Context: an optimization exercise on an open-source flow, tuned for small area. The choices shown serve that exercise and are no tape-out recipe.
The RTL was checked by simulation tests, not by an equivalence proof against the original design.
Some runs may be left out. An edit can pass the tests and still lose a function that they never use.

Run 1, signal wires on met1:
Scale bar: 100 um.
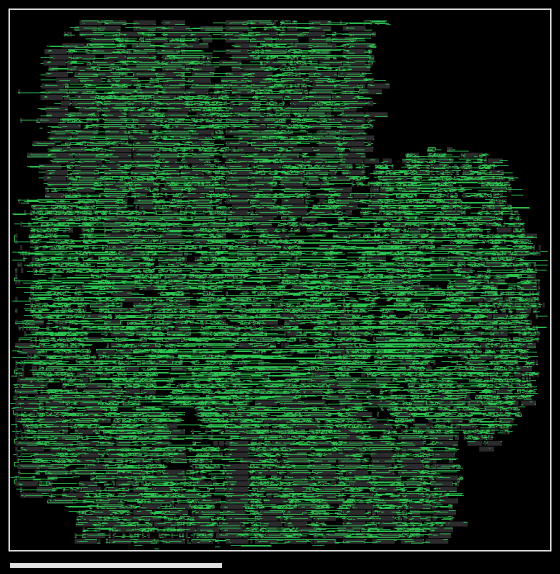
Run 1, signal wires on met2:
Scale bar: 100 um.
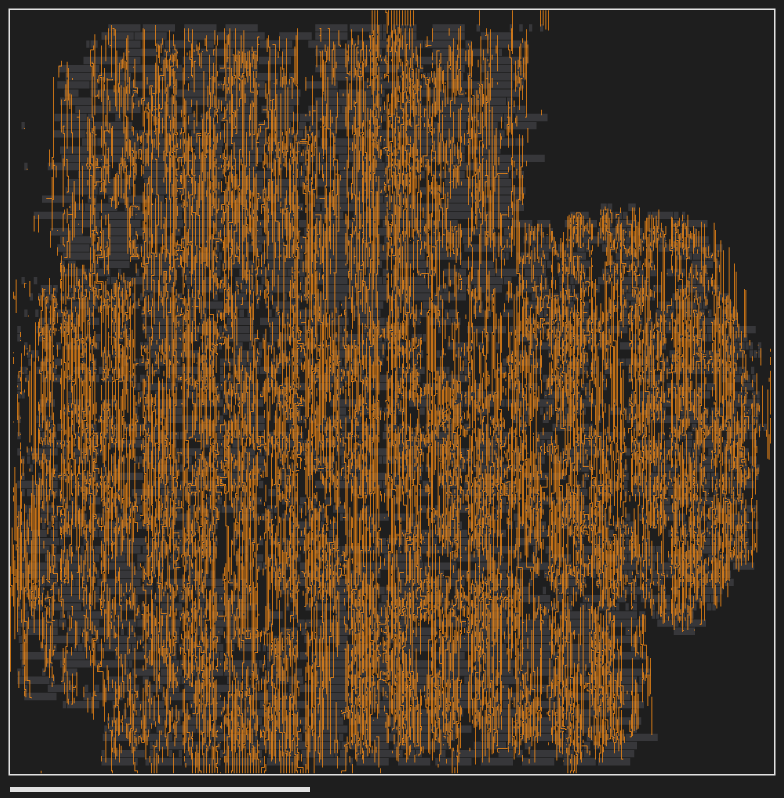
Run 1, the metal 3 layer:
Scale bar: 100 um.
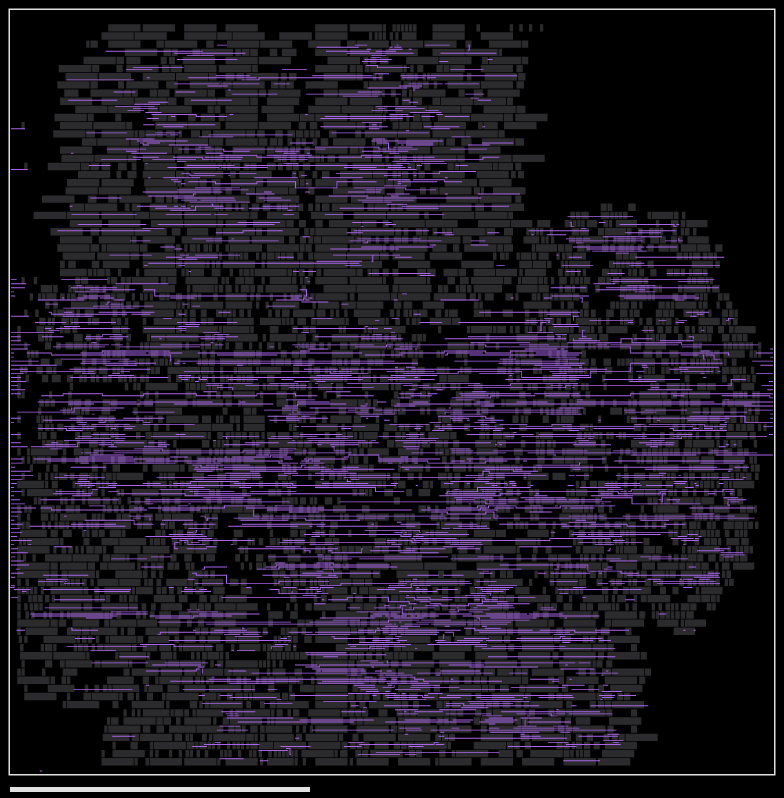
Run 1, metal 4:
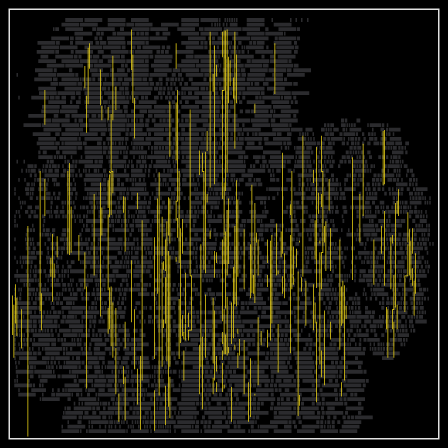
### flow/config.mk
export PLATFORM = sky130hd
export DESIGN_NAME = cpu
export DESIGN_NICKNAME = cpu
export VERILOG_FILES = /design/flow/design.v
export SDC_FILE = /design/flow/constraint.sdc
export NUM_CORES = 4
export LEC_CHECK = 0
export ABC_AREA = 1
export ABC_CLOCK_PERIOD_IN_PS = 36000
export CAP_MARGIN = 20
export CORE_MARGIN = 2
export CORE_UTILIZATION = 55
export PLACE_DENSITY = 0.85
export SLEW_MARGIN = 20
### flow/constraint.sdc
create_clock -name core_clock -period 140.0 [get_ports {clk}]
set_input_delay 28.0000 -clock core_clock [delete_from_list [all_inputs] [get_ports {clk}]]
set_output_delay 28.0000 -clock core_clock [all_outputs]
set_load 0.01 [all_outputs]
### flow/design.v
module regfile (
    input wire clk, rst,
    input wire [15:0] d,
    input wire [7:0] we,
    input wire [2:0] l_sel, r_sel,
    output wire [15:0] l_out, r_out,
    output wire [7:0] leds
);
reg [127:0] r;
genvar i;
generate
    for (i = 0; i < 8; i = i + 1) begin : gp
        always @(posedge clk)
            if (rst | we[i])
                r[16*i +: 16] <= d & {16{~rst}};
    end
endgenerate
assign l_out = r[16*l_sel +: 16] & {16{~rst}};
assign r_out = r[16*r_sel +: 16] & {16{~rst}};
assign leds = r[7:0] & {8{~rst}};
endmodule
module fadd (
    input wire a, b, c,
    output wire s, co
);
assign s  = a ^ b ^ c;
assign co = (a & b) | (c & (a ^ b));
endmodule
module alu (
    input wire [15:0] a_in,
    input wire [15:0] b_in,
    output wire [15:0] out,
    input wire c_add, c_sub, c_and, c_or, c_xor, c_shl, c_shr, c_mul, c_div, c_pa, c_pb,
    input wire carry_in,
    output wire [4:0] flags
);
wire [16:0] ac;
wire [15:0] as;
assign ac[0] = carry_in ^ c_sub;
genvar k;
generate
    for (k = 0; k < 16; k = k + 1) begin : addc
        fadd f(a_in[k], b_in[k] ^ c_sub, ac[k], as[k], ac[k+1]);
    end
endgenerate
wire carry_out = ac[16] ^ c_sub;
wire dv = c_div | c_shr;
wire sh = c_shl | c_shr;
wire [15:0] oh = 16'b1 << b_in[3:0];
wire big = |b_in[15:4];
wire [15:0] y = sh ? oh : b_in;
wire [16:0] hz;     
wire [3:0] gz;      
wire [16:0] hl;     
generate
    for (k = 0; k < 4; k = k + 1) begin : gzc
        assign gz[k] = ~|y[4*k+3:4*k];
    end
    for (k = 15; k >= 0; k = k - 1) begin : hlc
        if (k % 4 == 3) begin : t
            assign hl[k] = ~y[k];
        end else begin : c
            assign hl[k] = hl[k+1] & ~y[k];
        end
    end
endgenerate
assign hz[16] = 1'b1;
assign hz[15] = hl[15];
assign hz[14] = hl[14];
assign hz[13] = hl[13];
assign hz[12] = hl[12];
assign hz[11] = hl[11] & gz[3];
assign hz[10] = hl[10] & gz[3];
assign hz[9]  = hl[9]  & gz[3];
assign hz[8]  = hl[8]  & gz[3];
assign hz[7]  = hl[7]  & gz[3] & gz[2];
assign hz[6]  = hl[6]  & gz[3] & gz[2];
assign hz[5]  = hl[5]  & gz[3] & gz[2];
assign hz[4]  = hl[4]  & gz[3] & gz[2];
assign hz[3]  = hl[3]  & gz[3] & gz[2] & gz[1];
assign hz[2]  = hl[2]  & gz[3] & gz[2] & gz[1];
assign hz[1]  = hl[1]  & gz[3] & gz[2] & gz[1];
assign hz[0]  = hl[0]  & gz[3] & gz[2] & gz[1];
wire [15:0] q;      
wire [0:0] l0, y0, s0, r0, g0, p0;
wire [1:0] c0;
assign l0 = dv & a_in[15];
assign y0 = dv ? ~y[0:0] : (a_in[0:0] & {1{y[15]}});
assign g0 = l0 & y0;
assign p0 = l0 | y0;
assign c0[0] = dv;
fadd f0_0(l0[0], y0[0], c0[0], s0[0], c0[1]);
assign q[0] = c0[1] & hz[1];
assign r0 = (dv & ~q[0]) ? l0 : s0;
wire [1:0] l1, y1, s1, r1, g1, p1;
wire [2:0] c1;
assign l1 = {r0[0:0], dv & a_in[14]};
assign y1 = dv ? ~y[1:0] : (a_in[1:0] & {2{y[14]}});
assign g1 = l1 & y1;
assign p1 = l1 | y1;
assign c1[0] = dv;
wire m1_1;
fadd f1_0(l1[0], y1[0], c1[0], s1[0], m1_1);
fadd f1_1(l1[1], y1[1], m1_1, s1[1], c1[2]);
assign q[1] = c1[2] & hz[2];
assign r1 = (dv & ~q[1]) ? l1 : s1;
wire [2:0] l2, y2, s2, r2, g2, p2;
wire [3:0] c2;
assign l2 = {r1[1:0], dv & a_in[13]};
assign y2 = dv ? ~y[2:0] : (a_in[2:0] & {3{y[13]}});
assign g2 = l2 & y2;
assign p2 = l2 | y2;
assign c2[0] = dv;
wire m2_1;
fadd f2_0(l2[0], y2[0], c2[0], s2[0], m2_1);
fadd f2_1(l2[1], y2[1], m2_1, s2[1], c2[2]);
fadd f2_2(l2[2], y2[2], c2[2], s2[2], c2[3]);
assign q[2] = c2[3] & hz[3];
assign r2 = (dv & ~q[2]) ? l2 : s2;
wire [3:0] l3, y3, s3, r3, g3, p3;
wire [4:0] c3;
assign l3 = {r2[2:0], dv & a_in[12]};
assign y3 = dv ? ~y[3:0] : (a_in[3:0] & {4{y[12]}});
assign g3 = l3 & y3;
assign p3 = l3 | y3;
assign c3[0] = dv;
wire m3_1;
fadd f3_0(l3[0], y3[0], c3[0], s3[0], m3_1);
wire m3_2;
fadd f3_1(l3[1], y3[1], m3_1, s3[1], m3_2);
assign c3[2] = (g3[0] & p3[1]) | (g3[1]) | (p3[0] & p3[1] & c3[0]);
wire m3_3;
fadd f3_2(l3[2], y3[2], c3[2], s3[2], m3_3);
wire m3_4;
fadd f3_3(l3[3], y3[3], m3_3, s3[3], m3_4);
assign c3[4] = (g3[2] & p3[3]) | (g3[3]) | (p3[2] & p3[3] & c3[2]);
assign q[3] = c3[4] & hz[4];
assign r3 = (dv & ~q[3]) ? l3 : s3;
wire [4:0] l4, y4, s4, r4, g4, p4;
wire [5:0] c4;
assign l4 = {r3[3:0], dv & a_in[11]};
assign y4 = dv ? ~y[4:0] : (a_in[4:0] & {5{y[11]}});
assign g4 = l4 & y4;
assign p4 = l4 | y4;
assign c4[0] = dv;
wire m4_1;
fadd f4_0(l4[0], y4[0], c4[0], s4[0], m4_1);
wire m4_2;
fadd f4_1(l4[1], y4[1], m4_1, s4[1], m4_2);
assign c4[2] = (g4[0] & p4[1]) | (g4[1]) | (p4[0] & p4[1] & c4[0]);
wire m4_3;
fadd f4_2(l4[2], y4[2], c4[2], s4[2], m4_3);
wire m4_4;
fadd f4_3(l4[3], y4[3], m4_3, s4[3], m4_4);
assign c4[4] = (g4[2] & p4[3]) | (g4[3]) | (p4[2] & p4[3] & c4[2]);
fadd f4_4(l4[4], y4[4], c4[4], s4[4], c4[5]);
assign q[4] = c4[5] & hz[5];
assign r4 = (dv & ~q[4]) ? l4 : s4;
wire [5:0] l5, y5, s5, r5, g5, p5;
wire [6:0] c5;
assign l5 = {r4[4:0], dv & a_in[10]};
assign y5 = dv ? ~y[5:0] : (a_in[5:0] & {6{y[10]}});
assign g5 = l5 & y5;
assign p5 = l5 | y5;
assign c5[0] = dv;
wire m5_1;
fadd f5_0(l5[0], y5[0], c5[0], s5[0], m5_1);
wire m5_2;
fadd f5_1(l5[1], y5[1], m5_1, s5[1], m5_2);
assign c5[2] = (g5[0] & p5[1]) | (g5[1]) | (p5[0] & p5[1] & c5[0]);
wire m5_3;
fadd f5_2(l5[2], y5[2], c5[2], s5[2], m5_3);
wire m5_4;
fadd f5_3(l5[3], y5[3], m5_3, s5[3], m5_4);
assign c5[4] = (g5[2] & p5[3]) | (g5[3]) | (p5[2] & p5[3] & c5[2]);
wire m5_5;
fadd f5_4(l5[4], y5[4], c5[4], s5[4], m5_5);
wire m5_6;
fadd f5_5(l5[5], y5[5], m5_5, s5[5], m5_6);
assign c5[6] = (g5[4] & p5[5]) | (g5[5]) | (p5[4] & p5[5] & c5[4]);
assign q[5] = c5[6] & hz[6];
assign r5 = (dv & ~q[5]) ? l5 : s5;
wire [6:0] l6, y6, s6, r6, g6, p6;
wire [7:0] c6;
assign l6 = {r5[5:0], dv & a_in[9]};
assign y6 = dv ? ~y[6:0] : (a_in[6:0] & {7{y[9]}});
assign g6 = l6 & y6;
assign p6 = l6 | y6;
assign c6[0] = dv;
wire m6_1;
fadd f6_0(l6[0], y6[0], c6[0], s6[0], m6_1);
wire m6_2;
fadd f6_1(l6[1], y6[1], m6_1, s6[1], m6_2);
assign c6[2] = (g6[0] & p6[1]) | (g6[1]) | (p6[0] & p6[1] & c6[0]);
wire m6_3;
fadd f6_2(l6[2], y6[2], c6[2], s6[2], m6_3);
wire m6_4;
fadd f6_3(l6[3], y6[3], m6_3, s6[3], m6_4);
assign c6[4] = (g6[2] & p6[3]) | (g6[3]) | (p6[2] & p6[3] & c6[2]);
wire m6_5;
fadd f6_4(l6[4], y6[4], c6[4], s6[4], m6_5);
wire m6_6;
fadd f6_5(l6[5], y6[5], m6_5, s6[5], m6_6);
assign c6[6] = (g6[4] & p6[5]) | (g6[5]) | (p6[4] & p6[5] & c6[4]);
fadd f6_6(l6[6], y6[6], c6[6], s6[6], c6[7]);
assign q[6] = c6[7] & hz[7];
assign r6 = (dv & ~q[6]) ? l6 : s6;
wire [7:0] l7, y7, s7, r7, g7, p7;
wire [8:0] c7;
assign l7 = {r6[6:0], dv & a_in[8]};
assign y7 = dv ? ~y[7:0] : (a_in[7:0] & {8{y[8]}});
assign g7 = l7 & y7;
assign p7 = l7 | y7;
assign c7[0] = dv;
wire m7_1;
fadd f7_0(l7[0], y7[0], c7[0], s7[0], m7_1);
wire m7_2;
fadd f7_1(l7[1], y7[1], m7_1, s7[1], m7_2);
assign c7[2] = (g7[0] & p7[1]) | (g7[1]) | (p7[0] & p7[1] & c7[0]);
wire m7_3;
fadd f7_2(l7[2], y7[2], c7[2], s7[2], m7_3);
wire m7_4;
fadd f7_3(l7[3], y7[3], m7_3, s7[3], m7_4);
assign c7[4] = (g7[2] & p7[3]) | (g7[3]) | (p7[2] & p7[3] & c7[2]);
wire m7_5;
fadd f7_4(l7[4], y7[4], c7[4], s7[4], m7_5);
wire m7_6;
fadd f7_5(l7[5], y7[5], m7_5, s7[5], m7_6);
assign c7[6] = (g7[4] & p7[5]) | (g7[5]) | (p7[4] & p7[5] & c7[4]);
wire m7_7;
fadd f7_6(l7[6], y7[6], c7[6], s7[6], m7_7);
wire m7_8;
fadd f7_7(l7[7], y7[7], m7_7, s7[7], m7_8);
assign c7[8] = (g7[6] & p7[7]) | (g7[7]) | (p7[6] & p7[7] & c7[6]);
assign q[7] = c7[8] & hz[8];
assign r7 = (dv & ~q[7]) ? l7 : s7;
wire [8:0] l8, y8, s8, r8, g8, p8;
wire [9:0] c8;
assign l8 = {r7[7:0], dv & a_in[7]};
assign y8 = dv ? ~y[8:0] : (a_in[8:0] & {9{y[7]}});
assign g8 = l8 & y8;
assign p8 = l8 | y8;
assign c8[0] = dv;
wire m8_1;
fadd f8_0(l8[0], y8[0], c8[0], s8[0], m8_1);
wire m8_2;
fadd f8_1(l8[1], y8[1], m8_1, s8[1], m8_2);
assign c8[2] = (g8[0] & p8[1]) | (g8[1]) | (p8[0] & p8[1] & c8[0]);
wire m8_3;
fadd f8_2(l8[2], y8[2], c8[2], s8[2], m8_3);
wire m8_4;
fadd f8_3(l8[3], y8[3], m8_3, s8[3], m8_4);
assign c8[4] = (g8[2] & p8[3]) | (g8[3]) | (p8[2] & p8[3] & c8[2]);
wire m8_5;
fadd f8_4(l8[4], y8[4], c8[4], s8[4], m8_5);
wire m8_6;
fadd f8_5(l8[5], y8[5], m8_5, s8[5], m8_6);
assign c8[6] = (g8[4] & p8[5]) | (g8[5]) | (p8[4] & p8[5] & c8[4]);
wire m8_7;
fadd f8_6(l8[6], y8[6], c8[6], s8[6], m8_7);
wire m8_8;
fadd f8_7(l8[7], y8[7], m8_7, s8[7], m8_8);
assign c8[8] = (g8[6] & p8[7]) | (g8[7]) | (p8[6] & p8[7] & c8[6]);
fadd f8_8(l8[8], y8[8], c8[8], s8[8], c8[9]);
assign q[8] = c8[9] & hz[9];
assign r8 = (dv & ~q[8]) ? l8 : s8;
wire [9:0] l9, y9, s9, r9, g9, p9;
wire [10:0] c9;
assign l9 = {r8[8:0], dv & a_in[6]};
assign y9 = dv ? ~y[9:0] : (a_in[9:0] & {10{y[6]}});
assign g9 = l9 & y9;
assign p9 = l9 | y9;
assign c9[0] = dv;
wire m9_1;
fadd f9_0(l9[0], y9[0], c9[0], s9[0], m9_1);
wire m9_2;
fadd f9_1(l9[1], y9[1], m9_1, s9[1], m9_2);
assign c9[2] = (g9[0] & p9[1]) | (g9[1]) | (p9[0] & p9[1] & c9[0]);
wire m9_3;
fadd f9_2(l9[2], y9[2], c9[2], s9[2], m9_3);
wire m9_4;
fadd f9_3(l9[3], y9[3], m9_3, s9[3], m9_4);
assign c9[4] = (g9[2] & p9[3]) | (g9[3]) | (p9[2] & p9[3] & c9[2]);
wire m9_5;
fadd f9_4(l9[4], y9[4], c9[4], s9[4], m9_5);
wire m9_6;
fadd f9_5(l9[5], y9[5], m9_5, s9[5], m9_6);
assign c9[6] = (g9[4] & p9[5]) | (g9[5]) | (p9[4] & p9[5] & c9[4]);
wire m9_7;
fadd f9_6(l9[6], y9[6], c9[6], s9[6], m9_7);
wire m9_8;
fadd f9_7(l9[7], y9[7], m9_7, s9[7], m9_8);
assign c9[8] = (g9[6] & p9[7]) | (g9[7]) | (p9[6] & p9[7] & c9[6]);
wire m9_9;
fadd f9_8(l9[8], y9[8], c9[8], s9[8], m9_9);
wire m9_10;
fadd f9_9(l9[9], y9[9], m9_9, s9[9], m9_10);
assign c9[10] = (g9[8] & p9[9]) | (g9[9]) | (p9[8] & p9[9] & c9[8]);
assign q[9] = c9[10] & hz[10];
assign r9 = (dv & ~q[9]) ? l9 : s9;
wire [10:0] l10, y10, s10, r10, g10, p10;
wire [11:0] c10;
assign l10 = {r9[9:0], dv & a_in[5]};
assign y10 = dv ? ~y[10:0] : (a_in[10:0] & {11{y[5]}});
assign g10 = l10 & y10;
assign p10 = l10 | y10;
assign c10[0] = dv;
wire m10_1;
fadd f10_0(l10[0], y10[0], c10[0], s10[0], m10_1);
wire m10_2;
fadd f10_1(l10[1], y10[1], m10_1, s10[1], m10_2);
assign c10[2] = (g10[0] & p10[1]) | (g10[1]) | (p10[0] & p10[1] & c10[0]);
wire m10_3;
fadd f10_2(l10[2], y10[2], c10[2], s10[2], m10_3);
wire m10_4;
fadd f10_3(l10[3], y10[3], m10_3, s10[3], m10_4);
assign c10[4] = (g10[2] & p10[3]) | (g10[3]) | (p10[2] & p10[3] & c10[2]);
wire m10_5;
fadd f10_4(l10[4], y10[4], c10[4], s10[4], m10_5);
wire m10_6;
fadd f10_5(l10[5], y10[5], m10_5, s10[5], m10_6);
assign c10[6] = (g10[4] & p10[5]) | (g10[5]) | (p10[4] & p10[5] & c10[4]);
wire m10_7;
fadd f10_6(l10[6], y10[6], c10[6], s10[6], m10_7);
wire m10_8;
fadd f10_7(l10[7], y10[7], m10_7, s10[7], m10_8);
assign c10[8] = (g10[6] & p10[7]) | (g10[7]) | (p10[6] & p10[7] & c10[6]);
wire m10_9;
fadd f10_8(l10[8], y10[8], c10[8], s10[8], m10_9);
wire m10_10;
fadd f10_9(l10[9], y10[9], m10_9, s10[9], m10_10);
assign c10[10] = (g10[8] & p10[9]) | (g10[9]) | (p10[8] & p10[9] & c10[8]);
fadd f10_10(l10[10], y10[10], c10[10], s10[10], c10[11]);
assign q[10] = c10[11] & hz[11];
assign r10 = (dv & ~q[10]) ? l10 : s10;
wire [11:0] l11, y11, s11, r11, g11, p11;
wire [12:0] c11;
assign l11 = {r10[10:0], dv & a_in[4]};
assign y11 = dv ? ~y[11:0] : (a_in[11:0] & {12{y[4]}});
assign g11 = l11 & y11;
assign p11 = l11 | y11;
assign c11[0] = dv;
wire m11_1;
fadd f11_0(l11[0], y11[0], c11[0], s11[0], m11_1);
wire m11_2;
fadd f11_1(l11[1], y11[1], m11_1, s11[1], m11_2);
assign c11[2] = (g11[0] & p11[1]) | (g11[1]) | (p11[0] & p11[1] & c11[0]);
wire m11_3;
fadd f11_2(l11[2], y11[2], c11[2], s11[2], m11_3);
wire m11_4;
fadd f11_3(l11[3], y11[3], m11_3, s11[3], m11_4);
assign c11[4] = (g11[2] & p11[3]) | (g11[3]) | (p11[2] & p11[3] & c11[2]);
wire m11_5;
fadd f11_4(l11[4], y11[4], c11[4], s11[4], m11_5);
wire m11_6;
fadd f11_5(l11[5], y11[5], m11_5, s11[5], m11_6);
assign c11[6] = (g11[4] & p11[5]) | (g11[5]) | (p11[4] & p11[5] & c11[4]);
wire m11_7;
fadd f11_6(l11[6], y11[6], c11[6], s11[6], m11_7);
wire m11_8;
fadd f11_7(l11[7], y11[7], m11_7, s11[7], m11_8);
assign c11[8] = (g11[6] & p11[7]) | (g11[7]) | (p11[6] & p11[7] & c11[6]);
wire m11_9;
fadd f11_8(l11[8], y11[8], c11[8], s11[8], m11_9);
wire m11_10;
fadd f11_9(l11[9], y11[9], m11_9, s11[9], m11_10);
assign c11[10] = (g11[8] & p11[9]) | (g11[9]) | (p11[8] & p11[9] & c11[8]);
wire m11_11;
fadd f11_10(l11[10], y11[10], c11[10], s11[10], m11_11);
wire m11_12;
fadd f11_11(l11[11], y11[11], m11_11, s11[11], m11_12);
assign c11[12] = (g11[10] & p11[11]) | (g11[11]) | (p11[10] & p11[11] & c11[10]);
assign q[11] = c11[12] & hz[12];
assign r11 = (dv & ~q[11]) ? l11 : s11;
wire [12:0] l12, y12, s12, r12, g12, p12;
wire [13:0] c12;
assign l12 = {r11[11:0], dv & a_in[3]};
assign y12 = dv ? ~y[12:0] : (a_in[12:0] & {13{y[3]}});
assign g12 = l12 & y12;
assign p12 = l12 | y12;
assign c12[0] = dv;
wire m12_1;
fadd f12_0(l12[0], y12[0], c12[0], s12[0], m12_1);
wire m12_2;
fadd f12_1(l12[1], y12[1], m12_1, s12[1], m12_2);
assign c12[2] = (g12[0] & p12[1]) | (g12[1]) | (p12[0] & p12[1] & c12[0]);
wire m12_3;
fadd f12_2(l12[2], y12[2], c12[2], s12[2], m12_3);
wire m12_4;
fadd f12_3(l12[3], y12[3], m12_3, s12[3], m12_4);
assign c12[4] = (g12[2] & p12[3]) | (g12[3]) | (p12[2] & p12[3] & c12[2]);
wire m12_5;
fadd f12_4(l12[4], y12[4], c12[4], s12[4], m12_5);
wire m12_6;
fadd f12_5(l12[5], y12[5], m12_5, s12[5], m12_6);
assign c12[6] = (g12[4] & p12[5]) | (g12[5]) | (p12[4] & p12[5] & c12[4]);
wire m12_7;
fadd f12_6(l12[6], y12[6], c12[6], s12[6], m12_7);
wire m12_8;
fadd f12_7(l12[7], y12[7], m12_7, s12[7], m12_8);
assign c12[8] = (g12[6] & p12[7]) | (g12[7]) | (p12[6] & p12[7] & c12[6]);
wire m12_9;
fadd f12_8(l12[8], y12[8], c12[8], s12[8], m12_9);
wire m12_10;
fadd f12_9(l12[9], y12[9], m12_9, s12[9], m12_10);
assign c12[10] = (g12[8] & p12[9]) | (g12[9]) | (p12[8] & p12[9] & c12[8]);
wire m12_11;
fadd f12_10(l12[10], y12[10], c12[10], s12[10], m12_11);
wire m12_12;
fadd f12_11(l12[11], y12[11], m12_11, s12[11], m12_12);
assign c12[12] = (g12[10] & p12[11]) | (g12[11]) | (p12[10] & p12[11] & c12[10]);
fadd f12_12(l12[12], y12[12], c12[12], s12[12], c12[13]);
assign q[12] = c12[13] & hz[13];
assign r12 = (dv & ~q[12]) ? l12 : s12;
wire [13:0] l13, y13, s13, r13, g13, p13;
wire [14:0] c13;
assign l13 = {r12[12:0], dv & a_in[2]};
assign y13 = dv ? ~y[13:0] : (a_in[13:0] & {14{y[2]}});
assign g13 = l13 & y13;
assign p13 = l13 | y13;
assign c13[0] = dv;
wire m13_1;
fadd f13_0(l13[0], y13[0], c13[0], s13[0], m13_1);
wire m13_2;
fadd f13_1(l13[1], y13[1], m13_1, s13[1], m13_2);
assign c13[2] = (g13[0] & p13[1]) | (g13[1]) | (p13[0] & p13[1] & c13[0]);
wire m13_3;
fadd f13_2(l13[2], y13[2], c13[2], s13[2], m13_3);
wire m13_4;
fadd f13_3(l13[3], y13[3], m13_3, s13[3], m13_4);
assign c13[4] = (g13[2] & p13[3]) | (g13[3]) | (p13[2] & p13[3] & c13[2]);
wire m13_5;
fadd f13_4(l13[4], y13[4], c13[4], s13[4], m13_5);
wire m13_6;
fadd f13_5(l13[5], y13[5], m13_5, s13[5], m13_6);
assign c13[6] = (g13[4] & p13[5]) | (g13[5]) | (p13[4] & p13[5] & c13[4]);
wire m13_7;
fadd f13_6(l13[6], y13[6], c13[6], s13[6], m13_7);
wire m13_8;
fadd f13_7(l13[7], y13[7], m13_7, s13[7], m13_8);
assign c13[8] = (g13[6] & p13[7]) | (g13[7]) | (p13[6] & p13[7] & c13[6]);
wire m13_9;
fadd f13_8(l13[8], y13[8], c13[8], s13[8], m13_9);
wire m13_10;
fadd f13_9(l13[9], y13[9], m13_9, s13[9], m13_10);
assign c13[10] = (g13[8] & p13[9]) | (g13[9]) | (p13[8] & p13[9] & c13[8]);
wire m13_11;
fadd f13_10(l13[10], y13[10], c13[10], s13[10], m13_11);
wire m13_12;
fadd f13_11(l13[11], y13[11], m13_11, s13[11], m13_12);
assign c13[12] = (g13[10] & p13[11]) | (g13[11]) | (p13[10] & p13[11] & c13[10]);
wire m13_13;
fadd f13_12(l13[12], y13[12], c13[12], s13[12], m13_13);
wire m13_14;
fadd f13_13(l13[13], y13[13], m13_13, s13[13], m13_14);
assign c13[14] = (g13[12] & p13[13]) | (g13[13]) | (p13[12] & p13[13] & c13[12]);
assign q[13] = c13[14] & hz[14];
assign r13 = (dv & ~q[13]) ? l13 : s13;
wire [14:0] l14, y14, s14, r14, g14, p14;
wire [15:0] c14;
assign l14 = {r13[13:0], dv & a_in[1]};
assign y14 = dv ? ~y[14:0] : (a_in[14:0] & {15{y[1]}});
assign g14 = l14 & y14;
assign p14 = l14 | y14;
assign c14[0] = dv;
wire m14_1;
fadd f14_0(l14[0], y14[0], c14[0], s14[0], m14_1);
wire m14_2;
fadd f14_1(l14[1], y14[1], m14_1, s14[1], m14_2);
assign c14[2] = (g14[0] & p14[1]) | (g14[1]) | (p14[0] & p14[1] & c14[0]);
wire m14_3;
fadd f14_2(l14[2], y14[2], c14[2], s14[2], m14_3);
wire m14_4;
fadd f14_3(l14[3], y14[3], m14_3, s14[3], m14_4);
assign c14[4] = (g14[2] & p14[3]) | (g14[3]) | (p14[2] & p14[3] & c14[2]);
wire m14_5;
fadd f14_4(l14[4], y14[4], c14[4], s14[4], m14_5);
wire m14_6;
fadd f14_5(l14[5], y14[5], m14_5, s14[5], m14_6);
assign c14[6] = (g14[4] & p14[5]) | (g14[5]) | (p14[4] & p14[5] & c14[4]);
wire m14_7;
fadd f14_6(l14[6], y14[6], c14[6], s14[6], m14_7);
wire m14_8;
fadd f14_7(l14[7], y14[7], m14_7, s14[7], m14_8);
assign c14[8] = (g14[6] & p14[7]) | (g14[7]) | (p14[6] & p14[7] & c14[6]);
wire m14_9;
fadd f14_8(l14[8], y14[8], c14[8], s14[8], m14_9);
wire m14_10;
fadd f14_9(l14[9], y14[9], m14_9, s14[9], m14_10);
assign c14[10] = (g14[8] & p14[9]) | (g14[9]) | (p14[8] & p14[9] & c14[8]);
wire m14_11;
fadd f14_10(l14[10], y14[10], c14[10], s14[10], m14_11);
wire m14_12;
fadd f14_11(l14[11], y14[11], m14_11, s14[11], m14_12);
assign c14[12] = (g14[10] & p14[11]) | (g14[11]) | (p14[10] & p14[11] & c14[10]);
wire m14_13;
fadd f14_12(l14[12], y14[12], c14[12], s14[12], m14_13);
wire m14_14;
fadd f14_13(l14[13], y14[13], m14_13, s14[13], m14_14);
assign c14[14] = (g14[12] & p14[13]) | (g14[13]) | (p14[12] & p14[13] & c14[12]);
fadd f14_14(l14[14], y14[14], c14[14], s14[14], c14[15]);
assign q[14] = c14[15] & hz[15];
assign r14 = (dv & ~q[14]) ? l14 : s14;
wire [15:0] l15, y15, s15, r15, g15, p15;
wire [16:0] c15;
assign l15 = {r14[14:0], dv & a_in[0]};
assign y15 = dv ? ~y[15:0] : (a_in[15:0] & {16{y[0]}});
assign g15 = l15 & y15;
assign p15 = l15 | y15;
assign c15[0] = dv;
wire m15_1;
fadd f15_0(l15[0], y15[0], c15[0], s15[0], m15_1);
wire m15_2;
fadd f15_1(l15[1], y15[1], m15_1, s15[1], m15_2);
assign c15[2] = (g15[0] & p15[1]) | (g15[1]) | (p15[0] & p15[1] & c15[0]);
wire m15_3;
fadd f15_2(l15[2], y15[2], c15[2], s15[2], m15_3);
wire m15_4;
fadd f15_3(l15[3], y15[3], m15_3, s15[3], m15_4);
assign c15[4] = (g15[2] & p15[3]) | (g15[3]) | (p15[2] & p15[3] & c15[2]);
wire m15_5;
fadd f15_4(l15[4], y15[4], c15[4], s15[4], m15_5);
wire m15_6;
fadd f15_5(l15[5], y15[5], m15_5, s15[5], m15_6);
assign c15[6] = (g15[4] & p15[5]) | (g15[5]) | (p15[4] & p15[5] & c15[4]);
wire m15_7;
fadd f15_6(l15[6], y15[6], c15[6], s15[6], m15_7);
wire m15_8;
fadd f15_7(l15[7], y15[7], m15_7, s15[7], m15_8);
assign c15[8] = (g15[6] & p15[7]) | (g15[7]) | (p15[6] & p15[7] & c15[6]);
wire m15_9;
fadd f15_8(l15[8], y15[8], c15[8], s15[8], m15_9);
wire m15_10;
fadd f15_9(l15[9], y15[9], m15_9, s15[9], m15_10);
assign c15[10] = (g15[8] & p15[9]) | (g15[9]) | (p15[8] & p15[9] & c15[8]);
wire m15_11;
fadd f15_10(l15[10], y15[10], c15[10], s15[10], m15_11);
wire m15_12;
fadd f15_11(l15[11], y15[11], m15_11, s15[11], m15_12);
assign c15[12] = (g15[10] & p15[11]) | (g15[11]) | (p15[10] & p15[11] & c15[10]);
wire m15_13;
fadd f15_12(l15[12], y15[12], c15[12], s15[12], m15_13);
wire m15_14;
fadd f15_13(l15[13], y15[13], m15_13, s15[13], m15_14);
assign c15[14] = (g15[12] & p15[13]) | (g15[13]) | (p15[12] & p15[13] & c15[12]);
wire m15_15;
fadd f15_14(l15[14], y15[14], c15[14], s15[14], m15_15);
wire m15_16;
fadd f15_15(l15[15], y15[15], m15_15, s15[15], m15_16);
assign c15[16] = (g15[14] & p15[15]) | (g15[15]) | (p15[14] & p15[15] & c15[14]);
assign q[15] = c15[16];
assign r15 = s15;
wire [15:0] prod = r15;
wire [15:0] quot;
generate
    for (k = 0; k < 16; k = k + 1) begin : qr
        assign quot[15-k] = q[k];
    end
endgenerate
wire lg3 = c_and | c_or | c_pa | c_pb;
wire lg2 = c_or | c_xor | c_pa;
wire lg1 = c_or | c_xor | c_pb;
wire [15:0] lu = (a_in & b_in & {16{lg3}}) | (a_in & ~b_in & {16{lg2}}) | (~a_in & b_in & {16{lg1}});
wire sel_p = c_mul | (c_shl & ~big);
wire sel_q = c_div | (c_shr & ~big);
wire sel_a = c_add | c_sub;
assign out = lu | (as & {16{sel_a}}) | (prod & {16{sel_p}}) | (quot & {16{sel_q}});
wire m0 = c_sub | c_or | c_shl | c_mul | c_pa;
assign flags[0] = ~(|out);
assign flags[1] = sel_a & carry_out;
assign flags[2] = out[15];
assign flags[3] = ((a_in[15] ^ b_in[15]) ^ ~m0) & ((b_in[15] ^ out[15]) ^ m0);
assign flags[4] = ^out;
endmodule
module pc (
    input wire [15:0] in,
    output reg [15:0] out,
    input wire clk, inc, ie, irq, rst,
    output reg [15:0] saved_pc,
    output reg chg           
);
wire [15:0] t1 = ie ? in : out;
wire [15:0] t2 = inc ? t1 + 16'b1 : t1;
wire take = irq & (ie | inc);
wire [15:0] nx = take ? 16'b1 : t2;
always @(posedge clk, posedge rst) begin
    if (rst) begin
        out <= 16'b0;
        chg <= 1'b1;
    end else begin
        out <= nx;
        chg <= nx != out;
    end
end
always @(posedge clk) begin
    if (rst)
        saved_pc <= 16'b0;
    else if (take)
        saved_pc <= t2;
end
endmodule
module decoder (
    input wire [15:0] instr,
    output wire pc_inc, pc_ie, reg_in_mux_ctl, alu_r_mux_ctl, alu_cin, ram_write, ram_read,
    output wire alu_flags_ie, reg_sr_in, sr_ie, sr_pc_over, ram_read_done, pc_sr_ie, irq_instr, jtr_op,
    output wire c_add, c_sub, c_and, c_or, c_xor, c_shl, c_shr, c_mul, c_div, c_pa, c_pb,
    output wire [2:0] reg_l_ctl, reg_r_ctl,
    output wire [7:0] gp_reg_ie,
    input wire mem_busy, mem_ready,
    input wire [4:0] flags
);
wire [6:0] op = instr[6:0];
wire [2:0] tg = instr[9:7];
wire [2:0] fo = instr[12:10];
wire [2:0] so = instr[15:13];
wire o_mov = op == 7'h01, o_ldd = op == 7'h02, o_ldo = op == 7'h03, o_ldi = op == 7'h04;
wire o_std = op == 7'h05, o_sto = op == 7'h06, o_add = op == 7'h07, o_adi = op == 7'h08;
wire o_adc = op == 7'h09, o_sub = op == 7'h0A, o_suc = op == 7'h0B, o_cmp = op == 7'h0C;
wire o_cmi = op == 7'h0D, o_jmp = op == 7'h0E, o_jal = op == 7'h0F, o_srl = op == 7'h10;
wire o_srs = op == 7'h11, o_sys = op == 7'h12, o_and = op == 7'h13, o_orr = op == 7'h14;
wire o_xor = op == 7'h15, o_ani = op == 7'h16, o_ori = op == 7'h17, o_xoi = op == 7'h18;
wire o_shl = op == 7'h19, o_shr = op == 7'h1A, o_cai = op == 7'h1B, o_mul = op == 7'h1C;
wire o_div = op == 7'h1D, o_irt = op == 7'h1E;
reg jmp_en;
always @(*) begin
    case (instr[10:7])
        4'b0001: jmp_en = flags[1];
        4'b0010: jmp_en = flags[0];
        4'b0011: jmp_en = flags[2];
        4'b0100: jmp_en = ~(flags[2] | flags[0]);
        4'b0101: jmp_en = flags[0] | flags[2];
        4'b0110: jmp_en = ~flags[2];
        4'b0111: jmp_en = ~flags[0];
        4'b1000: jmp_en = flags[3];
        4'b1001: jmp_en = flags[3];
        default: jmp_en = 1'b1;
    endcase
end
wire ld = o_ldd | o_ldo;
wire st = o_std | o_sto;
wire ld_wait = ld & ~mem_busy & ~mem_ready;
assign pc_inc = ~((ld & (mem_busy | ~mem_ready)) | (st & mem_busy) | (o_jmp & jmp_en) | o_jal | o_irt);
assign pc_ie = (o_jmp & jmp_en) | o_jal | o_irt;
assign reg_in_mux_ctl = ld & ~mem_busy;
assign ram_read_done = ld & ~mem_busy & mem_ready;
assign ram_read = ld_wait;
assign ram_write = st & ~mem_busy;
assign alu_r_mux_ctl = ld | o_ldi | st | o_adi | o_cmi | o_jmp | o_jal | o_ani | o_ori | o_xoi | o_cai;
assign alu_cin = (o_adc | o_suc) & flags[1];
assign alu_flags_ie = o_add | o_adi | o_adc | o_sub | o_suc | o_cmp | o_cmi | o_and | o_orr | o_xor
                    | o_ani | o_ori | o_xoi | o_shl | o_shr | o_cai | o_mul | o_div;
assign reg_sr_in = o_jal | o_srl;
assign sr_ie = o_srs;
assign sr_pc_over = o_jal;
assign pc_sr_ie = o_irt;
assign irq_instr = o_sys;
assign jtr_op = o_jmp | o_jal | o_irt;
assign c_sub = o_sub | o_suc | o_cmp | o_cmi;
assign c_and = o_and | o_ani | o_cai;
assign c_or  = o_orr | o_ori;
assign c_xor = o_xor | o_xoi;
assign c_shl = o_shl;
assign c_shr = o_shr;
assign c_mul = o_mul;
assign c_div = o_div;
assign c_pa  = o_mov;
assign c_pb  = o_ldd | o_ldi | o_std | o_jmp | o_jal | o_srs;
assign c_add = ~(c_sub | c_and | c_or | c_xor | c_shl | c_shr | c_mul | c_div | c_pa | c_pb);
wire l_fo = o_mov | o_ldo | o_add | o_adi | o_adc | o_sub | o_suc | o_cmp | o_cmi | o_and | o_orr | o_xor
          | o_ani | o_ori | o_xoi | o_shl | o_shr | o_cai | o_mul | o_div;
assign reg_l_ctl = l_fo ? fo : o_sto ? so : 3'b0;
wire r_so = o_add | o_adc | o_sub | o_suc | o_cmp | o_and | o_orr | o_xor | o_shl | o_shr | o_mul | o_div;
assign reg_r_ctl = r_so ? so : (o_std | o_sto | o_srs) ? fo : 3'b0;
wire we = o_mov | (ld & ~mem_busy & mem_ready) | o_ldi | o_add | o_adi | o_adc | o_sub | o_suc
        | o_jal | o_srl | o_and | o_orr | o_xor | o_ani | o_ori | o_xoi | o_shl | o_shr | o_mul | o_div;
assign gp_reg_ie = {8{we}} & (8'b1 << tg);
endmodule
module fetch (
    input wire clk,
    input wire [15:0] pc_in,
    input wire pc_chg,               
    input wire [31:0] ram_data,
    input wire ram_busy, ram_cack, ram_data_ready,
    output reg ram_read,
    output reg [31:0] instr_out,
    output wire [15:0] ram_addr,
    output reg ram_addr_ovr,
    output reg pc_hold,
    input wire flag_boot_mode,
    input wire rst,
    input wire irq_in, irq_en,
    output reg irq_p,
    input wire [7:0] pc_page_in
);
reg [1:0] state;
reg c_acked;
reg [31:0] pref_instr;
reg [7:0] prev_pc_page, saved_pc_page;
reg prev_irq;
reg [3:0] ra_hi;
reg [11:0] ra_lo;
assign ram_addr = {ra_hi, ra_lo};
function pok(input [6:0] o);
    pok = o != 7'h02 && o != 7'h03 && o != 7'h05 && o != 7'h06;
endfunction
wire chg = pc_chg | (pc_page_in != prev_pc_page);
wire hit = pc_in == ram_addr && pc_page_in == saved_pc_page;
wire [15:0] pc_nx = pc_in + 16'b1;
reg n_rd, n_ovr, n_hold, n_ack, ld_addr, ld_pref;
reg [1:0] n_state;
reg [15:0] n_addr;
reg [1:0] isel;   
always @(*) begin
    n_rd = ram_read; n_ovr = ram_addr_ovr; n_hold = pc_hold; n_ack = c_acked;
    n_state = state; ld_addr = 1'b0; n_addr = pc_in; ld_pref = 1'b0;
    isel = 2'd0;
    if (chg) begin
        n_hold = 1'b1;
        isel = 2'd1;
    end
    case (state)
        2'd0: begin
            if ((chg | pc_hold) & ~ram_busy) begin
                n_rd = 1'b1; n_ovr = 1'b1; ld_addr = 1'b1; n_addr = pc_in; n_state = 2'd1;
            end else if (pok(instr_out[6:0])) begin
                n_rd = 1'b1; n_ovr = 1'b1; ld_addr = 1'b1; n_addr = pc_nx; n_state = 2'd2;
            end
        end
        2'd1: begin
            if (~ram_cack & ~c_acked) begin
                n_rd = 1'b1; n_ovr = 1'b1;
            end else begin
                n_rd = 1'b0; n_ack = 1'b1;
                if (ram_data_ready) begin
                    n_ack = 1'b0; n_hold = 1'b0; isel = 2'd2;
                    if (pok(ram_data[6:0])) begin
                        n_rd = 1'b1; n_ovr = 1'b1; ld_addr = 1'b1; n_addr = pc_nx; n_state = 2'd2;
                    end else begin
                        n_ovr = 1'b0; n_state = 2'd0;
                    end
                end else
                    n_ovr = 1'b1;
            end
        end
        2'd2: begin
            if (~ram_cack & ~c_acked) begin
                n_rd = 1'b1; n_ovr = 1'b1;
            end else begin
                n_rd = 1'b0; n_ack = 1'b1;
                if (ram_data_ready & (chg | pc_hold)) begin
                    n_ack = 1'b0;
                    if (hit) begin
                        n_ovr = 1'b0; n_hold = 1'b0; isel = 2'd2;
                        if (pok(ram_data[6:0])) begin
                            n_rd = 1'b1; n_ovr = 1'b1; ld_addr = 1'b1; n_addr = pc_nx; n_state = 2'd2;
                        end else begin
                            n_ovr = 1'b0; n_state = 2'd0;
                        end
                    end else begin
                        n_rd = 1'b1; n_ovr = 1'b1; ld_addr = 1'b1; n_addr = pc_in; n_state = 2'd1;
                    end
                end else if (ram_data_ready) begin
                    n_ack = 1'b0; ld_pref = 1'b1; n_state = 2'd3;
                end else
                    n_ovr = 1'b1;
            end
        end
        2'd3: begin
            if (chg | pc_hold) begin
                if (hit) begin
                    n_ack = 1'b0; n_hold = 1'b0; isel = 2'd3;
                    if (pok(pref_instr[6:0])) begin
                        n_rd = 1'b1; n_ovr = 1'b1; ld_addr = 1'b1; n_addr = pc_nx; n_state = 2'd2;
                    end else begin
                        n_ovr = 1'b0; n_state = 2'd0;
                    end
                end else begin
                    n_rd = 1'b1; n_ovr = 1'b1; ld_addr = 1'b1; n_addr = pc_in; n_state = 2'd1;
                end
            end
        end
    endcase
end
wire run = ~flag_boot_mode;
always @(negedge clk, posedge rst) begin
    if (rst) begin
        ram_read <= 1'b0;
        instr_out <= 32'b0;
        ra_hi <= 4'b0;
        ram_addr_ovr <= 1'b0;
        pc_hold <= 1'b0;
        state <= 2'b0;
        c_acked <= 1'b0;
        irq_p <= 1'b0;
        prev_irq <= 1'b0;
    end else begin
        if (run) begin
            ram_read <= n_rd;
            ram_addr_ovr <= n_ovr;
            pc_hold <= n_hold;
            c_acked <= n_ack;
            state <= n_state;
            if (ld_addr)
                ra_hi <= n_addr[15:12];
            case (isel)
                2'd1: instr_out <= 32'b0;
                2'd2: instr_out <= ram_data;
                2'd3: instr_out <= pref_instr;
                default: ;
            endcase
        end
        if (pc_in == 16'b1 && pc_page_in == 8'b0 && irq_p)
            irq_p <= 1'b0;
        else if (irq_in & ~prev_irq & irq_en)
            irq_p <= 1'b1;
        prev_irq <= irq_in;
    end
end
always @(negedge clk) begin
    if (run & ld_addr) begin
        ra_lo <= n_addr[11:0];
        saved_pc_page <= pc_page_in;
    end
    if (run & ld_pref)
        pref_instr <= ram_data;
    prev_pc_page <= pc_page_in;
end
endmodule
module sregs (
    input wire clk,
    input wire rst,
    input wire sr_ie,
    input wire [15:0] sr_sel, sr_in,
    input wire jtr_op,
    output wire [15:0] sr_out,       
    output wire boot_mode, instr_mem_over,
    input wire irq_in, irq_instr,
    output wire irq_en,
    input wire out_addr_ovr, pc_move,
    input wire [4:0] alu_flags_in,
    output reg [4:0] alu_flags,
    input wire alu_flags_ie,
    input wire [15:0] saved_pc,
    output reg [15:0] irq_pc,
    input wire [15:0] addr_in,
    output wire [19:0] addr_out,
    input wire [15:0] prog_in,
    output wire [19:0] prog_out,
    output wire [7:0] prog_page_out
);
reg [3:0] rt_mode;
reg [1:0] jtr_mode, jtr_mode_buff;
reg [3:0] irq_flags;
reg [15:0] virt_scratch_reg;
reg [127:0] mem_page, prog_page;
wire hi0 = sr_sel[15:3] == 13'b0;
wire s1 = hi0 & sr_sel[2:0] == 3'd1;
wire s2 = hi0 & sr_sel[2:0] == 3'd2;
wire s3 = hi0 & sr_sel[2:0] == 3'd3;
wire s4 = hi0 & sr_sel[2:0] == 3'd4;
wire s5 = hi0 & sr_sel[2:0] == 3'd5;
wire s6 = hi0 & sr_sel[2:0] == 3'd6;
wire sel0 = hi0 & sr_sel[2:0] == 3'd0;
wire irq_take = irq_in & rt_mode[2] & pc_move;
always @(posedge clk, posedge rst) begin
    if (rst) begin
        rt_mode <= 4'b0001;
        jtr_mode <= 2'b01;
        jtr_mode_buff <= 2'b01;
        alu_flags <= 5'b0;
    end else begin
        if (sr_ie & s1 & rt_mode[0])
            rt_mode <= sr_in[3:0];
        if (sr_ie & s2)
            jtr_mode_buff <= sr_in[1:0];
        if ((jtr_op | (sr_ie & sel0)) & pc_move)
            jtr_mode <= jtr_mode_buff;
        if (out_addr_ovr)
            rt_mode[2] <= 1'b1;
        if (irq_take) begin
            rt_mode[0] <= 1'b1;
            rt_mode[3] <= 1'b0;
            jtr_mode[1] <= 1'b0;
            jtr_mode_buff[1] <= 1'b0;
            rt_mode[2] <= 1'b0;
        end
        if (alu_flags_ie)
            alu_flags <= alu_flags_in;
        else if (sr_ie & s4)
            alu_flags <= sr_in[4:0];
    end
end
always @(posedge clk) begin
    if (rst) begin
        irq_pc <= 16'b0;
        virt_scratch_reg <= 16'b0;
        irq_flags <= 4'b0;
    end else begin
        if (sr_ie & s3)
            irq_pc <= sr_in;
        if (sr_ie & s6)
            virt_scratch_reg <= sr_in;
        if (irq_take)
            irq_flags <= {irq_instr, rt_mode[0], jtr_mode[1], rt_mode[3]};
    end
end
wire mp_wr = sr_ie & rt_mode[0] & (sr_sel[15:4] == 12'd1);
wire pp_wr = sr_ie & rt_mode[0] & (sr_sel[15:4] == 12'd2);
wire [7:0] pdin = sr_in[7:0] & {8{~rst}};
genvar i;
generate
    for (i = 0; i < 16; i = i + 1) begin : pt
        always @(posedge clk)
            if (rst | (mp_wr & sr_sel[3:0] == i))
                mem_page[8*i +: 8] <= pdin;
        always @(posedge clk)
            if (rst | (pp_wr & sr_sel[3:0] == i))
                prog_page[8*i +: 8] <= pdin;
    end
endgenerate
assign boot_mode = jtr_mode[0];
assign instr_mem_over = rt_mode[1];
assign irq_en = rt_mode[2];
assign sr_out = ({16{s1}} & {12'b0, rt_mode})
              | ({16{s2}} & {14'b0, jtr_mode})
              | ({16{s3}} & saved_pc)
              | ({16{s4}} & {11'b0, alu_flags})
              | ({16{s5}} & {12'b0, irq_flags})
              | ({16{s6}} & virt_scratch_reg);
wire [7:0] mp = mem_page[8*addr_in[15:12] +: 8];
wire [7:0] pp = prog_page[8*prog_in[15:12] +: 8];
assign addr_out = rt_mode[3] ? {mp, addr_in[11:0]} : {4'b0, addr_in};
assign prog_page_out = jtr_mode[1] ? pp : {4'b0, prog_in[15:12]};
assign prog_out = {prog_page_out, prog_in[11:0]};
endmodule
module cpu (
    input wire clk, rst,
    output wire [19:0] e_addr_bus,
    output wire [15:0] e_prog_addr, e_data,
    input wire [15:0] e_mem_bus,
    input wire [31:0] e_instr,
    input wire [31:0] e_sdram_instr,
    input wire e_mem_busy, e_mem_ready, e_mem_cack,
    input wire irq_in,
    output wire ram_read_out, ram_write, ram_instr_access, ram_read_done,
    output wire [7:0] e_reg_leds,
    output wire [3:0] e_pc_leds
);
wire [15:0] reg_l_bus, reg_r_bus, alu_bus, alu_r_mux, reg_in_mux, spec_reg_out, sr_out;
wire [15:0] prog_addr, saved_pc, irq_pc, fetch_addr;
wire [31:0] instr_bus, fetch_instr_bus;
wire [19:0] alu_bus_paged, fetch_addr_paged;
wire [7:0] prog_page;
wire [4:0] alu_flags_f, alu_flags_out;
wire [2:0] reg_l_ctl, reg_r_ctl;
wire [7:0] gp_reg_ie;
wire pc_inc, pc_ie, reg_in_mux_ctl, alu_r_mux_ctl, alu_cin, alu_flags_ie, reg_sr_in, sr_ie, sr_pc_over, ram_read, irq_instr, pc_sr_ie, jtr_op;
wire c_add, c_sub, c_and, c_or, c_xor, c_shl, c_shr, c_mul, c_div, c_pa, c_pb;
wire fetch_ram_read, fetch_wait, fetch_addr_mux, irq_p, irq_en, pc_chg;
wire flag_boot_mode, flag_instr_mem_over;
wire sel0 = instr_bus[31:16] == 16'b0;
wire adv = ~fetch_wait | flag_boot_mode;
wire pc_ie_g = (pc_ie | (sr_ie & sel0)) & adv;
wire pc_inc_g = pc_inc & adv;
regfile gp(clk, rst, reg_in_mux, gp_reg_ie, reg_l_ctl, reg_r_ctl, reg_l_bus, reg_r_bus, e_reg_leds);
alu alu(reg_l_bus, alu_r_mux, alu_bus, c_add, c_sub, c_and, c_or, c_xor, c_shl, c_shr, c_mul, c_div, c_pa, c_pb,
    alu_cin, alu_flags_f);
pc pc(pc_sr_ie ? irq_pc : alu_r_mux, prog_addr, clk, pc_inc_g, pc_ie_g, irq_p | irq_instr, rst, saved_pc, pc_chg);
decoder decoder(instr_bus[15:0], pc_inc, pc_ie, reg_in_mux_ctl, alu_r_mux_ctl, alu_cin, ram_write, ram_read,
    alu_flags_ie, reg_sr_in, sr_ie, sr_pc_over, ram_read_done, pc_sr_ie, irq_instr, jtr_op,
    c_add, c_sub, c_and, c_or, c_xor, c_shl, c_shr, c_mul, c_div, c_pa, c_pb,
    reg_l_ctl, reg_r_ctl, gp_reg_ie, e_mem_busy, e_mem_ready, alu_flags_out);
fetch fetch(clk, prog_addr, pc_chg, e_sdram_instr, e_mem_busy, e_mem_cack, e_mem_ready, fetch_ram_read, fetch_instr_bus,
    fetch_addr, fetch_addr_mux, fetch_wait, flag_boot_mode, rst, irq_in, irq_en, irq_p, prog_page);
sregs sregs(clk, rst, sr_ie, instr_bus[31:16], reg_r_bus, jtr_op, sr_out, flag_boot_mode, flag_instr_mem_over,
    irq_p | irq_instr, irq_instr, irq_en, pc_sr_ie, pc_ie_g | pc_inc_g,
    alu_flags_f, alu_flags_out, alu_flags_ie, saved_pc, irq_pc,
    alu_bus, alu_bus_paged, fetch_addr, fetch_addr_paged, prog_page);
assign spec_reg_out = (sel0 | sr_pc_over) ? prog_addr : sr_out;
assign reg_in_mux = reg_sr_in ? spec_reg_out : reg_in_mux_ctl ? e_mem_bus : alu_bus;
assign alu_r_mux = alu_r_mux_ctl ? instr_bus[31:16] : reg_r_bus;
assign e_addr_bus = fetch_addr_mux ? fetch_addr_paged : alu_bus_paged;
assign instr_bus = flag_boot_mode ? e_instr : fetch_instr_bus;
assign e_prog_addr = prog_addr;
assign e_data = reg_r_bus;
assign e_pc_leds = prog_addr[3:0];
assign ram_read_out = ram_read | fetch_ram_read;
assign ram_instr_access = fetch_addr_mux | flag_instr_mem_over;
endmodule
### flow/flow/run.sh
#!/bin/bash
# Own layout flow: the standard ORFS flow, except that
#  - ABC maps the logic with an area-oriented script, then resizes for delay (flow/amap.abc),
#  - ports are buffered with the smallest buffer,
#  - CTS inserts no dummy loads and uses the smaller clock buffers,
#  - half-adder cells are not used (synthesis keeps full adders only).
# Every tool's output goes to a log in this folder (make_*.log) and under orfs/logs.
set -euo pipefail
W=$(pwd)
# synthesis script: the standard flow's, with the ABC mapping script replaced
{
  head -n 1 synth_recipe.tcl
  cat <<'T'
proc abc {args} {
  set i [lsearch -exact $args -script]
  if { $i >= 0 } { set args [lreplace $args [expr {$i+1}] [expr {$i+1}] $::env(MY_ABC_SCRIPT)] }
  yosys abc {*}$args
}
T
  tail -n +2 synth_recipe.tcl
} > my_synth.tcl
sed -e "s#SYNTH_SCRIPT=[^ ]*#SYNTH_SCRIPT=$W/my_synth.tcl#" \
    -e 's#CLKGATE_MAP_FILE= #CLKGATE_MAP_FILE= "DONT_USE_CELLS=${DU_LIST}" #' standard.sh > my_standard.sh
export MY_ABC_SCRIPT=$W/flow/amap.abc
export BUFFER_PORTS_ARGS="-buffer_cell sky130_fd_sc_hd__buf_1"
export CTS_ARGS="-sink_clustering_enable -repair_clock_nets -dont_use_dummy_load -buf_list {sky130_fd_sc_hd__clkbuf_8} -sink_clustering_size 12 -sink_clustering_max_diameter 80"
# the platform's don't-use cells, and the half adders
DU_LIST=$(sed -n '/^export DONT_USE_CELLS/,/^$/p' "$FLOW_HOME/platforms/$FLOW_PLATFORM/config.mk" \
  | sed -e 's/export DONT_USE_CELLS += //' -e 's/\\//' | tr -s ' \n' '  ')
export DU_LIST="$DU_LIST sky130_fd_sc_hd__ha_1 sky130_fd_sc_hd__ha_2 sky130_fd_sc_hd__ha_4"
bash my_standard.sh "${1:-finish}" > make_${1:-finish}.log 2>&1
[ -n "${1:-}" ] || test -f out/final.def
### flow/flow/amap.abc
strash
dch -f
amap
topo
stime -c
buffer -c
upsize -c
dnsize -c
### flow/standard.sh
#!/bin/bash
# synth_recipe.tcl (not shown) runs the flow's synth.tcl, then flattens the netlist and writes it again
# the make line also repeats each setting of config.mk as NAME=value (left out here)
make -C /OpenROAD-flow-scripts/flow DESIGN_CONFIG=/design/flow/config.mk WORK_HOME=/design/flow/orfs CLKGATE_MAP_FILE= SYNTH_SCRIPT=/design/flow/synth_recipe.tcl "${@:-finish}"
==> flow_summary.json, run 1 <==
{
  "status": "timing/DRC/antenna clean",
  "placed_cells": 4519,
  "max_stage_delay_ns": 0.86,
  "port-buffer-count": 153,
  "stdcell_count": 4664,
  "first_iter_violations": 5917,
  "synth_top_family_by_area": "compound AO/OA/AOI/OAI gates",
  "cts_tree": "done",
  "synth.yosys.seq_area_share_pct": 46.7,
  "crit_type": "flip-flop to primary output",
  "chipWidth_um": 255,
  "cap_violations": 0,
  "hold_violations": 0,
  "syn_to_final_growth_pct": 9.29,
  "cts_sinks": 570,
  "crit_top_cell": "o22ai_1",
  "clk_pin_slew_ns": 0.06,
  "antenna_found_initial": 3,
  "cp_top_family": "compound AO/OA/AOI/OAI gates",
  "ios": 154,
  "finalSetupTns_ns": 0,
  "grt_pass1_vias": 31000,
  "synth_top_area_share_pct": 37.8,
  "finalWorstSetupSlack_ns": 2.45,
  "hold_start": "fetch.instr_out[9]$_DFFE_NP0P_",
  "rrSetupSlack_ns": 30.79,
  "synthDistinctLibCells": 93,
  "core_sq_um": 61900,
  "start_util_pct": 55.9,
  "async_flop_share_pct": 13.0,
  "synth_fp_nets": 3831,
  "die_h_um": 255,
  "fin_nets": 4002,
  "tightest_slew_ns": 1.26,
  "drcViolationCount": 0,
  "startpoint": "fetch.instr_out[5]$_DFFE_NP0P_"
}
Back to the opening pictures, 'signal wires on met1':
longest straight run = 74.1 um
main direction = horizontal
share of all routed wire = 36%
routed wire length: 124 mm
M1 GR Usage: 49.5%
vias: 33600

Back to the opening pictures, 'signal wires on met2':
nets with wire on the layer = 3472
share of all routed wire = 43%
wire length on this layer = 53.9 mm
main direction = vertical
GRT met2 Usage: 56.1%

Back to the opening pictures, 'the metal 3 layer':
longest straight run = 118 um
wire length on this layer = 18200 um
main direction = horizontal
grt met3 use: 9.73%

Back to the opening pictures, 'metal 4':
main direction = vertical
wire length on this layer = 7350 um
longest straight run = 133 um
nets with wire on the layer = 187
share of all routed wire = 5.9%

## run 1: cells by family after synthesis
group                      Yosys count
AOI/OAI and AO/OA                 1566
and+or+nand+nor                    922
DFF                                570
buffers and inverters              509
adders and majority gates           88
xor gates and xnor gates             2
## run 1: cells in the mapped netlist, types with 60 or more instances
| master | number |
|---|---|
| fa_1 | 88 |
| o21ai_0 | 313 |
| a22oi_1 | 83 |
| inv_1 | 232 |
| o22ai_1 | 503 |
| clkbuf_1 | 174 |
| nor2_1 | 413 |
| nand2_1 | 228 |
| dfxtp_1 | 60 |
| a21oi_1 | 194 |
| nor3_1 | 71 |
| a221oi_1 | 78 |
| o221ai_1 | 62 |
| edfxtp_1 | 436 |
## run 1: layer usage
layer,track usage (%),share of wire [%],up-vias
met2,56.1,43,2853
met4,19.7,5.9,4
met3,9.73,15,516
met5,0,0.018,-
li1,-,-,14400
met1,49.5,36,15700
## run 1: path summary, 6_finish.rpt
path                                                   to  cells past startpoint
max                                        e_addr_bus[14]                    217
min                        fetch.instr_out[9]$_DFFE_NP0P_                      2
max reg2reg                sregs.alu_flags[4]$_DFFE_PP0P_                    222
min reg2reg                fetch.instr_out[9]$_DFFE_NP0P_                      2
max in group asynchronous      fetch.ra_hi[1]$_DFFE_NP0P_                      4
min in group asynchronous            pc.out[12]$_DFF_PP0_                      3
## run 1: cell usage in the layout, fill, tap and decap left out, types with 54 or more instances in the layout
cell / count
fa_1: 88
a221oi_1: 77
buf_1: 152
nor3_1: 65
nand2_1: 225
a21oi_1: 192
o22ai_1: 487
dfxtp_1: 60
inv_1: 284
buf_4: 127
o21ai_0: 299
edfxtp_1: 436
clkbuf_8: 54
nor2_1: 394
a22oi_1: 83
o221ai_1: 57
## run 1: worst reg2reg max path, delay by kind of cell (launching register included)
kind / cells / cell delay, ns
AO/OA/AOI/OAI: 128 / 21.36
AND/OR/NAND/NOR: 59 / 9.17
buffers and inverters: 26 / 5.11
adder cells (fa/ha/maj): 9 / 3.04
flip-flops: 1 / 0.51
## run 1: final cells by class
type | count | area [sq um]
Fill cell | 5126 | 24100
Multi-Input combinational cell | 2578 | 16900
Sequential cell | 570 | 16200
Timing Repair Buffer | 286 | 1630
Inverter | 276 | 1080
Tap cell | 837 | 1050
Clock buffer | 54 | 743
Clock inverter | 60 | 225
Timing Repair inverter | 2 | 10.0
Antenna cell | 1 | 2.50
## run 1: metrics by stage
stage	hold slack [ns]	area, sq um	utilization, %
2_1_floorplan	0.401	34600	-
3_3_place_gp	0.411	36100	58.3
3_5_place_dp	0.426	36100	58.3
4_1_cts	0.435	37100	59.9
5_1_grt	0.465	37800	61.1
6_report	0.434	37800	61.1
## run 1: timing repair
action | in CTS | in global routing
hold buffers | 0 | 0
pin swaps | 0 | 13
gates resized for setup | 4 | 94
setup buffers | 0 | 29
endpoints found under the setup margin | 8 | 20
gates cloned | 0 | 2
--- run 2 (diff from run 1) ---
--- a/flow/config.mk
+++ b/flow/config.mk
@@ -10,5 +10,5 @@
 export CAP_MARGIN = 20
 export CORE_MARGIN = 2
 export CORE_UTILIZATION = 55
-export PLACE_DENSITY = 0.85
+export PLACE_DENSITY = 0.95
 export SLEW_MARGIN = 20
==> flow_summary.json, run 2 <==
{
  "status": "timing/DRC/antenna clean",
  "grt-ovfl-total": 0,
  "rr_worst_depth": 223,
  "synth.yosys.seq_area_share_pct": 46.7,
  "synth_top_family_by_area": "compound AO/OA/AOI/OAI gates",
  "synthDistinctLibCells": 93,
  "mostFrequentLayoutCells": "491 x o22ai_1, 436 x edfxtp_1, 398 x nor2_1",
  "wire_per_inst_um": 26.5,
  "antenna_found_initial": 6,
  "min_path_type": "flip-flop to flip-flop",
  "async_flop_share_pct": 13.0,
  "finalSetupTns_ns": 0,
  "crit_path_max_fanout": 39,
  "crit_top_cell": "o22ai_1",
  "seqCellArea_sq_um": 16200,
  "crit_type": "flip-flop to primary output",
  "r2r-start": "fetch.instr_out[2]$_DFFE_NP0P_",
  "finalWorstSetupSlack_ns": 2.38,
  "port-buffer-count": 153,
  "reg2reg_to": "sregs.alu_flags[4]$_DFFE_PP0P_",
  "final_common_cell": "o22ai_1",
  "endpoint": "e_addr_bus[13]",
  "crit_arrival_ns": 109.62,
  "core_sq_um": 61900,
  "max_stage_delay_ns": 0.77,
  "n_fill_cell": 4901,
  "cts_sinks": 570,
  "cts_buffers": 53,
  "ys_seq_elements": 570,
  "startpoint": "fetch.instr_out[2]$_DFFE_NP0P_",
  "synth.avg_cell_area_sq_um": 9.46,
  "grt_max_degree": 98,
  "syn_to_final_growth_pct": 9.51,
  "die_area_sq_um": 64900,
  "chipWidth_um": 255,
  "cp-end-kind": "primary output",
  "die_h_um": 255,
  "ant_nets": 0,
  "synth_cells": 3657,
  "firstDrtPassIters": 10,
  "cts_buffer_depth": 3,
  "drcViolationCount": 0,
  "avgViaCountPerCell": 7.35,
  "ios": 154,
  "rows": 91,
  "cp_slowest_cell": "o22ai_1",
  "slew_violations": 0,
  "synth_fp_nets": 3831,
  "synth_commonest_cells": "503 x o22ai_1, 436 x edfxtp_1, 413 x nor2_1",
  "dp.final_hpwl_mm": 84.5,
  "tightest_slew_ns": 1.26,
  "synthTopCellsByArea": "edfxtp_1 38%, o22ai_1 9.1%, fa_1 5.1%",
  "grtUsageTotal_pct": 36.6,
  "rrSetupSlack_ns": 30.69,
  "setup_viol": 0,
  "place_congestion": 1.07,
  "multi_input_area_sq_um": 16800,
  "fin_nets": 4024,
  "start_util_pct": 55.9,
  "yosys.area.top_type": "edfxtp_1",
  "hold_start": "fetch.instr_out[9]$_DFFE_NP0P_",
  "clk_pin_slew_ns": 0.06,
  "clock_latency_ns": 0.68,
  "grt_first_pass_wirelength_mm": 183,
  "cp.required_ns": 112.00,
  "synth-simple-area-share_pct": 12.1,
  "grt_pass1_vias": 31300,
  "cts_root_buffer": "clkbuf_8",
  "cts_tree": "done",
  "cts-htree-levels": 2,
  "first_iter_violations": 7255,
  "synth_warnings": 5,
  "hold_violations": 0,
  "synth_fa_ha_area_share_pct": 5.09,
  "ys.flop_type": "edfxtp_1",
  "yosysMostFrequentCell": "o22ai_1",
  "dp_slack_ns": 0.330,
  "drive_above_1_share_pct": 11.3,
  "synth_top_area_share_pct": 37.8,
  "synthXorXnorAreaFrac_pct": 0.0506,
  "cap_violations": 0,
  "syn_area_sq_um": 34600,
  "slew_headroom_pct": 16.1,
  "synth_compound_area_share_pct": 30.2,
  "synth-edff-count": 436,
  "reg_top3": "gp.r x128, sregs.mem_page x128, sregs.prog_page x128",
  "cp-start-kind": "flip-flop",
  "synth_mux_area_share_pct": 0
}
==> run 2: what timing repair did <==
action | CTS | global route
pin swaps | 0 | 21
endpoints found under the setup margin | 4 | 20
gates cloned | 0 | 2
buffers inserted | 0 | 54
hold buffers | 0 | 0
gates resized for setup | 2 | 76
==> run 2: layout make-up <==
type / count / share of cell area, %
Antenna cell: 3 / 0.0198
Clock buffer: 53 / 1.92
Clock inverter: 60 / 0.594
Inverter: 276 / 2.85
Multi-Input combinational cell: 2579 / 44.5
Sequential cell: 570 / 42.6
Tap cell: 837 / 2.76
Timing Repair Buffer: 310 / 4.77
==> run 2: metrics by stage <==
step                area, sq um  cells  hold slack [ns]  utilization, %
floorplan                 34600   3657            0.401               -
global placement          36100   4515            0.408            58.3
detailed placement        36100   4516            0.424            58.3
CTS                       37100   4628            0.441            59.8
global route              37900   4686            0.468            61.2
finish                    37900   4688            0.440            61.2
==> run 2: cell families after synthesis <==
group | count (synthesis)
AO/OA/AOI/OAI | 1566
XOR/XNOR | 2
adder cells (fa/ha/maj) | 88
buffers and inverters | 509
flip-flops | 570
AND/OR/NAND/NOR | 922
==> run 2: per-layer routing <==
layer,wire (um),vias to the layer above,global-route usage (%),share of wire (%)
li1,-,14500,-,-
met1,42000,15800,47.4,34
met2,52400,3370,54.8,42
met3,20800,758,12.0,17
met4,9020,6,19.5,7.3
met5,54,-,0.376,0.043
==> run 2: worst max-delay path: cells and delay by family (launching register included) <==
family	cells	cell delay (ns)
buffers and inverters	24	3.93
AND/OR/NAND/NOR	62	10.21
flip-flops	1	0.50
AO/OA/AOI/OAI	124	21.85
adder cells (fa/ha/maj)	8	2.55
==> run 2: worst min-delay path by stage <==
stage / to / depth (start not counted)
after floorplan: fetch.instr_out[22]$_DFFE_NP0P_ / 2
after global placement: fetch.instr_out[23]$_DFFE_NP0P_ / 2
after detailed placement: fetch.instr_out[24]$_DFFE_NP0P_ / 2
after CTS: fetch.instr_out[9]$_DFFE_NP0P_ / 2
after global routing: fetch.instr_out[21]$_DFFE_NP0P_ / 2
final: fetch.instr_out[9]$_DFFE_NP0P_ / 2
Run 2, signal wires on met1:
Scale bar: 100 um.
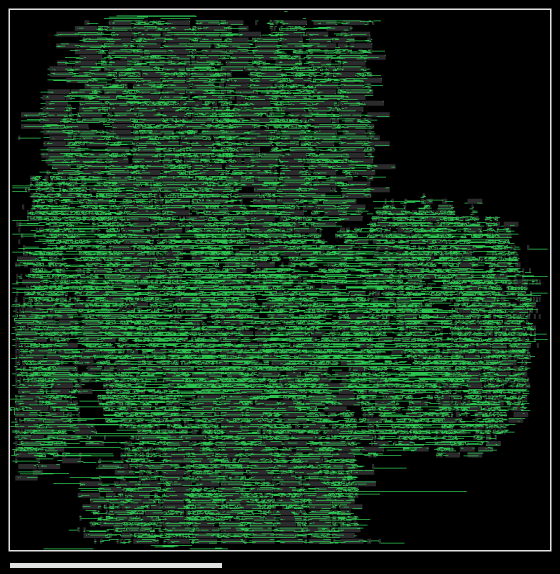
main direction = horizontal
nets with wire on the layer = 3861
share of all routed wire = 34%
wire length on this layer = 42.0 mm
vias: 34500
routed wire length: 124 mm

Run 2, metal 4:
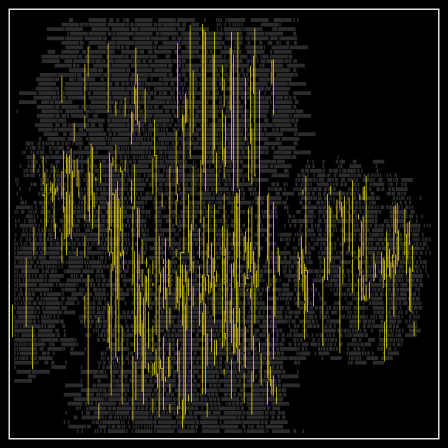
nets with wire on the layer = 259
share of all routed wire = 7.2%
wire length on this layer = 9020 um

Run 2, the metal 3 layer:
Scale bar: 100 um.
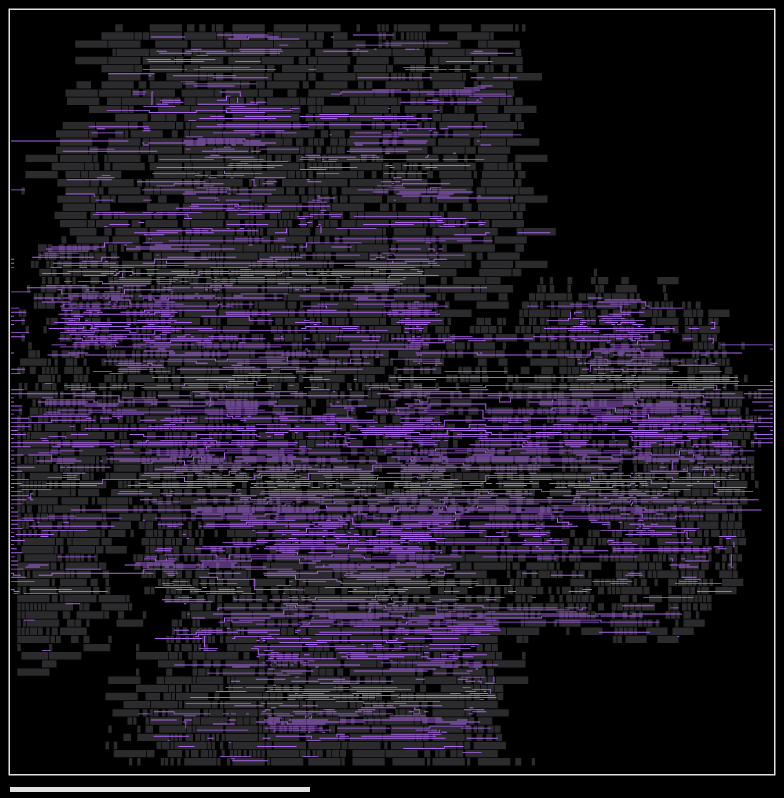
main direction = horizontal
wire length on this layer = 20.8 mm
longest straight run = 119 um
nets with wire on the layer = 941
share of all routed wire = 17%
grt met3 use: 12.0%

Run 2, clock routing:
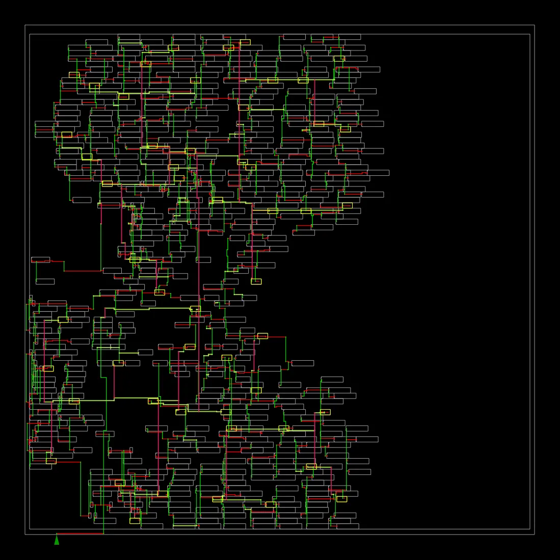
Fin Clk Skew: 0.107 ns
FFs & Latches: 570

--- run 3 (diff from run 2) ---
--- a/flow/config.mk
+++ b/flow/config.mk
@@ -9,6 +9,6 @@
 export ABC_CLOCK_PERIOD_IN_PS = 36000
 export CAP_MARGIN = 20
 export CORE_MARGIN = 2
-export CORE_UTILIZATION = 55
-export PLACE_DENSITY = 0.95
+export CORE_UTILIZATION = 62
+export PLACE_DENSITY = 0.85
 export SLEW_MARGIN = 20
Run 3, signal wires on met2:
Scale bar: 50 um.
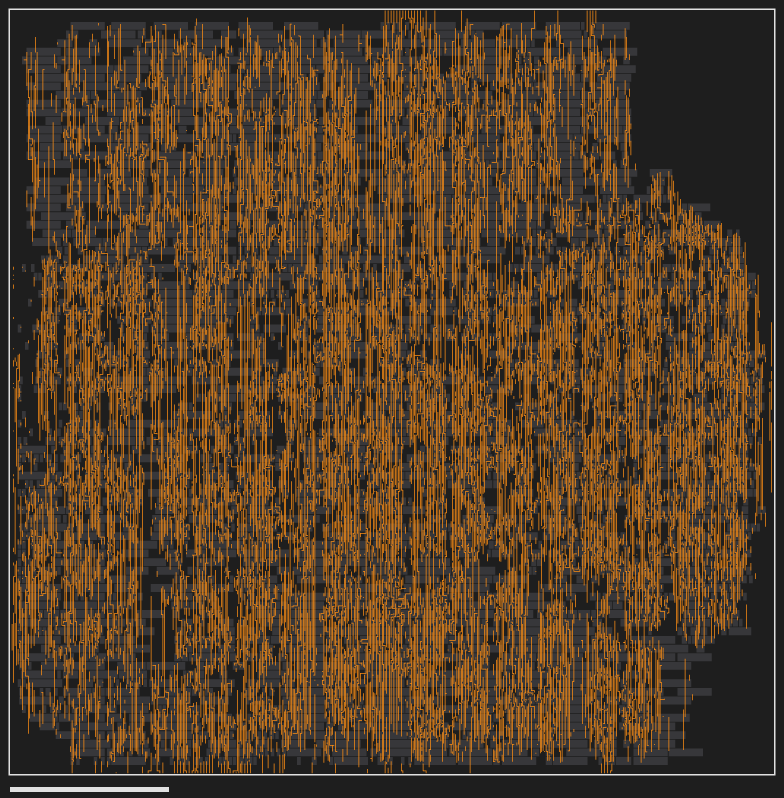
share of all routed wire = 43%
longest straight run = 76.8 um
wire length on this layer = 52.3 mm
nets with wire on the layer = 3448
routed wire length: 122 mm
vias: 33400
GRT met2 Usage: 60.7%

Run 3, signal wires on met1:
Scale bar: 50 um.
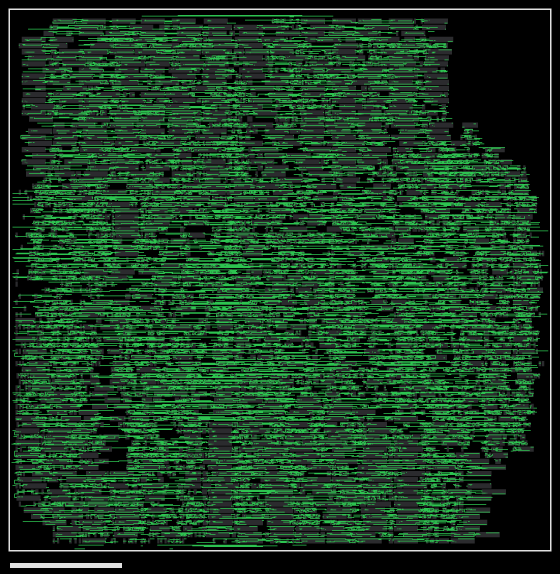
wire length on this layer = 43.3 mm
longest straight run = 85.1 um
share of all routed wire = 35%
main direction = horizontal
nets with wire on the layer = 3783
M1 GR Usage: 55.6%

==> flow_summary.json, run 3 <==
{
  "syn_area_sq_um": 34600,
  "synth_fp_nets": 3831,
  "synth_top_area_share_pct": 37.8,
  "slew_headroom_pct": 12.7,
  "fin_nets": 4007,
  "ys_seq_elements": 570,
  "ys.flop_type": "edfxtp_1",
  "startpoint": "fetch.instr_out[2]$_DFFE_NP0P_",
  "mostFrequentLayoutCells": "487 x o22ai_1, 436 x edfxtp_1, 396 x nor2_1",
  "synthTopCellsByArea": "edfxtp_1 38%, o22ai_1 9.1%, fa_1 5.1%",
  "chipWidth_um": 240,
  "grt_pass1_vias": 30700,
  "cap_violations": 0,
  "cts_root_buffer": "clkbuf_8",
  "cts_sinks": 570,
  "cts-htree-levels": 2,
  "fin_area_sq_um": 37900,
  "synth-edff-count": 436,
  "cp-end-kind": "primary output",
  "firstDrtPassIters": 9,
  "grt_max_degree": 77,
  "crit_path_max_fanout": 66,
  "max_stage_delay_ns": 0.59,
  "crit_type": "flip-flop to primary output",
  "clk_pin_slew_ns": 0.06,
  "setup_viol": 0,
  "hold_start": "fetch.instr_out[20]$_DFFE_NP0P_",
  "cts_buffers": 54,
  "rr_worst_depth": 222,
  "whs_path_depth": 2,
  "drcViolationCount": 0,
  "async_flop_share_pct": 13.0,
  "synth_cells": 3657,
  "crit_arrival_ns": 109.39,
  "syn_to_final_growth_pct": 9.39,
  "cp_slowest_cell": "a221oi_2",
  "hold_violations": 0,
  "skew_ns": 0.0972,
  "first_iter_violations": 5658,
  "synth.yosys.seq_area_share_pct": 46.7,
  "cts_tree": "done",
  "synth_commonest_cells": "503 x o22ai_1, 436 x edfxtp_1, 413 x nor2_1",
  "n_fill_cell": 4281,
  "die_area_sq_um": 57700,
  "yosys.area.top_type": "edfxtp_1",
  "final_common_cell": "o22ai_1",
  "grtUsageTotal_pct": 41.5,
  "synthDistinctLibCells": 93,
  "finalWorstSetupSlack_ns": 2.61,
  "dpl_cell_area_sq_um": 36100,
  "slew_violations": 0,
  "dp.final_hpwl_mm": 84.4,
  "cts_buffer_depth": 3,
  "ant_nets": 0,
  "avgViaCountPerCell": 7.29,
  "synth.avg_cell_area_sq_um": 9.46,
  "grt_first_pass_wirelength_mm": 181,
  "tightest_slew_ns": 1.30,
  "rows": 86,
  "yosysMostFrequentCell": "o22ai_1",
  "r2r-start": "fetch.instr_out[2]$_DFFE_NP0P_",
  "hold_buffers": 0,
  "status": "timing/DRC/antenna clean",
  "antenna_found_initial": 3,
  "reg_top3": "gp.r x128, sregs.mem_page x128, sregs.prog_page x128",
  "wire_per_inst_um": 26.7,
  "die_h_um": 240,
  "dp_slack_ns": -0.673,
  "grt-ovfl-total": 0
}
Run 3, clock routing:
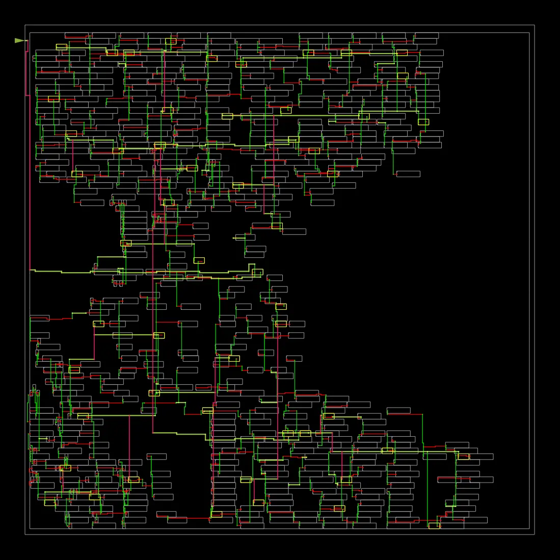
clock buffers: 54
worst skew pair latency: 0.70 ns

Run 3, metal 4:
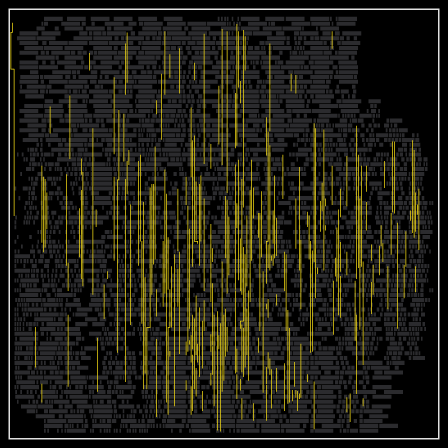
longest straight run = 117 um
nets with wire on the layer = 185
wire length on this layer = 8030 um
main direction = vertical
share of all routed wire = 6.6%

## run 3: layer usage
metal  up-vias  global-route usage (%)  share of wire [%]
met5         -                       0                  0
met4         0                    23.9                6.6
met3       508                    11.5                 15
met2      2891                    60.7                 43
met1     15500                    55.6                 35
li1      14400                       -                  -
## run 3: logic make-up after synthesis
| logic type | share of synthesized area [%] |
|---|---|
| fa+ha+maj | 5.09 |
| xor+xnor | 0.0506 |
| compound gates | 30.2 |
| flops | 46.7 |
| simple gates | 12.1 |
| buf+inv | 5.89 |
## run 3: cell type report
type	count	area [sq um]	share of cell area, %
clock buffers	54	743	1.96
inverters	276	1080	2.87
clock inverters	60	225	0.595
repair inverters	1	5.00	0.0132
repair buffers	291	1720	4.53
well taps	748	936	2.47
multi-input cells	2579	17000	44.9
flip-flops and latches	570	16200	42.7
diodes	1	2.50	0.00661
## run 3: worst max-delay path: cells and delay by family, from the launching register on
kind                       cells  cell delay [ns]
and+or+nand+nor               61             9.18
buffers and inverters         26             4.97
adders and majority gates      9             3.11
DFF                            1             0.40
AOI/OAI and AO/OA            120            20.96
## run 3: through the flow
| stage | utilization, % | instances | hold WS (ns) | TNS [ns] |
|---|---|---|---|---|
| 2_1_floorplan | - | 3657 | 0.401 | 0 |
| 3_3_place_gp | 65.5 | 4433 | 0.408 | 0 |
| 3_5_place_dp | 65.5 | 4433 | 0.423 | -3.31 |
| 4_1_cts | 67.3 | 4547 | 0.432 | 0 |
| 5_1_grt | 68.7 | 4580 | 0.469 | -0.211 |
| 6_report | 68.7 | 4580 | 0.429 | 0 |
## run 3: what timing repair did
action / CTS / global route
setup buffers: 0 / 29
endpoints found under the setup margin: 8 / 20
cloned: 1 / 3
resized for setup: 11 / 98
pin swaps: 1 / 16
## run 3: worst paths after layout
| kind | endpoint | slack (ns) |
|---|---|---|
| min in group asynchronous | pc.out[4]$_DFF_PP0_ | 28.62 |
| max reg2reg | sregs.alu_flags[4]$_DFFE_PP0P_ | 30.90 |
| max in group asynchronous | fetch.ra_hi[3]$_DFFE_NP0P_ | 40.85 |
| min reg2reg | fetch.instr_out[20]$_DFFE_NP0P_ | 0.43 |
| min | fetch.instr_out[20]$_DFFE_NP0P_ | 0.43 |
| max | e_addr_bus[17] | 2.61 |
--- run 4 (diff from run 3) ---
--- a/flow/config.mk
+++ b/flow/config.mk
@@ -7,8 +7,8 @@
 export LEC_CHECK = 0
 export ABC_AREA = 1
 export ABC_CLOCK_PERIOD_IN_PS = 36000
-export CAP_MARGIN = 20
+export CAP_MARGIN = 10
 export CORE_MARGIN = 2
-export CORE_UTILIZATION = 62
+export CORE_UTILIZATION = 55
 export PLACE_DENSITY = 0.85
-export SLEW_MARGIN = 20
+export SLEW_MARGIN = 10
Run 4, signal wires on met2:
Scale bar: 100 um.
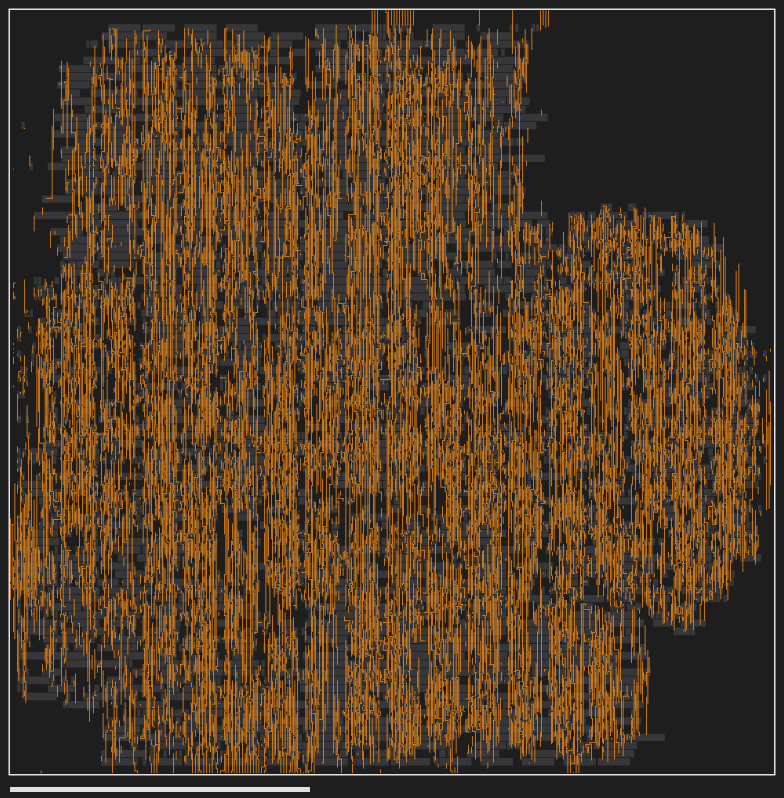
wire length on this layer = 54.1 mm
longest straight run = 80.2 um
main direction = vertical
nets with wire on the layer = 3460
vias: 33500
GRT met2 Usage: 55.7%

Run 4, clock routing:
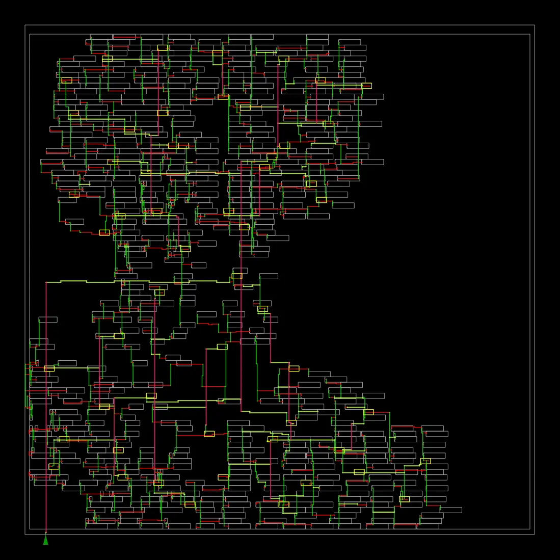
worst skew pair latency: 0.68 ns

Run 4, metal 4:
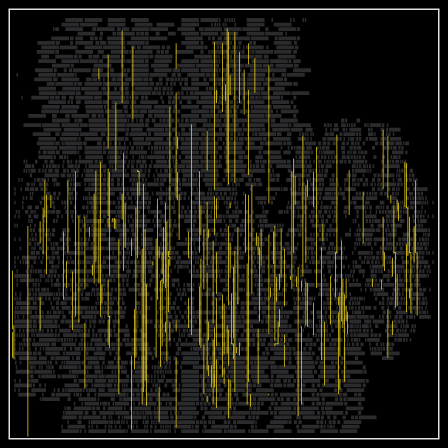
wire length on this layer = 7170 um
nets with wire on the layer = 180
longest straight run = 125 um
main direction = vertical
routed wire length: 124 mm

Run 4, signal wires on met1:
Scale bar: 100 um.
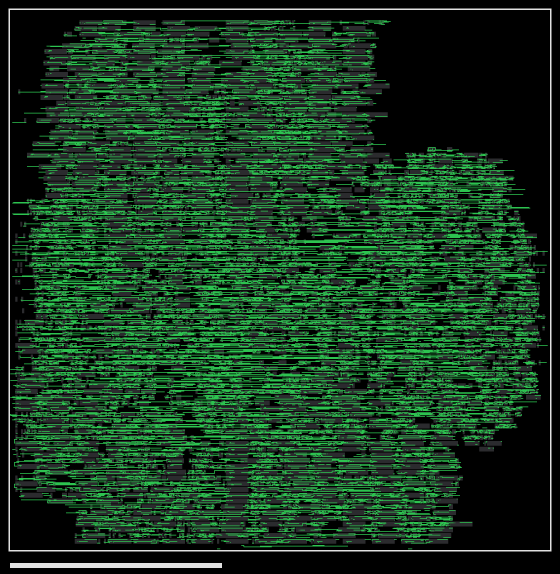
main direction = horizontal
nets with wire on the layer = 3805
longest straight run = 67.6 um
wire length on this layer = 45.4 mm
M1 GR Usage: 50.0%

==> flow_summary.json, run 4 <==
{
  "status": "timing/DRC/antenna clean",
  "ant_nets": 0,
  "slew_violations": 0,
  "dp_slack_ns": -0.352,
  "hold_start": "fetch.instr_out[16]$_DFFE_NP0P_",
  "chipWidth_um": 255,
  "drcViolationCount": 0,
  "ys_seq_elements": 570,
  "wire_per_inst_um": 26.7,
  "hold_violations": 0,
  "skew_ns": 0.0985,
  "rrSetupSlack_ns": 30.61,
  "die_area_sq_um": 64900,
  "r2r-start": "fetch.instr_out[5]$_DFFE_NP0P_",
  "yosysMostFrequentCell": "o22ai_1",
  "cts_sinks": 570,
  "cts_root_buffer": "clkbuf_8",
  "setup_viol": 0,
  "stdcell_count": 4667,
  "antenna_found_initial": 4,
  "synth-edff-count": 436,
  "final_common_cell": "o22ai_1",
  "tightest_slew_ns": 1.21,
  "synth_fp_nets": 3831,
  "grt_max_degree": 78,
  "slew_headroom_pct": 19.2,
  "synth_top_area_share_pct": 37.8,
  "crit_type": "flip-flop to primary output",
  "yosys.area.top_type": "edfxtp_1",
  "async_flop_share_pct": 13.0,
  "placed_cells": 4519,
  "syn_to_final_growth_pct": 9.40,
  "rows": 91,
  "holdPathEnd": "fetch.instr_out[16]$_DFFE_NP0P_",
  "hold_buffers": 0,
  "rr_worst_depth": 221,
  "grt_pass1_vias": 30700,
  "fin_nets": 4003,
  "reg2reg_to": "sregs.alu_flags[4]$_DFFE_PP0P_",
  "die_h_um": 255
}
## run 4: cell counts after synthesis
Identical to the previous run, type by type.
## run 4: per-stage QoR
stage                     util (%)  hold slack, ns  setup TNS (ns)  instance area, sq um
after floorplan                  -           0.401               0                 34600
after global placement        58.3           0.411               0                 36100
after detailed placement      58.3           0.426           -1.17                 36100
after CTS                     60.0           0.439               0                 37100
after global routing          61.1           0.458           -1.53                 37900
final                         61.1           0.434               0                 37900
## run 4: layout make-up
type | instances | share of cell area (%)
inverter | 276 | 2.87
multi-input combinational | 2581 | 44.7
clock inverter | 60 | 0.595
timing repair buffer | 285 | 4.36
tap | 837 | 2.77
clock buffer | 55 | 2.00
antenna | 3 | 0.0198
sequential | 570 | 42.7
## run 4: critical path: cells and delay by family, from the launching register on
| family | cells | cell delay (ns) |
|---|---|---|
| adder cells (fa/ha/maj) | 9 | 2.86 |
| flip-flops | 1 | 0.46 |
| AND/OR/NAND/NOR | 57 | 8.34 |
| buffers and inverters | 30 | 5.78 |
| AO/OA/AOI/OAI | 125 | 21.53 |
## run 4: what timing repair did
item,4_1_cts,5_1_grt
pin swaps,0,15
cloned,0,4
endpoints found under the setup margin,8,20
setup buffers,0,26
endpoints found under the hold margin,0,0
resized for setup,5,91
## run 4: kinds of logic after synthesis
group | Yosys count | share of synthesized area, %
buf+inv | 509 | 5.89
simple gates | 922 | 12.1
xor+xnor | 2 | 0.0506
compound gates | 1566 | 30.2
fa+ha+maj | 88 | 5.09
flops | 570 | 46.7
## run 4: routing by layer
layer  up-vias  global-route usage [%]  routed length [um]
met4         4                    19.2                7170
met3       472                    9.29               17700
li1      14500                       -                   -
met5         -                       0                  20
met1     15700                    50.0               45400
met2      2765                    55.7               54100
## run 4: worst max path at each step
stage	from	to	slack [ns]	cells past startpoint
final	fetch.instr_out[5]$_DFFE_NP0P_	e_addr_bus[16]	2.29	221
after global routing	fetch.instr_out[5]$_DFFE_NP0P_	e_addr_bus[12]	-0.27	221
after CTS	fetch.instr_out[3]$_DFFE_NP0P_	e_addr_bus[15]	0.002	221
after detailed placement	fetch.instr_out[5]$_DFFE_NP0P_	e_addr_bus[14]	-0.35	219
after global placement	fetch.instr_out[5]$_DFFE_NP0P_	e_addr_bus[14]	1.22	209
after floorplan	fetch.instr_out[5]$_DFFE_NP0P_	e_addr_bus[14]	7.81	216
Run 4, the metal 3 layer:
Scale bar: 100 um.
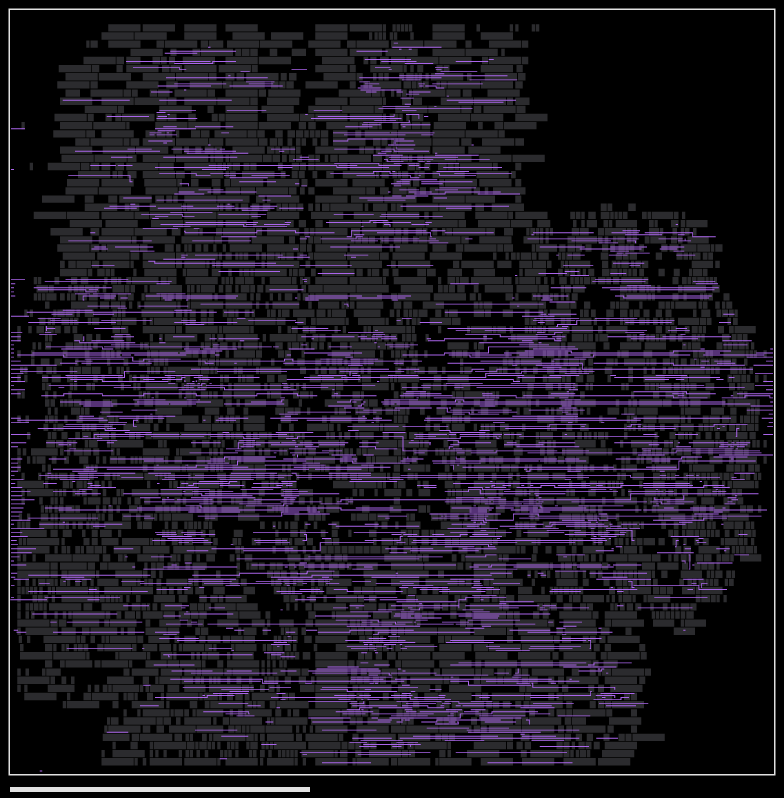

--- run 5 (diff from run 4) ---
--- a/flow/flow/run.sh
+++ b/flow/flow/run.sh
@@ -23,7 +23,7 @@
     -e 's#CLKGATE_MAP_FILE= #CLKGATE_MAP_FILE= "DONT_USE_CELLS=${DU_LIST}" #' standard.sh > my_standard.sh
 export MY_ABC_SCRIPT=$W/flow/amap.abc
 export BUFFER_PORTS_ARGS="-buffer_cell sky130_fd_sc_hd__buf_1"
-export CTS_ARGS="-sink_clustering_enable -repair_clock_nets -dont_use_dummy_load -buf_list {sky130_fd_sc_hd__clkbuf_8} -sink_clustering_size 12 -sink_clustering_max_diameter 80"
+export CTS_ARGS="-sink_clustering_enable -repair_clock_nets -dont_use_dummy_load -buf_list {sky130_fd_sc_hd__clkbuf_8} -sink_clustering_size 14 -sink_clustering_max_diameter 90"
 # the platform's don't-use cells, and the half adders
 DU_LIST=$(sed -n '/^export DONT_USE_CELLS/,/^$/p' "$FLOW_HOME/platforms/$FLOW_PLATFORM/config.mk" \
   | sed -e 's/export DONT_USE_CELLS += //' -e 's/\\//' | tr -s ' \n' '  ')
--- a/flow/config.mk
+++ b/flow/config.mk
@@ -7,8 +7,8 @@
 export LEC_CHECK = 0
 export ABC_AREA = 1
 export ABC_CLOCK_PERIOD_IN_PS = 36000
-export CAP_MARGIN = 10
+export CAP_MARGIN = 20
 export CORE_MARGIN = 2
 export CORE_UTILIZATION = 55
 export PLACE_DENSITY = 0.85
-export SLEW_MARGIN = 10
+export SLEW_MARGIN = 20
Run 5, the metal 3 layer:
Scale bar: 100 um.
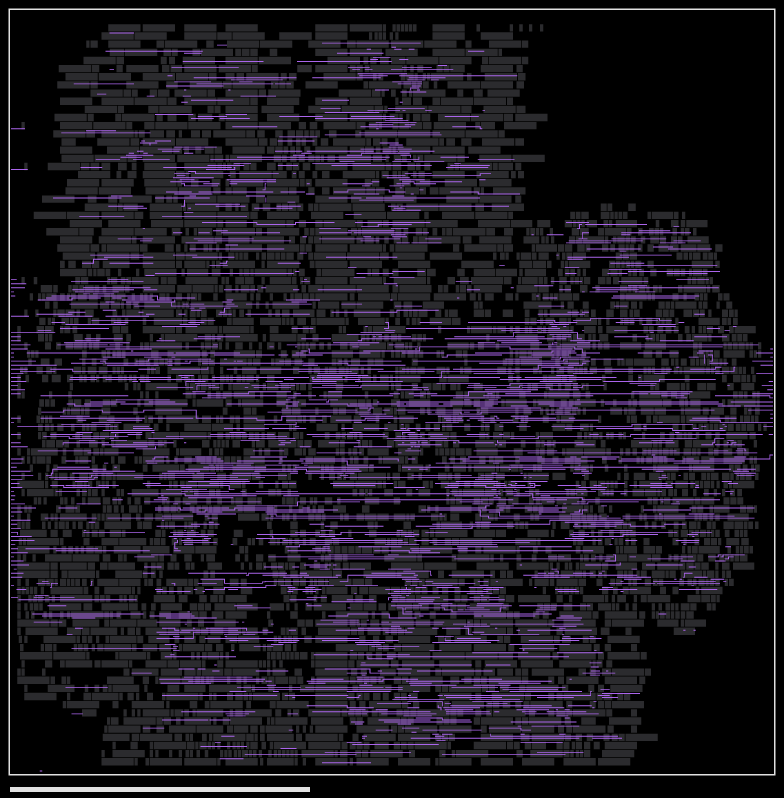
main direction = horizontal
longest straight run = 107 um
nets with wire on the layer = 843
share of all routed wire = 14%
wire length on this layer = 17400 um
routed wire length: 124 mm
vias: 33500

Run 5, signal wires on met2:
Scale bar: 100 um.
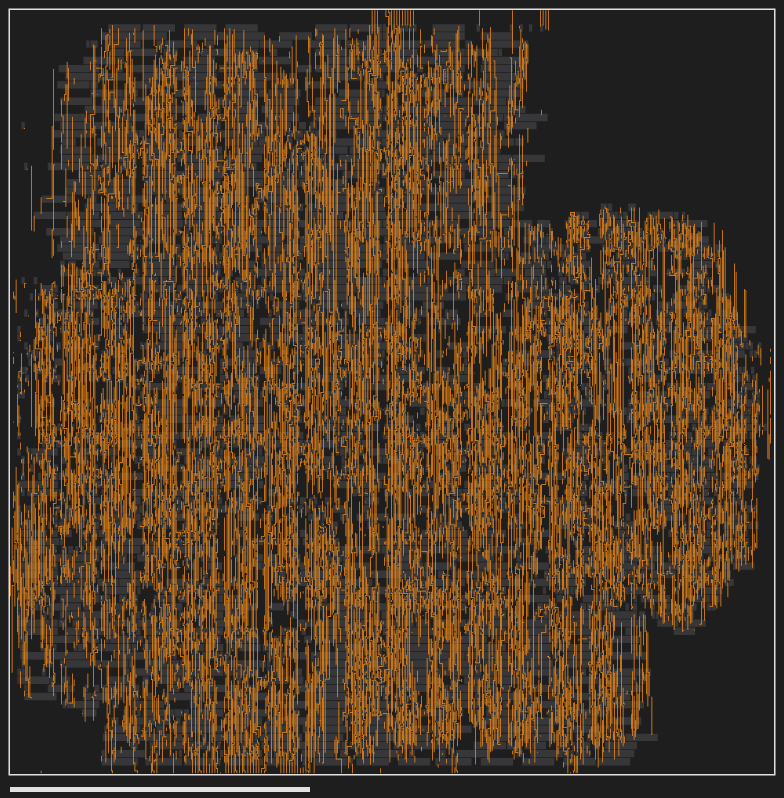
wire length on this layer = 53.8 mm
longest straight run = 102 um
GRT met2 Usage: 56.3%

Run 5, clock routing:
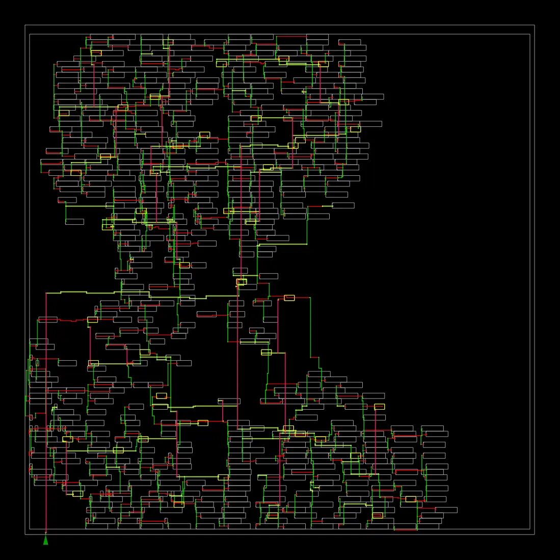
worst skew pair latency: 0.69 ns
clk sinks: 570
Inserted Clock Buffers: 46
clock buffers: 46
Fin Clk Skew: 0.0967 ns

Run 5, signal wires on met1:
Scale bar: 100 um.
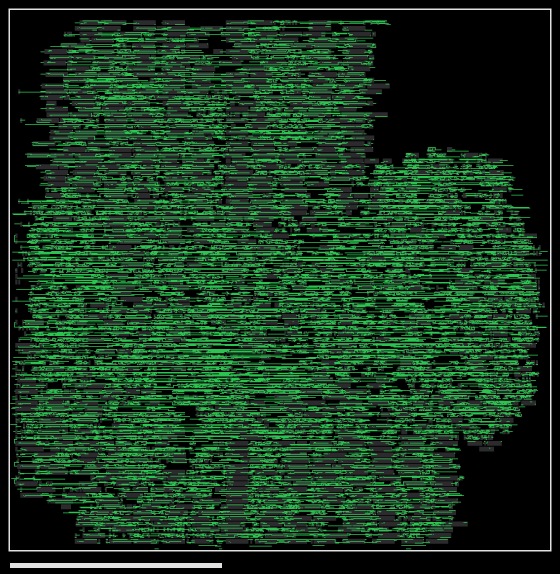
wire length on this layer = 45.2 mm
nets with wire on the layer = 3814
longest straight run = 75.9 um
main direction = horizontal
M1 GR Usage: 50.3%

==> flow_summary.json, run 5 <==
{
  "firstDrtPassIters": 8,
  "fin_nets": 3993,
  "place_congestion": 1.08,
  "grt_pass1_vias": 30800,
  "synth.avg_cell_area_sq_um": 9.46,
  "max_stage_delay_ns": 0.84,
  "synth_top_area_share_pct": 37.8,
  "dp.final_hpwl_mm": 87.0,
  "ys.flop_type": "edfxtp_1",
  "first_iter_violations": 5590,
  "grtUsageTotal_pct": 37.3,
  "clk_pin_slew_ns": 0.06,
  "cp_slowest_cell": "nor4_1",
  "die_area_sq_um": 64900,
  "chipWidth_um": 255,
  "cp-end-kind": "primary output",
  "start_util_pct": 55.9,
  "min_path_type": "flip-flop to flip-flop",
  "yosysMostFrequentCell": "o22ai_1",
  "cts-htree-levels": 2,
  "synthTopCellsByArea": "edfxtp_1 38%, o22ai_1 9.1%, fa_1 5.1%",
  "n_fill_cell": 5146,
  "crit_type": "flip-flop to primary output",
  "whs_path_depth": 2,
  "hold_violations": 0,
  "crit_top_cell": "o22ai_1",
  "reg_top3": "gp.r x128, sregs.mem_page x128, sregs.prog_page x128",
  "cts_root_buffer": "clkbuf_8",
  "finalSetupTns_ns": 0,
  "cp.required_ns": 112.00,
  "avgViaCountPerCell": 7.19,
  "die_h_um": 255,
  "rr_worst_depth": 222,
  "grt_max_degree": 78,
  "cts_buffer_depth": 3,
  "crit_path_max_fanout": 53,
  "final_common_cell": "o22ai_1",
  "grt-ovfl-total": 0,
  "cap_violations": 0,
  "mostFrequentLayoutCells": "488 x o22ai_1, 436 x edfxtp_1, 395 x nor2_1",
  "syn_to_final_growth_pct": 8.89,
  "drcViolationCount": 0,
  "ant_nets": 0,
  "startpoint": "fetch.instr_out[5]$_DFFE_NP0P_",
  "hold_start": "fetch.instr_out[16]$_DFFE_NP0P_",
  "ios": 154,
  "dp_slack_ns": -0.259,
  "synth_warnings": 5,
  "dpl_cell_area_sq_um": 36100,
  "slew_violations": 0,
  "ys_seq_elements": 570,
  "holdPathEnd": "fetch.instr_out[16]$_DFFE_NP0P_",
  "whs_ns": 0.435,
  "synth-edff-count": 436,
  "drive_above_1_share_pct": 10.7,
  "wire_per_inst_um": 26.6,
  "async_flop_share_pct": 13.0,
  "port-buffer-count": 153,
  "synthDistinctLibCells": 93,
  "synth.yosys.seq_area_share_pct": 46.7,
  "setup_viol": 0,
  "crit_arrival_ns": 109.49,
  "synth_cells": 3657,
  "core_sq_um": 61900,
  "rows": 91,
  "cts_tree": "done",
  "reg2reg_to": "sregs.alu_flags[4]$_DFFE_PP0P_",
  "status": "timing/DRC/antenna clean",
  "cp-start-kind": "flip-flop",
  "rrSetupSlack_ns": 30.88,
  "synth_commonest_cells": "503 x o22ai_1, 436 x edfxtp_1, 413 x nor2_1",
  "synth_fp_nets": 3831,
  "fin_area_sq_um": 37700,
  "finalWorstSetupSlack_ns": 2.51,
  "yosys.area.top_type": "edfxtp_1",
  "slew_headroom_pct": 18.4,
  "antenna_found_initial": 5,
  "tightest_slew_ns": 1.22,
  "syn_area_sq_um": 34600,
  "grt_first_pass_wirelength_mm": 184,
  "r2r-start": "fetch.instr_out[5]$_DFFE_NP0P_"
}
-- run 5: cell counts after synthesis --
Identical to the previous run, type by type.
-- run 5: cell families (layout without fill, tap and decap cells) --
kind of cell	count (synthesis)	in the layout	share of synthesized area (%)
simple gates	922	922	12.1
buf+inv	509	669	5.89
xor+xnor	2	2	0.0506
flops	570	570	46.7
compound gates	1566	1566	30.2
other cells	0	4	0
fa+ha+maj	88	88	5.09
-- run 5: routing by layer --
metal | vias up | GRT usage (%) | part of all wire (%)
met1 | 15800 | 50.3 | 36
met3 | 489 | 8.89 | 14
li1 | 14400 | - | -
met2 | 2812 | 56.3 | 43
met5 | - | 0 | 0.014
met4 | 4 | 19.3 | 5.9
-- run 5: repair_timing --
| action | in CTS | in global routing |
|---|---|---|
| pin swaps | 0 | 12 |
| hold buffers | 0 | 0 |
| gates resized for setup | 4 | 91 |
| setup endpoints to repair | 8 | 20 |
| setup buffers | 0 | 28 |
| gates cloned | 0 | 1 |
-- run 5: worst max path at each step --
| stage | end | slack (ns) | depth (start not counted) |
|---|---|---|---|
| 2_1_floorplan | e_addr_bus[14] | 7.81 | 216 |
| 3_3_place_gp | e_addr_bus[14] | 1.22 | 209 |
| 3_5_place_dp | e_addr_bus[14] | -0.26 | 219 |
| 4_1_cts | e_addr_bus[14] | 0.02 | 219 |
| 5_1_grt | e_addr_bus[12] | -0.38 | 220 |
| 6_report | e_addr_bus[14] | 2.51 | 217 |
-- run 5: final cells by class --
class                      count  area, sq um  share of cell area (%)
sequential                   570        16200                    42.9
timing repair inverter         1         5.00                  0.0133
clock buffer                  46          633                    1.68
tap                          837         1050                    2.78
clock inverter                60          225                   0.598
inverter                     276         1090                    2.89
multi-input combinational   2578        16900                    44.8
antenna                        4         10.0                  0.0266
timing repair buffer         286         1620                    4.31
-- run 5: worst max-delay path: cells and delay by family, from the launching register on --
family	cells	cell delay (ns)
AOI/OAI and AO/OA	120	20.63
and+or+nand+nor	57	8.82
buffers and inverters	31	5.88
adders and majority gates	9	2.97
DFF	1	0.47
-- run 5: through the flow --
step | instances | util, %
finish | 4658 | 60.8
global route | 4655 | 60.8
CTS | 4624 | 59.8
detailed placement | 4519 | 58.3
global placement | 4519 | 58.3
floorplan | 3657 | -
Run 5, metal 4:
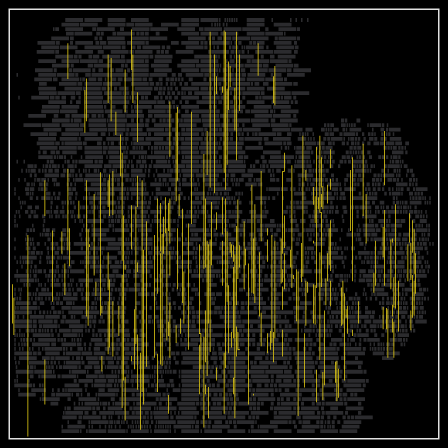

--- run 6 (diff from run 5) ---
--- a/flow/flow/run.sh
+++ b/flow/flow/run.sh
@@ -3,7 +3,8 @@
 #  - ABC maps the logic with an area-oriented script, then resizes for delay (flow/amap.abc),
 #  - ports are buffered with the smallest buffer,
 #  - CTS inserts no dummy loads and uses the smaller clock buffers,
-#  - half-adder cells are not used (synthesis keeps full adders only).
+#  - half-adder cells are not used (synthesis keeps full adders only),
+#  - after global routing, cells off the critical paths are downsized (RECOVER_POWER).
 # Every tool's output goes to a log in this folder (make_*.log) and under orfs/logs.
 set -euo pipefail
 W=$(pwd)
@@ -20,10 +21,10 @@
   tail -n +2 synth_recipe.tcl
 } > my_synth.tcl
 sed -e "s#SYNTH_SCRIPT=[^ ]*#SYNTH_SCRIPT=$W/my_synth.tcl#" \
-    -e 's#CLKGATE_MAP_FILE= #CLKGATE_MAP_FILE= "DONT_USE_CELLS=${DU_LIST}" #' standard.sh > my_standard.sh
+    -e 's#CLKGATE_MAP_FILE= #CLKGATE_MAP_FILE= "DONT_USE_CELLS=${DU_LIST}" RECOVER_POWER=100 #' standard.sh > my_standard.sh
 export MY_ABC_SCRIPT=$W/flow/amap.abc
 export BUFFER_PORTS_ARGS="-buffer_cell sky130_fd_sc_hd__buf_1"
-export CTS_ARGS="-sink_clustering_enable -repair_clock_nets -dont_use_dummy_load -buf_list {sky130_fd_sc_hd__clkbuf_8} -sink_clustering_size 14 -sink_clustering_max_diameter 90"
+export CTS_ARGS="-sink_clustering_enable -repair_clock_nets -dont_use_dummy_load -buf_list {sky130_fd_sc_hd__clkbuf_4}"
 # the platform's don't-use cells, and the half adders
 DU_LIST=$(sed -n '/^export DONT_USE_CELLS/,/^$/p' "$FLOW_HOME/platforms/$FLOW_PLATFORM/config.mk" \
   | sed -e 's/export DONT_USE_CELLS += //' -e 's/\\//' | tr -s ' \n' '  ')
--- a/flow/config.mk
+++ b/flow/config.mk
@@ -9,6 +9,5 @@
 export ABC_CLOCK_PERIOD_IN_PS = 36000
 export CAP_MARGIN = 20
 export CORE_MARGIN = 2
-export CORE_UTILIZATION = 55
-export PLACE_DENSITY = 0.85
+export CORE_UTILIZATION = 65
 export SLEW_MARGIN = 20
Run 6, metal 4:
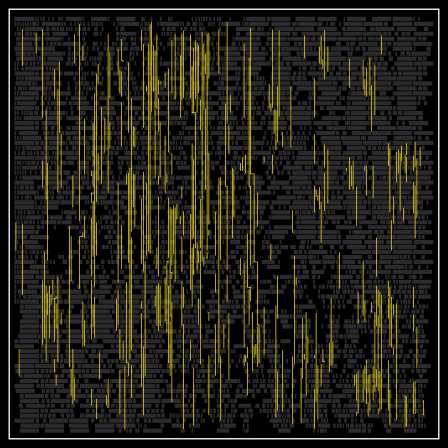
share of all routed wire = 6.8%
nets with wire on the layer = 282
wire length on this layer = 8860 um
longest straight run = 126 um
main direction = vertical
routed wire length: 131 mm
vias: 35200

Run 6, signal wires on met2:
Scale bar: 50 um.
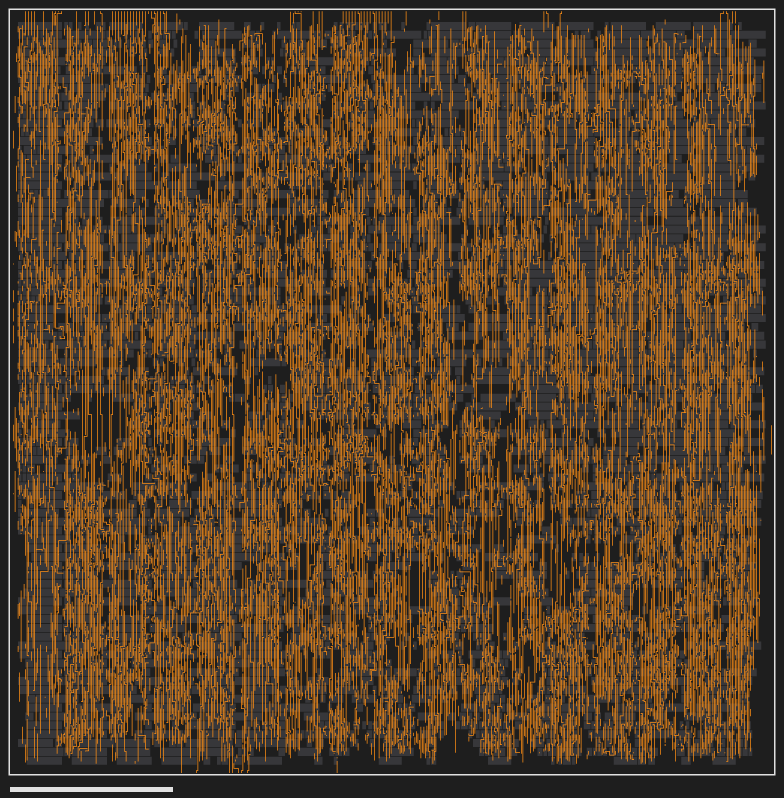
nets with wire on the layer = 3648
longest straight run = 74.5 um
share of all routed wire = 43%
main direction = vertical
wire length on this layer = 56.0 mm
GRT met2 Usage: 66.8%

==> flow_summary.json, run 6 <==
{
  "status": "complete, but fails checks",
  "check-failures": "max-capacitance violations, max-slew violations",
  "ios": 154,
  "place_congestion": 1.06,
  "grt_first_pass_wirelength_mm": 192,
  "synth_top_area_share_pct": 37.8,
  "grtUsageTotal_pct": 45.2,
  "startpoint": "fetch.instr_out[2]$_DFFE_NP0P_",
  "wire_per_inst_um": 28.1,
  "core_sq_um": 52600,
  "hold_buffers": 0,
  "chipWidth_um": 235,
  "cts_buffer_depth": 3,
  "synth.yosys.seq_area_share_pct": 46.7,
  "rows": 84,
  "synthTopCellsByArea": "edfxtp_1 38%, o22ai_1 9.1%, fa_1 5.1%",
  "path_depth": 224,
  "synth_mux_area_share_pct": 0,
  "whs_ns": 0.430,
  "dp_slack_ns": -0.710,
  "crit_type": "flip-flop to primary output",
  "cts_root_buffer": "clkbuf_4",
  "mostFrequentLayoutCells": "485 x o22ai_1, 436 x edfxtp_1, 394 x nor2_1",
  "first_iter_violations": 6514,
  "synth-simple-area-share_pct": 12.1,
  "synth_top_family_by_area": "compound AO/OA/AOI/OAI gates",
  "tightest_slew_ns": 3.40,
  "slew_violations": 147,
  "dpl_cell_area_sq_um": 36100,
  "max_stage_delay_ns": 0.53,
  "reg2reg_to": "sregs.alu_flags[4]$_DFFE_PP0P_",
  "reg_top3": "gp.r x128, sregs.mem_page x128, sregs.prog_page x128",
  "rr_worst_depth": 226,
  "fin_util_pct": 72.9,
  "cts_tree": "done",
  "final_common_cell": "o22ai_1",
  "fin_area_sq_um": 38300,
  "grt-ovfl-total": 0,
  "crit_top_cell": "o21ai_0",
  "yosysMostFrequentCell": "o22ai_1",
  "cts_sinks": 570,
  "ant_nets": 0,
  "cp-end-kind": "primary output",
  "placed_cells": 4384,
  "synth_warnings": 5,
  "hold_violations": 0,
  "syn_to_final_growth_pct": 10.6,
  "ys_seq_elements": 570,
  "dp.final_hpwl_mm": 89.0,
  "syn_area_sq_um": 34600,
  "fin_nets": 4134,
  "synth.avg_cell_area_sq_um": 9.46,
  "drcViolationCount": 0,
  "cts-htree-levels": 4,
  "port-buffer-count": 153,
  "start_util_pct": 65.8,
  "avgViaCountPerCell": 7.56,
  "cap_violations": 2,
  "crit_path_max_fanout": 21,
  "endpoint": "e_addr_bus[18]",
  "synth-edff-count": 436,
  "finalWorstSetupSlack_ns": 2.00,
  "synth_fp_nets": 3831,
  "hold_start": "fetch.instr_out[10]$_DFFE_NP0P_",
  "stdcell_count": 4648,
  "crit_arrival_ns": 110.00,
  "synth_compound_area_share_pct": 30.2,
  "worst-path-buf-inv": 32,
  "synth_cells": 3657,
  "antenna_found_initial": 2,
  "slew_headroom_pct": -126,
  "async_flop_share_pct": 13.0
}
Run 6, the metal 3 layer:
Scale bar: 50 um.
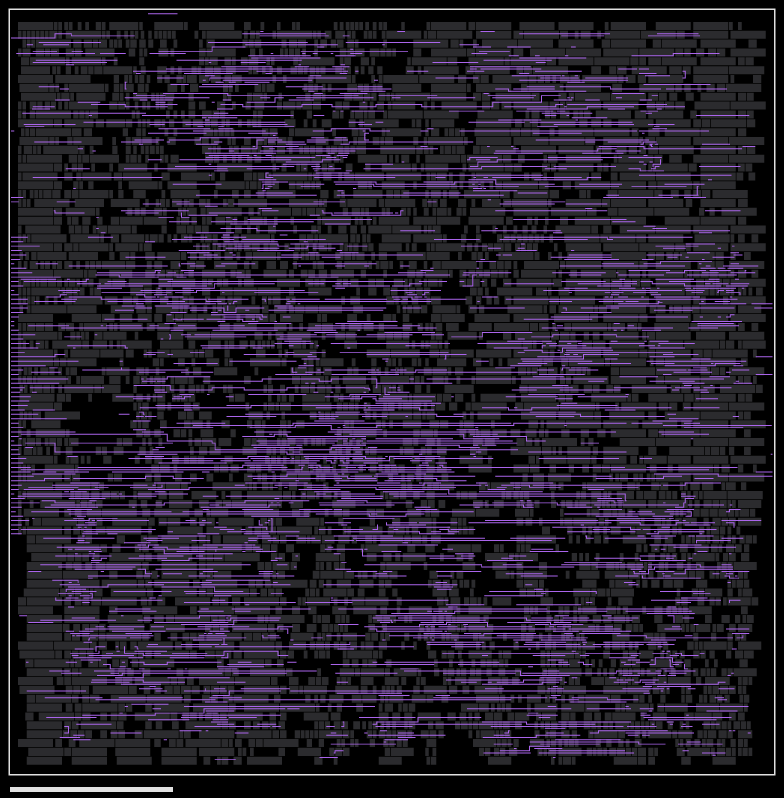
main direction = horizontal
nets with wire on the layer = 946
share of all routed wire = 16%
longest straight run = 110 um
grt met3 use: 14.9%

Run 6, clock routing:
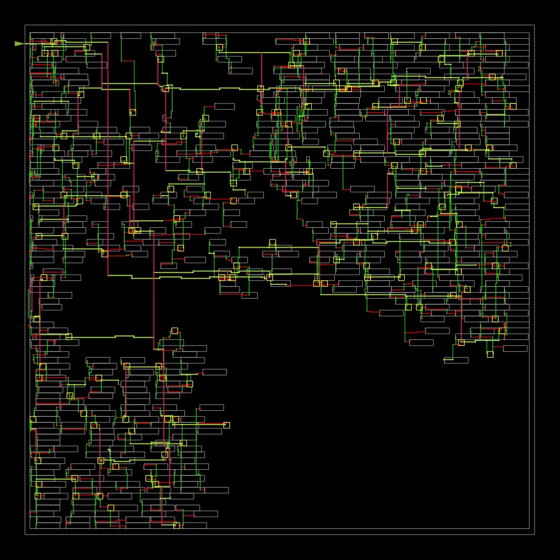
Fin Clk Skew: 0.211 ns
Inserted Clock Buffers: 146
worst skew pair latency: 0.98 ns

==> run 6: cell counts after synthesis <==
Identical to the previous run, type by type.
==> run 6: timing repair <==
action                                  CTS  global route
pin swaps                                 0            26
setup buffers                             0            52
gates resized for setup                  18           108
gates cloned                              2             3
endpoints found under the setup margin    8            20
==> run 6: per-stage QoR <==
step                      TNS (ns)
after floorplan                  0
after global routing         -3.54
after global placement           0
after CTS                        0
after detailed placement     -3.16
final                            0
==> run 6: layout make-up <==
cell class | instances | area (sq um)
Fill cell | 3846 | 14300
Multi-Input combinational cell | 2579 | 17000
Tap cell | 688 | 861
Antenna cell | 2 | 5.00
Clock buffer | 146 | 1100
Inverter | 276 | 1090
Timing Repair Buffer | 324 | 1800
Sequential cell | 570 | 16200
Timing Repair inverter | 3 | 20.0
Clock inverter | 60 | 225
==> run 6: per-layer routing <==
| metal | GRT usage (%) | part of all wire [%] | vias to the layer above | routed length, um |
|---|---|---|---|---|
| met1 | 59.4 | 34 | 16300 | 44900 |
| li1 | - | - | 14800 | - |
| met3 | 14.9 | 16 | 770 | 20900 |
| met5 | 0 | 0 | - | 0 |
| met4 | 24.2 | 6.8 | 0 | 8860 |
| met2 | 66.8 | 43 | 3313 | 56000 |
==> run 6: kinds of logic (layout without fill, tap and decap cells) <==
| logic type | after synthesis | count (layout) |
|---|---|---|
| and+or+nand+nor | 922 | 923 |
| AOI/OAI and AO/OA | 1566 | 1566 |
| other | 0 | 2 |
| DFF | 570 | 570 |
| buffers and inverters | 509 | 809 |
| xor gates and xnor gates | 2 | 2 |
| adders and majority gates | 88 | 88 |
==> run 6: worst min-delay path by stage <==
| stage | endpoint | slack, ns | cells past startpoint |
|---|---|---|---|
| floorplan | fetch.instr_out[22]$_DFFE_NP0P_ | 0.40 | 2 |
| global placement | fetch.instr_out[18]$_DFFE_NP0P_ | 0.42 | 2 |
| detailed placement | fetch.instr_out[25]$_DFFE_NP0P_ | 0.42 | 2 |
| CTS | fetch.instr_out[19]$_DFFE_NP0P_ | 0.43 | 2 |
| global route | fetch.instr_out[21]$_DFFE_NP0P_ | 0.46 | 2 |
| finish | fetch.instr_out[10]$_DFFE_NP0P_ | 0.43 | 2 |
==> run 6: tightest hold or removal path, cell delays in order, from the launching register on <==
cell and delay [ns]:
dfrtn_1 0.40, nand2_1 0.05, o21ai_0 0.06
Run 6, signal wires on met1:
Scale bar: 50 um.
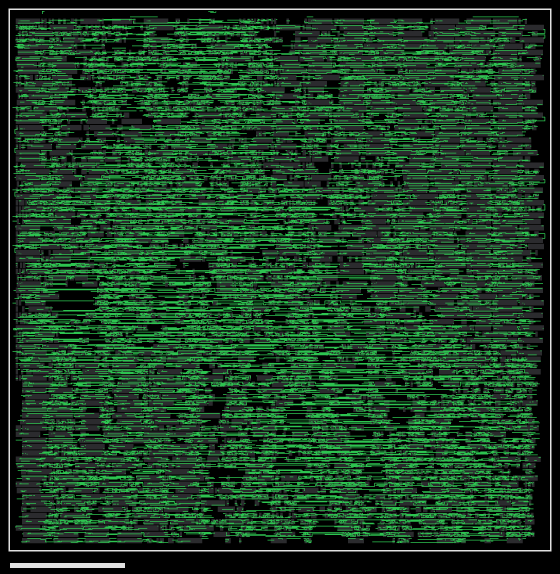

--- run 7 (diff from run 6) ---
--- a/flow/design.v
+++ b/flow/design.v
@@ -682,7 +682,7 @@
     input wire [31:0] ram_data,
     input wire ram_busy, ram_cack, ram_data_ready,
     output reg ram_read,
-    output reg [31:0] instr_out,
+    output wire [31:0] instr_out,    
     output wire [15:0] ram_addr,
     output reg ram_addr_ovr,
     output reg pc_hold,
@@ -692,16 +692,21 @@
     output reg irq_p,
     input wire [7:0] pc_page_in
 );
+function [4:0] opcode(input [6:0] o);
+    opcode = (o[6:5] == 2'b00 && o[4:0] != 5'h1F) ? o[4:0] : 5'h00;
+endfunction
 reg [1:0] state;
 reg c_acked;
-reg [31:0] pref_instr;
+reg [29:0] instr_q, pref_instr;
+assign instr_out = {instr_q[29:5], 2'b00, instr_q[4:0]};
+wire [29:0] ram_word = {ram_data[31:7], opcode(ram_data[6:0])};
 reg [7:0] prev_pc_page, saved_pc_page;
 reg prev_irq;
 reg [3:0] ra_hi;
 reg [11:0] ra_lo;
 assign ram_addr = {ra_hi, ra_lo};
-function pok(input [6:0] o);
-    pok = o != 7'h02 && o != 7'h03 && o != 7'h05 && o != 7'h06;
+function pok(input [4:0] o);
+    pok = o != 5'h02 && o != 5'h03 && o != 5'h05 && o != 5'h06;
 endfunction
 wire chg = pc_chg | (pc_page_in != prev_pc_page);
 wire hit = pc_in == ram_addr && pc_page_in == saved_pc_page;
@@ -722,7 +727,7 @@
         2'd0: begin
             if ((chg | pc_hold) & ~ram_busy) begin
                 n_rd = 1'b1; n_ovr = 1'b1; ld_addr = 1'b1; n_addr = pc_in; n_state = 2'd1;
-            end else if (pok(instr_out[6:0])) begin
+            end else if (pok(instr_q[4:0])) begin
                 n_rd = 1'b1; n_ovr = 1'b1; ld_addr = 1'b1; n_addr = pc_nx; n_state = 2'd2;
             end
         end
@@ -733,7 +738,7 @@
                 n_rd = 1'b0; n_ack = 1'b1;
                 if (ram_data_ready) begin
                     n_ack = 1'b0; n_hold = 1'b0; isel = 2'd2;
-                    if (pok(ram_data[6:0])) begin
+                    if (pok(ram_word[4:0])) begin
                         n_rd = 1'b1; n_ovr = 1'b1; ld_addr = 1'b1; n_addr = pc_nx; n_state = 2'd2;
                     end else begin
                         n_ovr = 1'b0; n_state = 2'd0;
@@ -751,7 +756,7 @@
                     n_ack = 1'b0;
                     if (hit) begin
                         n_ovr = 1'b0; n_hold = 1'b0; isel = 2'd2;
-                        if (pok(ram_data[6:0])) begin
+                        if (pok(ram_word[4:0])) begin
                             n_rd = 1'b1; n_ovr = 1'b1; ld_addr = 1'b1; n_addr = pc_nx; n_state = 2'd2;
                         end else begin
                             n_ovr = 1'b0; n_state = 2'd0;
@@ -769,7 +774,7 @@
             if (chg | pc_hold) begin
                 if (hit) begin
                     n_ack = 1'b0; n_hold = 1'b0; isel = 2'd3;
-                    if (pok(pref_instr[6:0])) begin
+                    if (pok(pref_instr[4:0])) begin
                         n_rd = 1'b1; n_ovr = 1'b1; ld_addr = 1'b1; n_addr = pc_nx; n_state = 2'd2;
                     end else begin
                         n_ovr = 1'b0; n_state = 2'd0;
@@ -785,7 +790,7 @@
 always @(negedge clk, posedge rst) begin
     if (rst) begin
         ram_read <= 1'b0;
-        instr_out <= 32'b0;
+        instr_q <= 30'b0;
         ra_hi <= 4'b0;
         ram_addr_ovr <= 1'b0;
         pc_hold <= 1'b0;
@@ -803,9 +808,9 @@
             if (ld_addr)
                 ra_hi <= n_addr[15:12];
             case (isel)
-                2'd1: instr_out <= 32'b0;
-                2'd2: instr_out <= ram_data;
-                2'd3: instr_out <= pref_instr;
+                2'd1: instr_q <= 30'b0;
+                2'd2: instr_q <= ram_word;
+                2'd3: instr_q <= pref_instr;
                 default: ;
             endcase
         end
@@ -822,7 +827,7 @@
         saved_pc_page <= pc_page_in;
     end
     if (run & ld_pref)
-        pref_instr <= ram_data;
+        pref_instr <= ram_word;
     prev_pc_page <= pc_page_in;
 end
 endmodule
@@ -946,6 +951,9 @@
     output wire [7:0] e_reg_leds,
     output wire [3:0] e_pc_leds
 );
+function [4:0] opcode(input [6:0] o);
+    opcode = (o[6:5] == 2'b00 && o[4:0] != 5'h1F) ? o[4:0] : 5'h00;
+endfunction
 wire [15:0] reg_l_bus, reg_r_bus, alu_bus, alu_r_mux, reg_in_mux, spec_reg_out, sr_out;
 wire [15:0] prog_addr, saved_pc, irq_pc, fetch_addr;
 wire [31:0] instr_bus, fetch_instr_bus;
@@ -980,7 +988,7 @@
 assign reg_in_mux = reg_sr_in ? spec_reg_out : reg_in_mux_ctl ? e_mem_bus : alu_bus;
 assign alu_r_mux = alu_r_mux_ctl ? instr_bus[31:16] : reg_r_bus;
 assign e_addr_bus = fetch_addr_mux ? fetch_addr_paged : alu_bus_paged;
-assign instr_bus = flag_boot_mode ? e_instr : fetch_instr_bus;
+assign instr_bus = flag_boot_mode ? {e_instr[31:7], 2'b00, opcode(e_instr[6:0])} : fetch_instr_bus;
 assign e_prog_addr = prog_addr;
 assign e_data = reg_r_bus;
 assign e_pc_leds = prog_addr[3:0];
--- a/flow/flow/run.sh
+++ b/flow/flow/run.sh
@@ -3,8 +3,7 @@
 #  - ABC maps the logic with an area-oriented script, then resizes for delay (flow/amap.abc),
 #  - ports are buffered with the smallest buffer,
 #  - CTS inserts no dummy loads and uses the smaller clock buffers,
-#  - half-adder cells are not used (synthesis keeps full adders only),
-#  - after global routing, cells off the critical paths are downsized (RECOVER_POWER).
+#  - half-adder cells are not used (synthesis keeps full adders only).
 # Every tool's output goes to a log in this folder (make_*.log) and under orfs/logs.
 set -euo pipefail
 W=$(pwd)
@@ -21,10 +20,10 @@
   tail -n +2 synth_recipe.tcl
 } > my_synth.tcl
 sed -e "s#SYNTH_SCRIPT=[^ ]*#SYNTH_SCRIPT=$W/my_synth.tcl#" \
-    -e 's#CLKGATE_MAP_FILE= #CLKGATE_MAP_FILE= "DONT_USE_CELLS=${DU_LIST}" RECOVER_POWER=100 #' standard.sh > my_standard.sh
+    -e 's#CLKGATE_MAP_FILE= #CLKGATE_MAP_FILE= "DONT_USE_CELLS=${DU_LIST}" #' standard.sh > my_standard.sh
 export MY_ABC_SCRIPT=$W/flow/amap.abc
 export BUFFER_PORTS_ARGS="-buffer_cell sky130_fd_sc_hd__buf_1"
-export CTS_ARGS="-sink_clustering_enable -repair_clock_nets -dont_use_dummy_load -buf_list {sky130_fd_sc_hd__clkbuf_4}"
+export CTS_ARGS="-sink_clustering_enable -repair_clock_nets -dont_use_dummy_load -buf_list {sky130_fd_sc_hd__clkbuf_8} -sink_clustering_size 12 -sink_clustering_max_diameter 80"
 # the platform's don't-use cells, and the half adders
 DU_LIST=$(sed -n '/^export DONT_USE_CELLS/,/^$/p' "$FLOW_HOME/platforms/$FLOW_PLATFORM/config.mk" \
   | sed -e 's/export DONT_USE_CELLS += //' -e 's/\\//' | tr -s ' \n' '  ')
--- a/flow/config.mk
+++ b/flow/config.mk
@@ -9,5 +9,6 @@
 export ABC_CLOCK_PERIOD_IN_PS = 36000
 export CAP_MARGIN = 20
 export CORE_MARGIN = 2
-export CORE_UTILIZATION = 65
+export CORE_UTILIZATION = 55
+export PLACE_DENSITY = 0.75
 export SLEW_MARGIN = 20
Run 7, signal wires on met1:
Scale bar: 100 um.
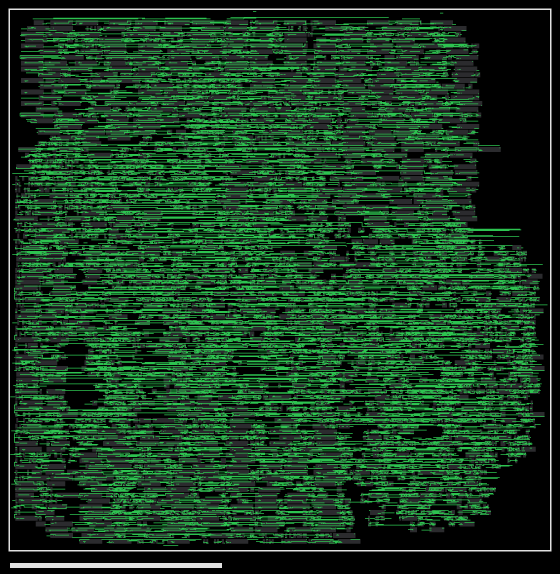
main direction = horizontal
share of all routed wire = 39%
longest straight run = 120 um
nets with wire on the layer = 3808
M1 GR Usage: 53.8%
vias: 33100
routed wire length: 126 mm

Run 7, metal 4:
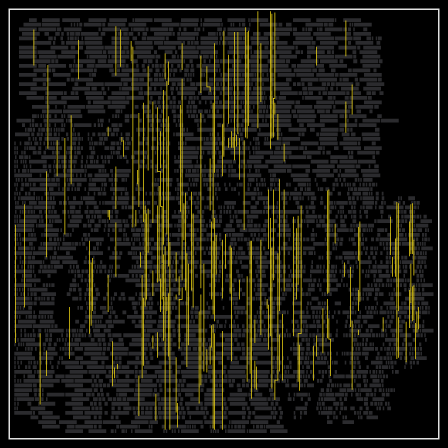
share of all routed wire = 5.7%
main direction = vertical
wire length on this layer = 7180 um
nets with wire on the layer = 152

Run 7, clock routing:
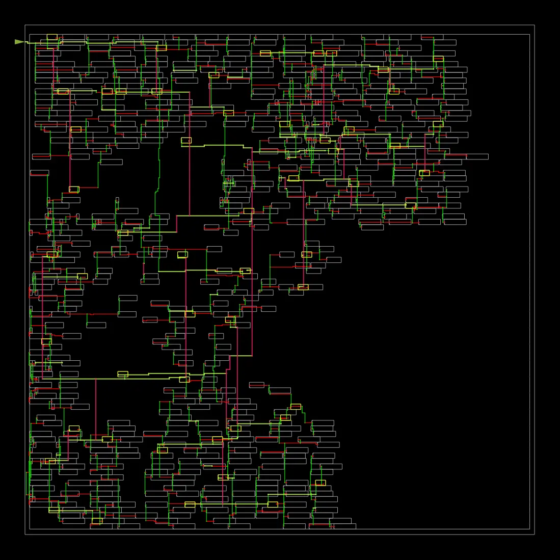
Inserted Clock Buffers: 54
FFs & Latches: 566
clk sinks: 566

Run 7, signal wires on met2:
Scale bar: 100 um.
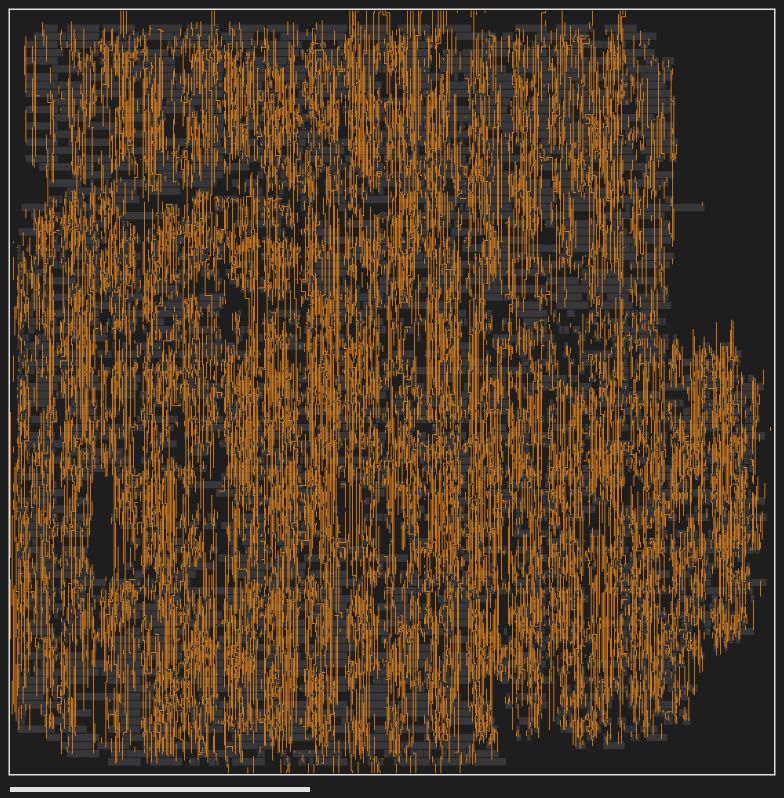
longest straight run = 117 um
share of all routed wire = 42%
wire length on this layer = 53.1 mm
nets with wire on the layer = 3411
main direction = vertical
GRT met2 Usage: 54.0%

==> flow_summary.json, run 7 <==
{
  "synth-simple-area-share_pct": 11.7,
  "rr_worst_depth": 223,
  "synth_mux_area_share_pct": 0,
  "synthTopCellsByArea": "edfxtp_1 38%, o22ai_1 8.5%, fa_1 5.1%",
  "slew_headroom_pct": 16.4,
  "slew_violations": 0,
  "grtUsageTotal_pct": 37.6,
  "startpoint": "fetch.instr_q[0]$_DFFE_NP0P_",
  "status": "timing/DRC/antenna clean",
  "async_flop_share_pct": 12.7,
  "port-buffer-count": 153,
  "inv_count": 287,
  "cts-htree-levels": 2
}
==> run 7: cell types whose count changed after synthesis, moves of 9 or more <==
cell / before / now
a21oi_1: 194 / 222
a221oi_1: 78 / 60
buf_4: 19 / 8
nand3_1: 28 / 37
nor2_1: 413 / 383
nor2b_1: 39 / 53
o21ai_0: 313 / 350
o21ai_1: 36 / 24
o221a_2: 37 / 27
o221ai_1: 62 / 72
o221ai_2: 1 / 11
o22ai_1: 503 / 468
or4_1: 16 / 5
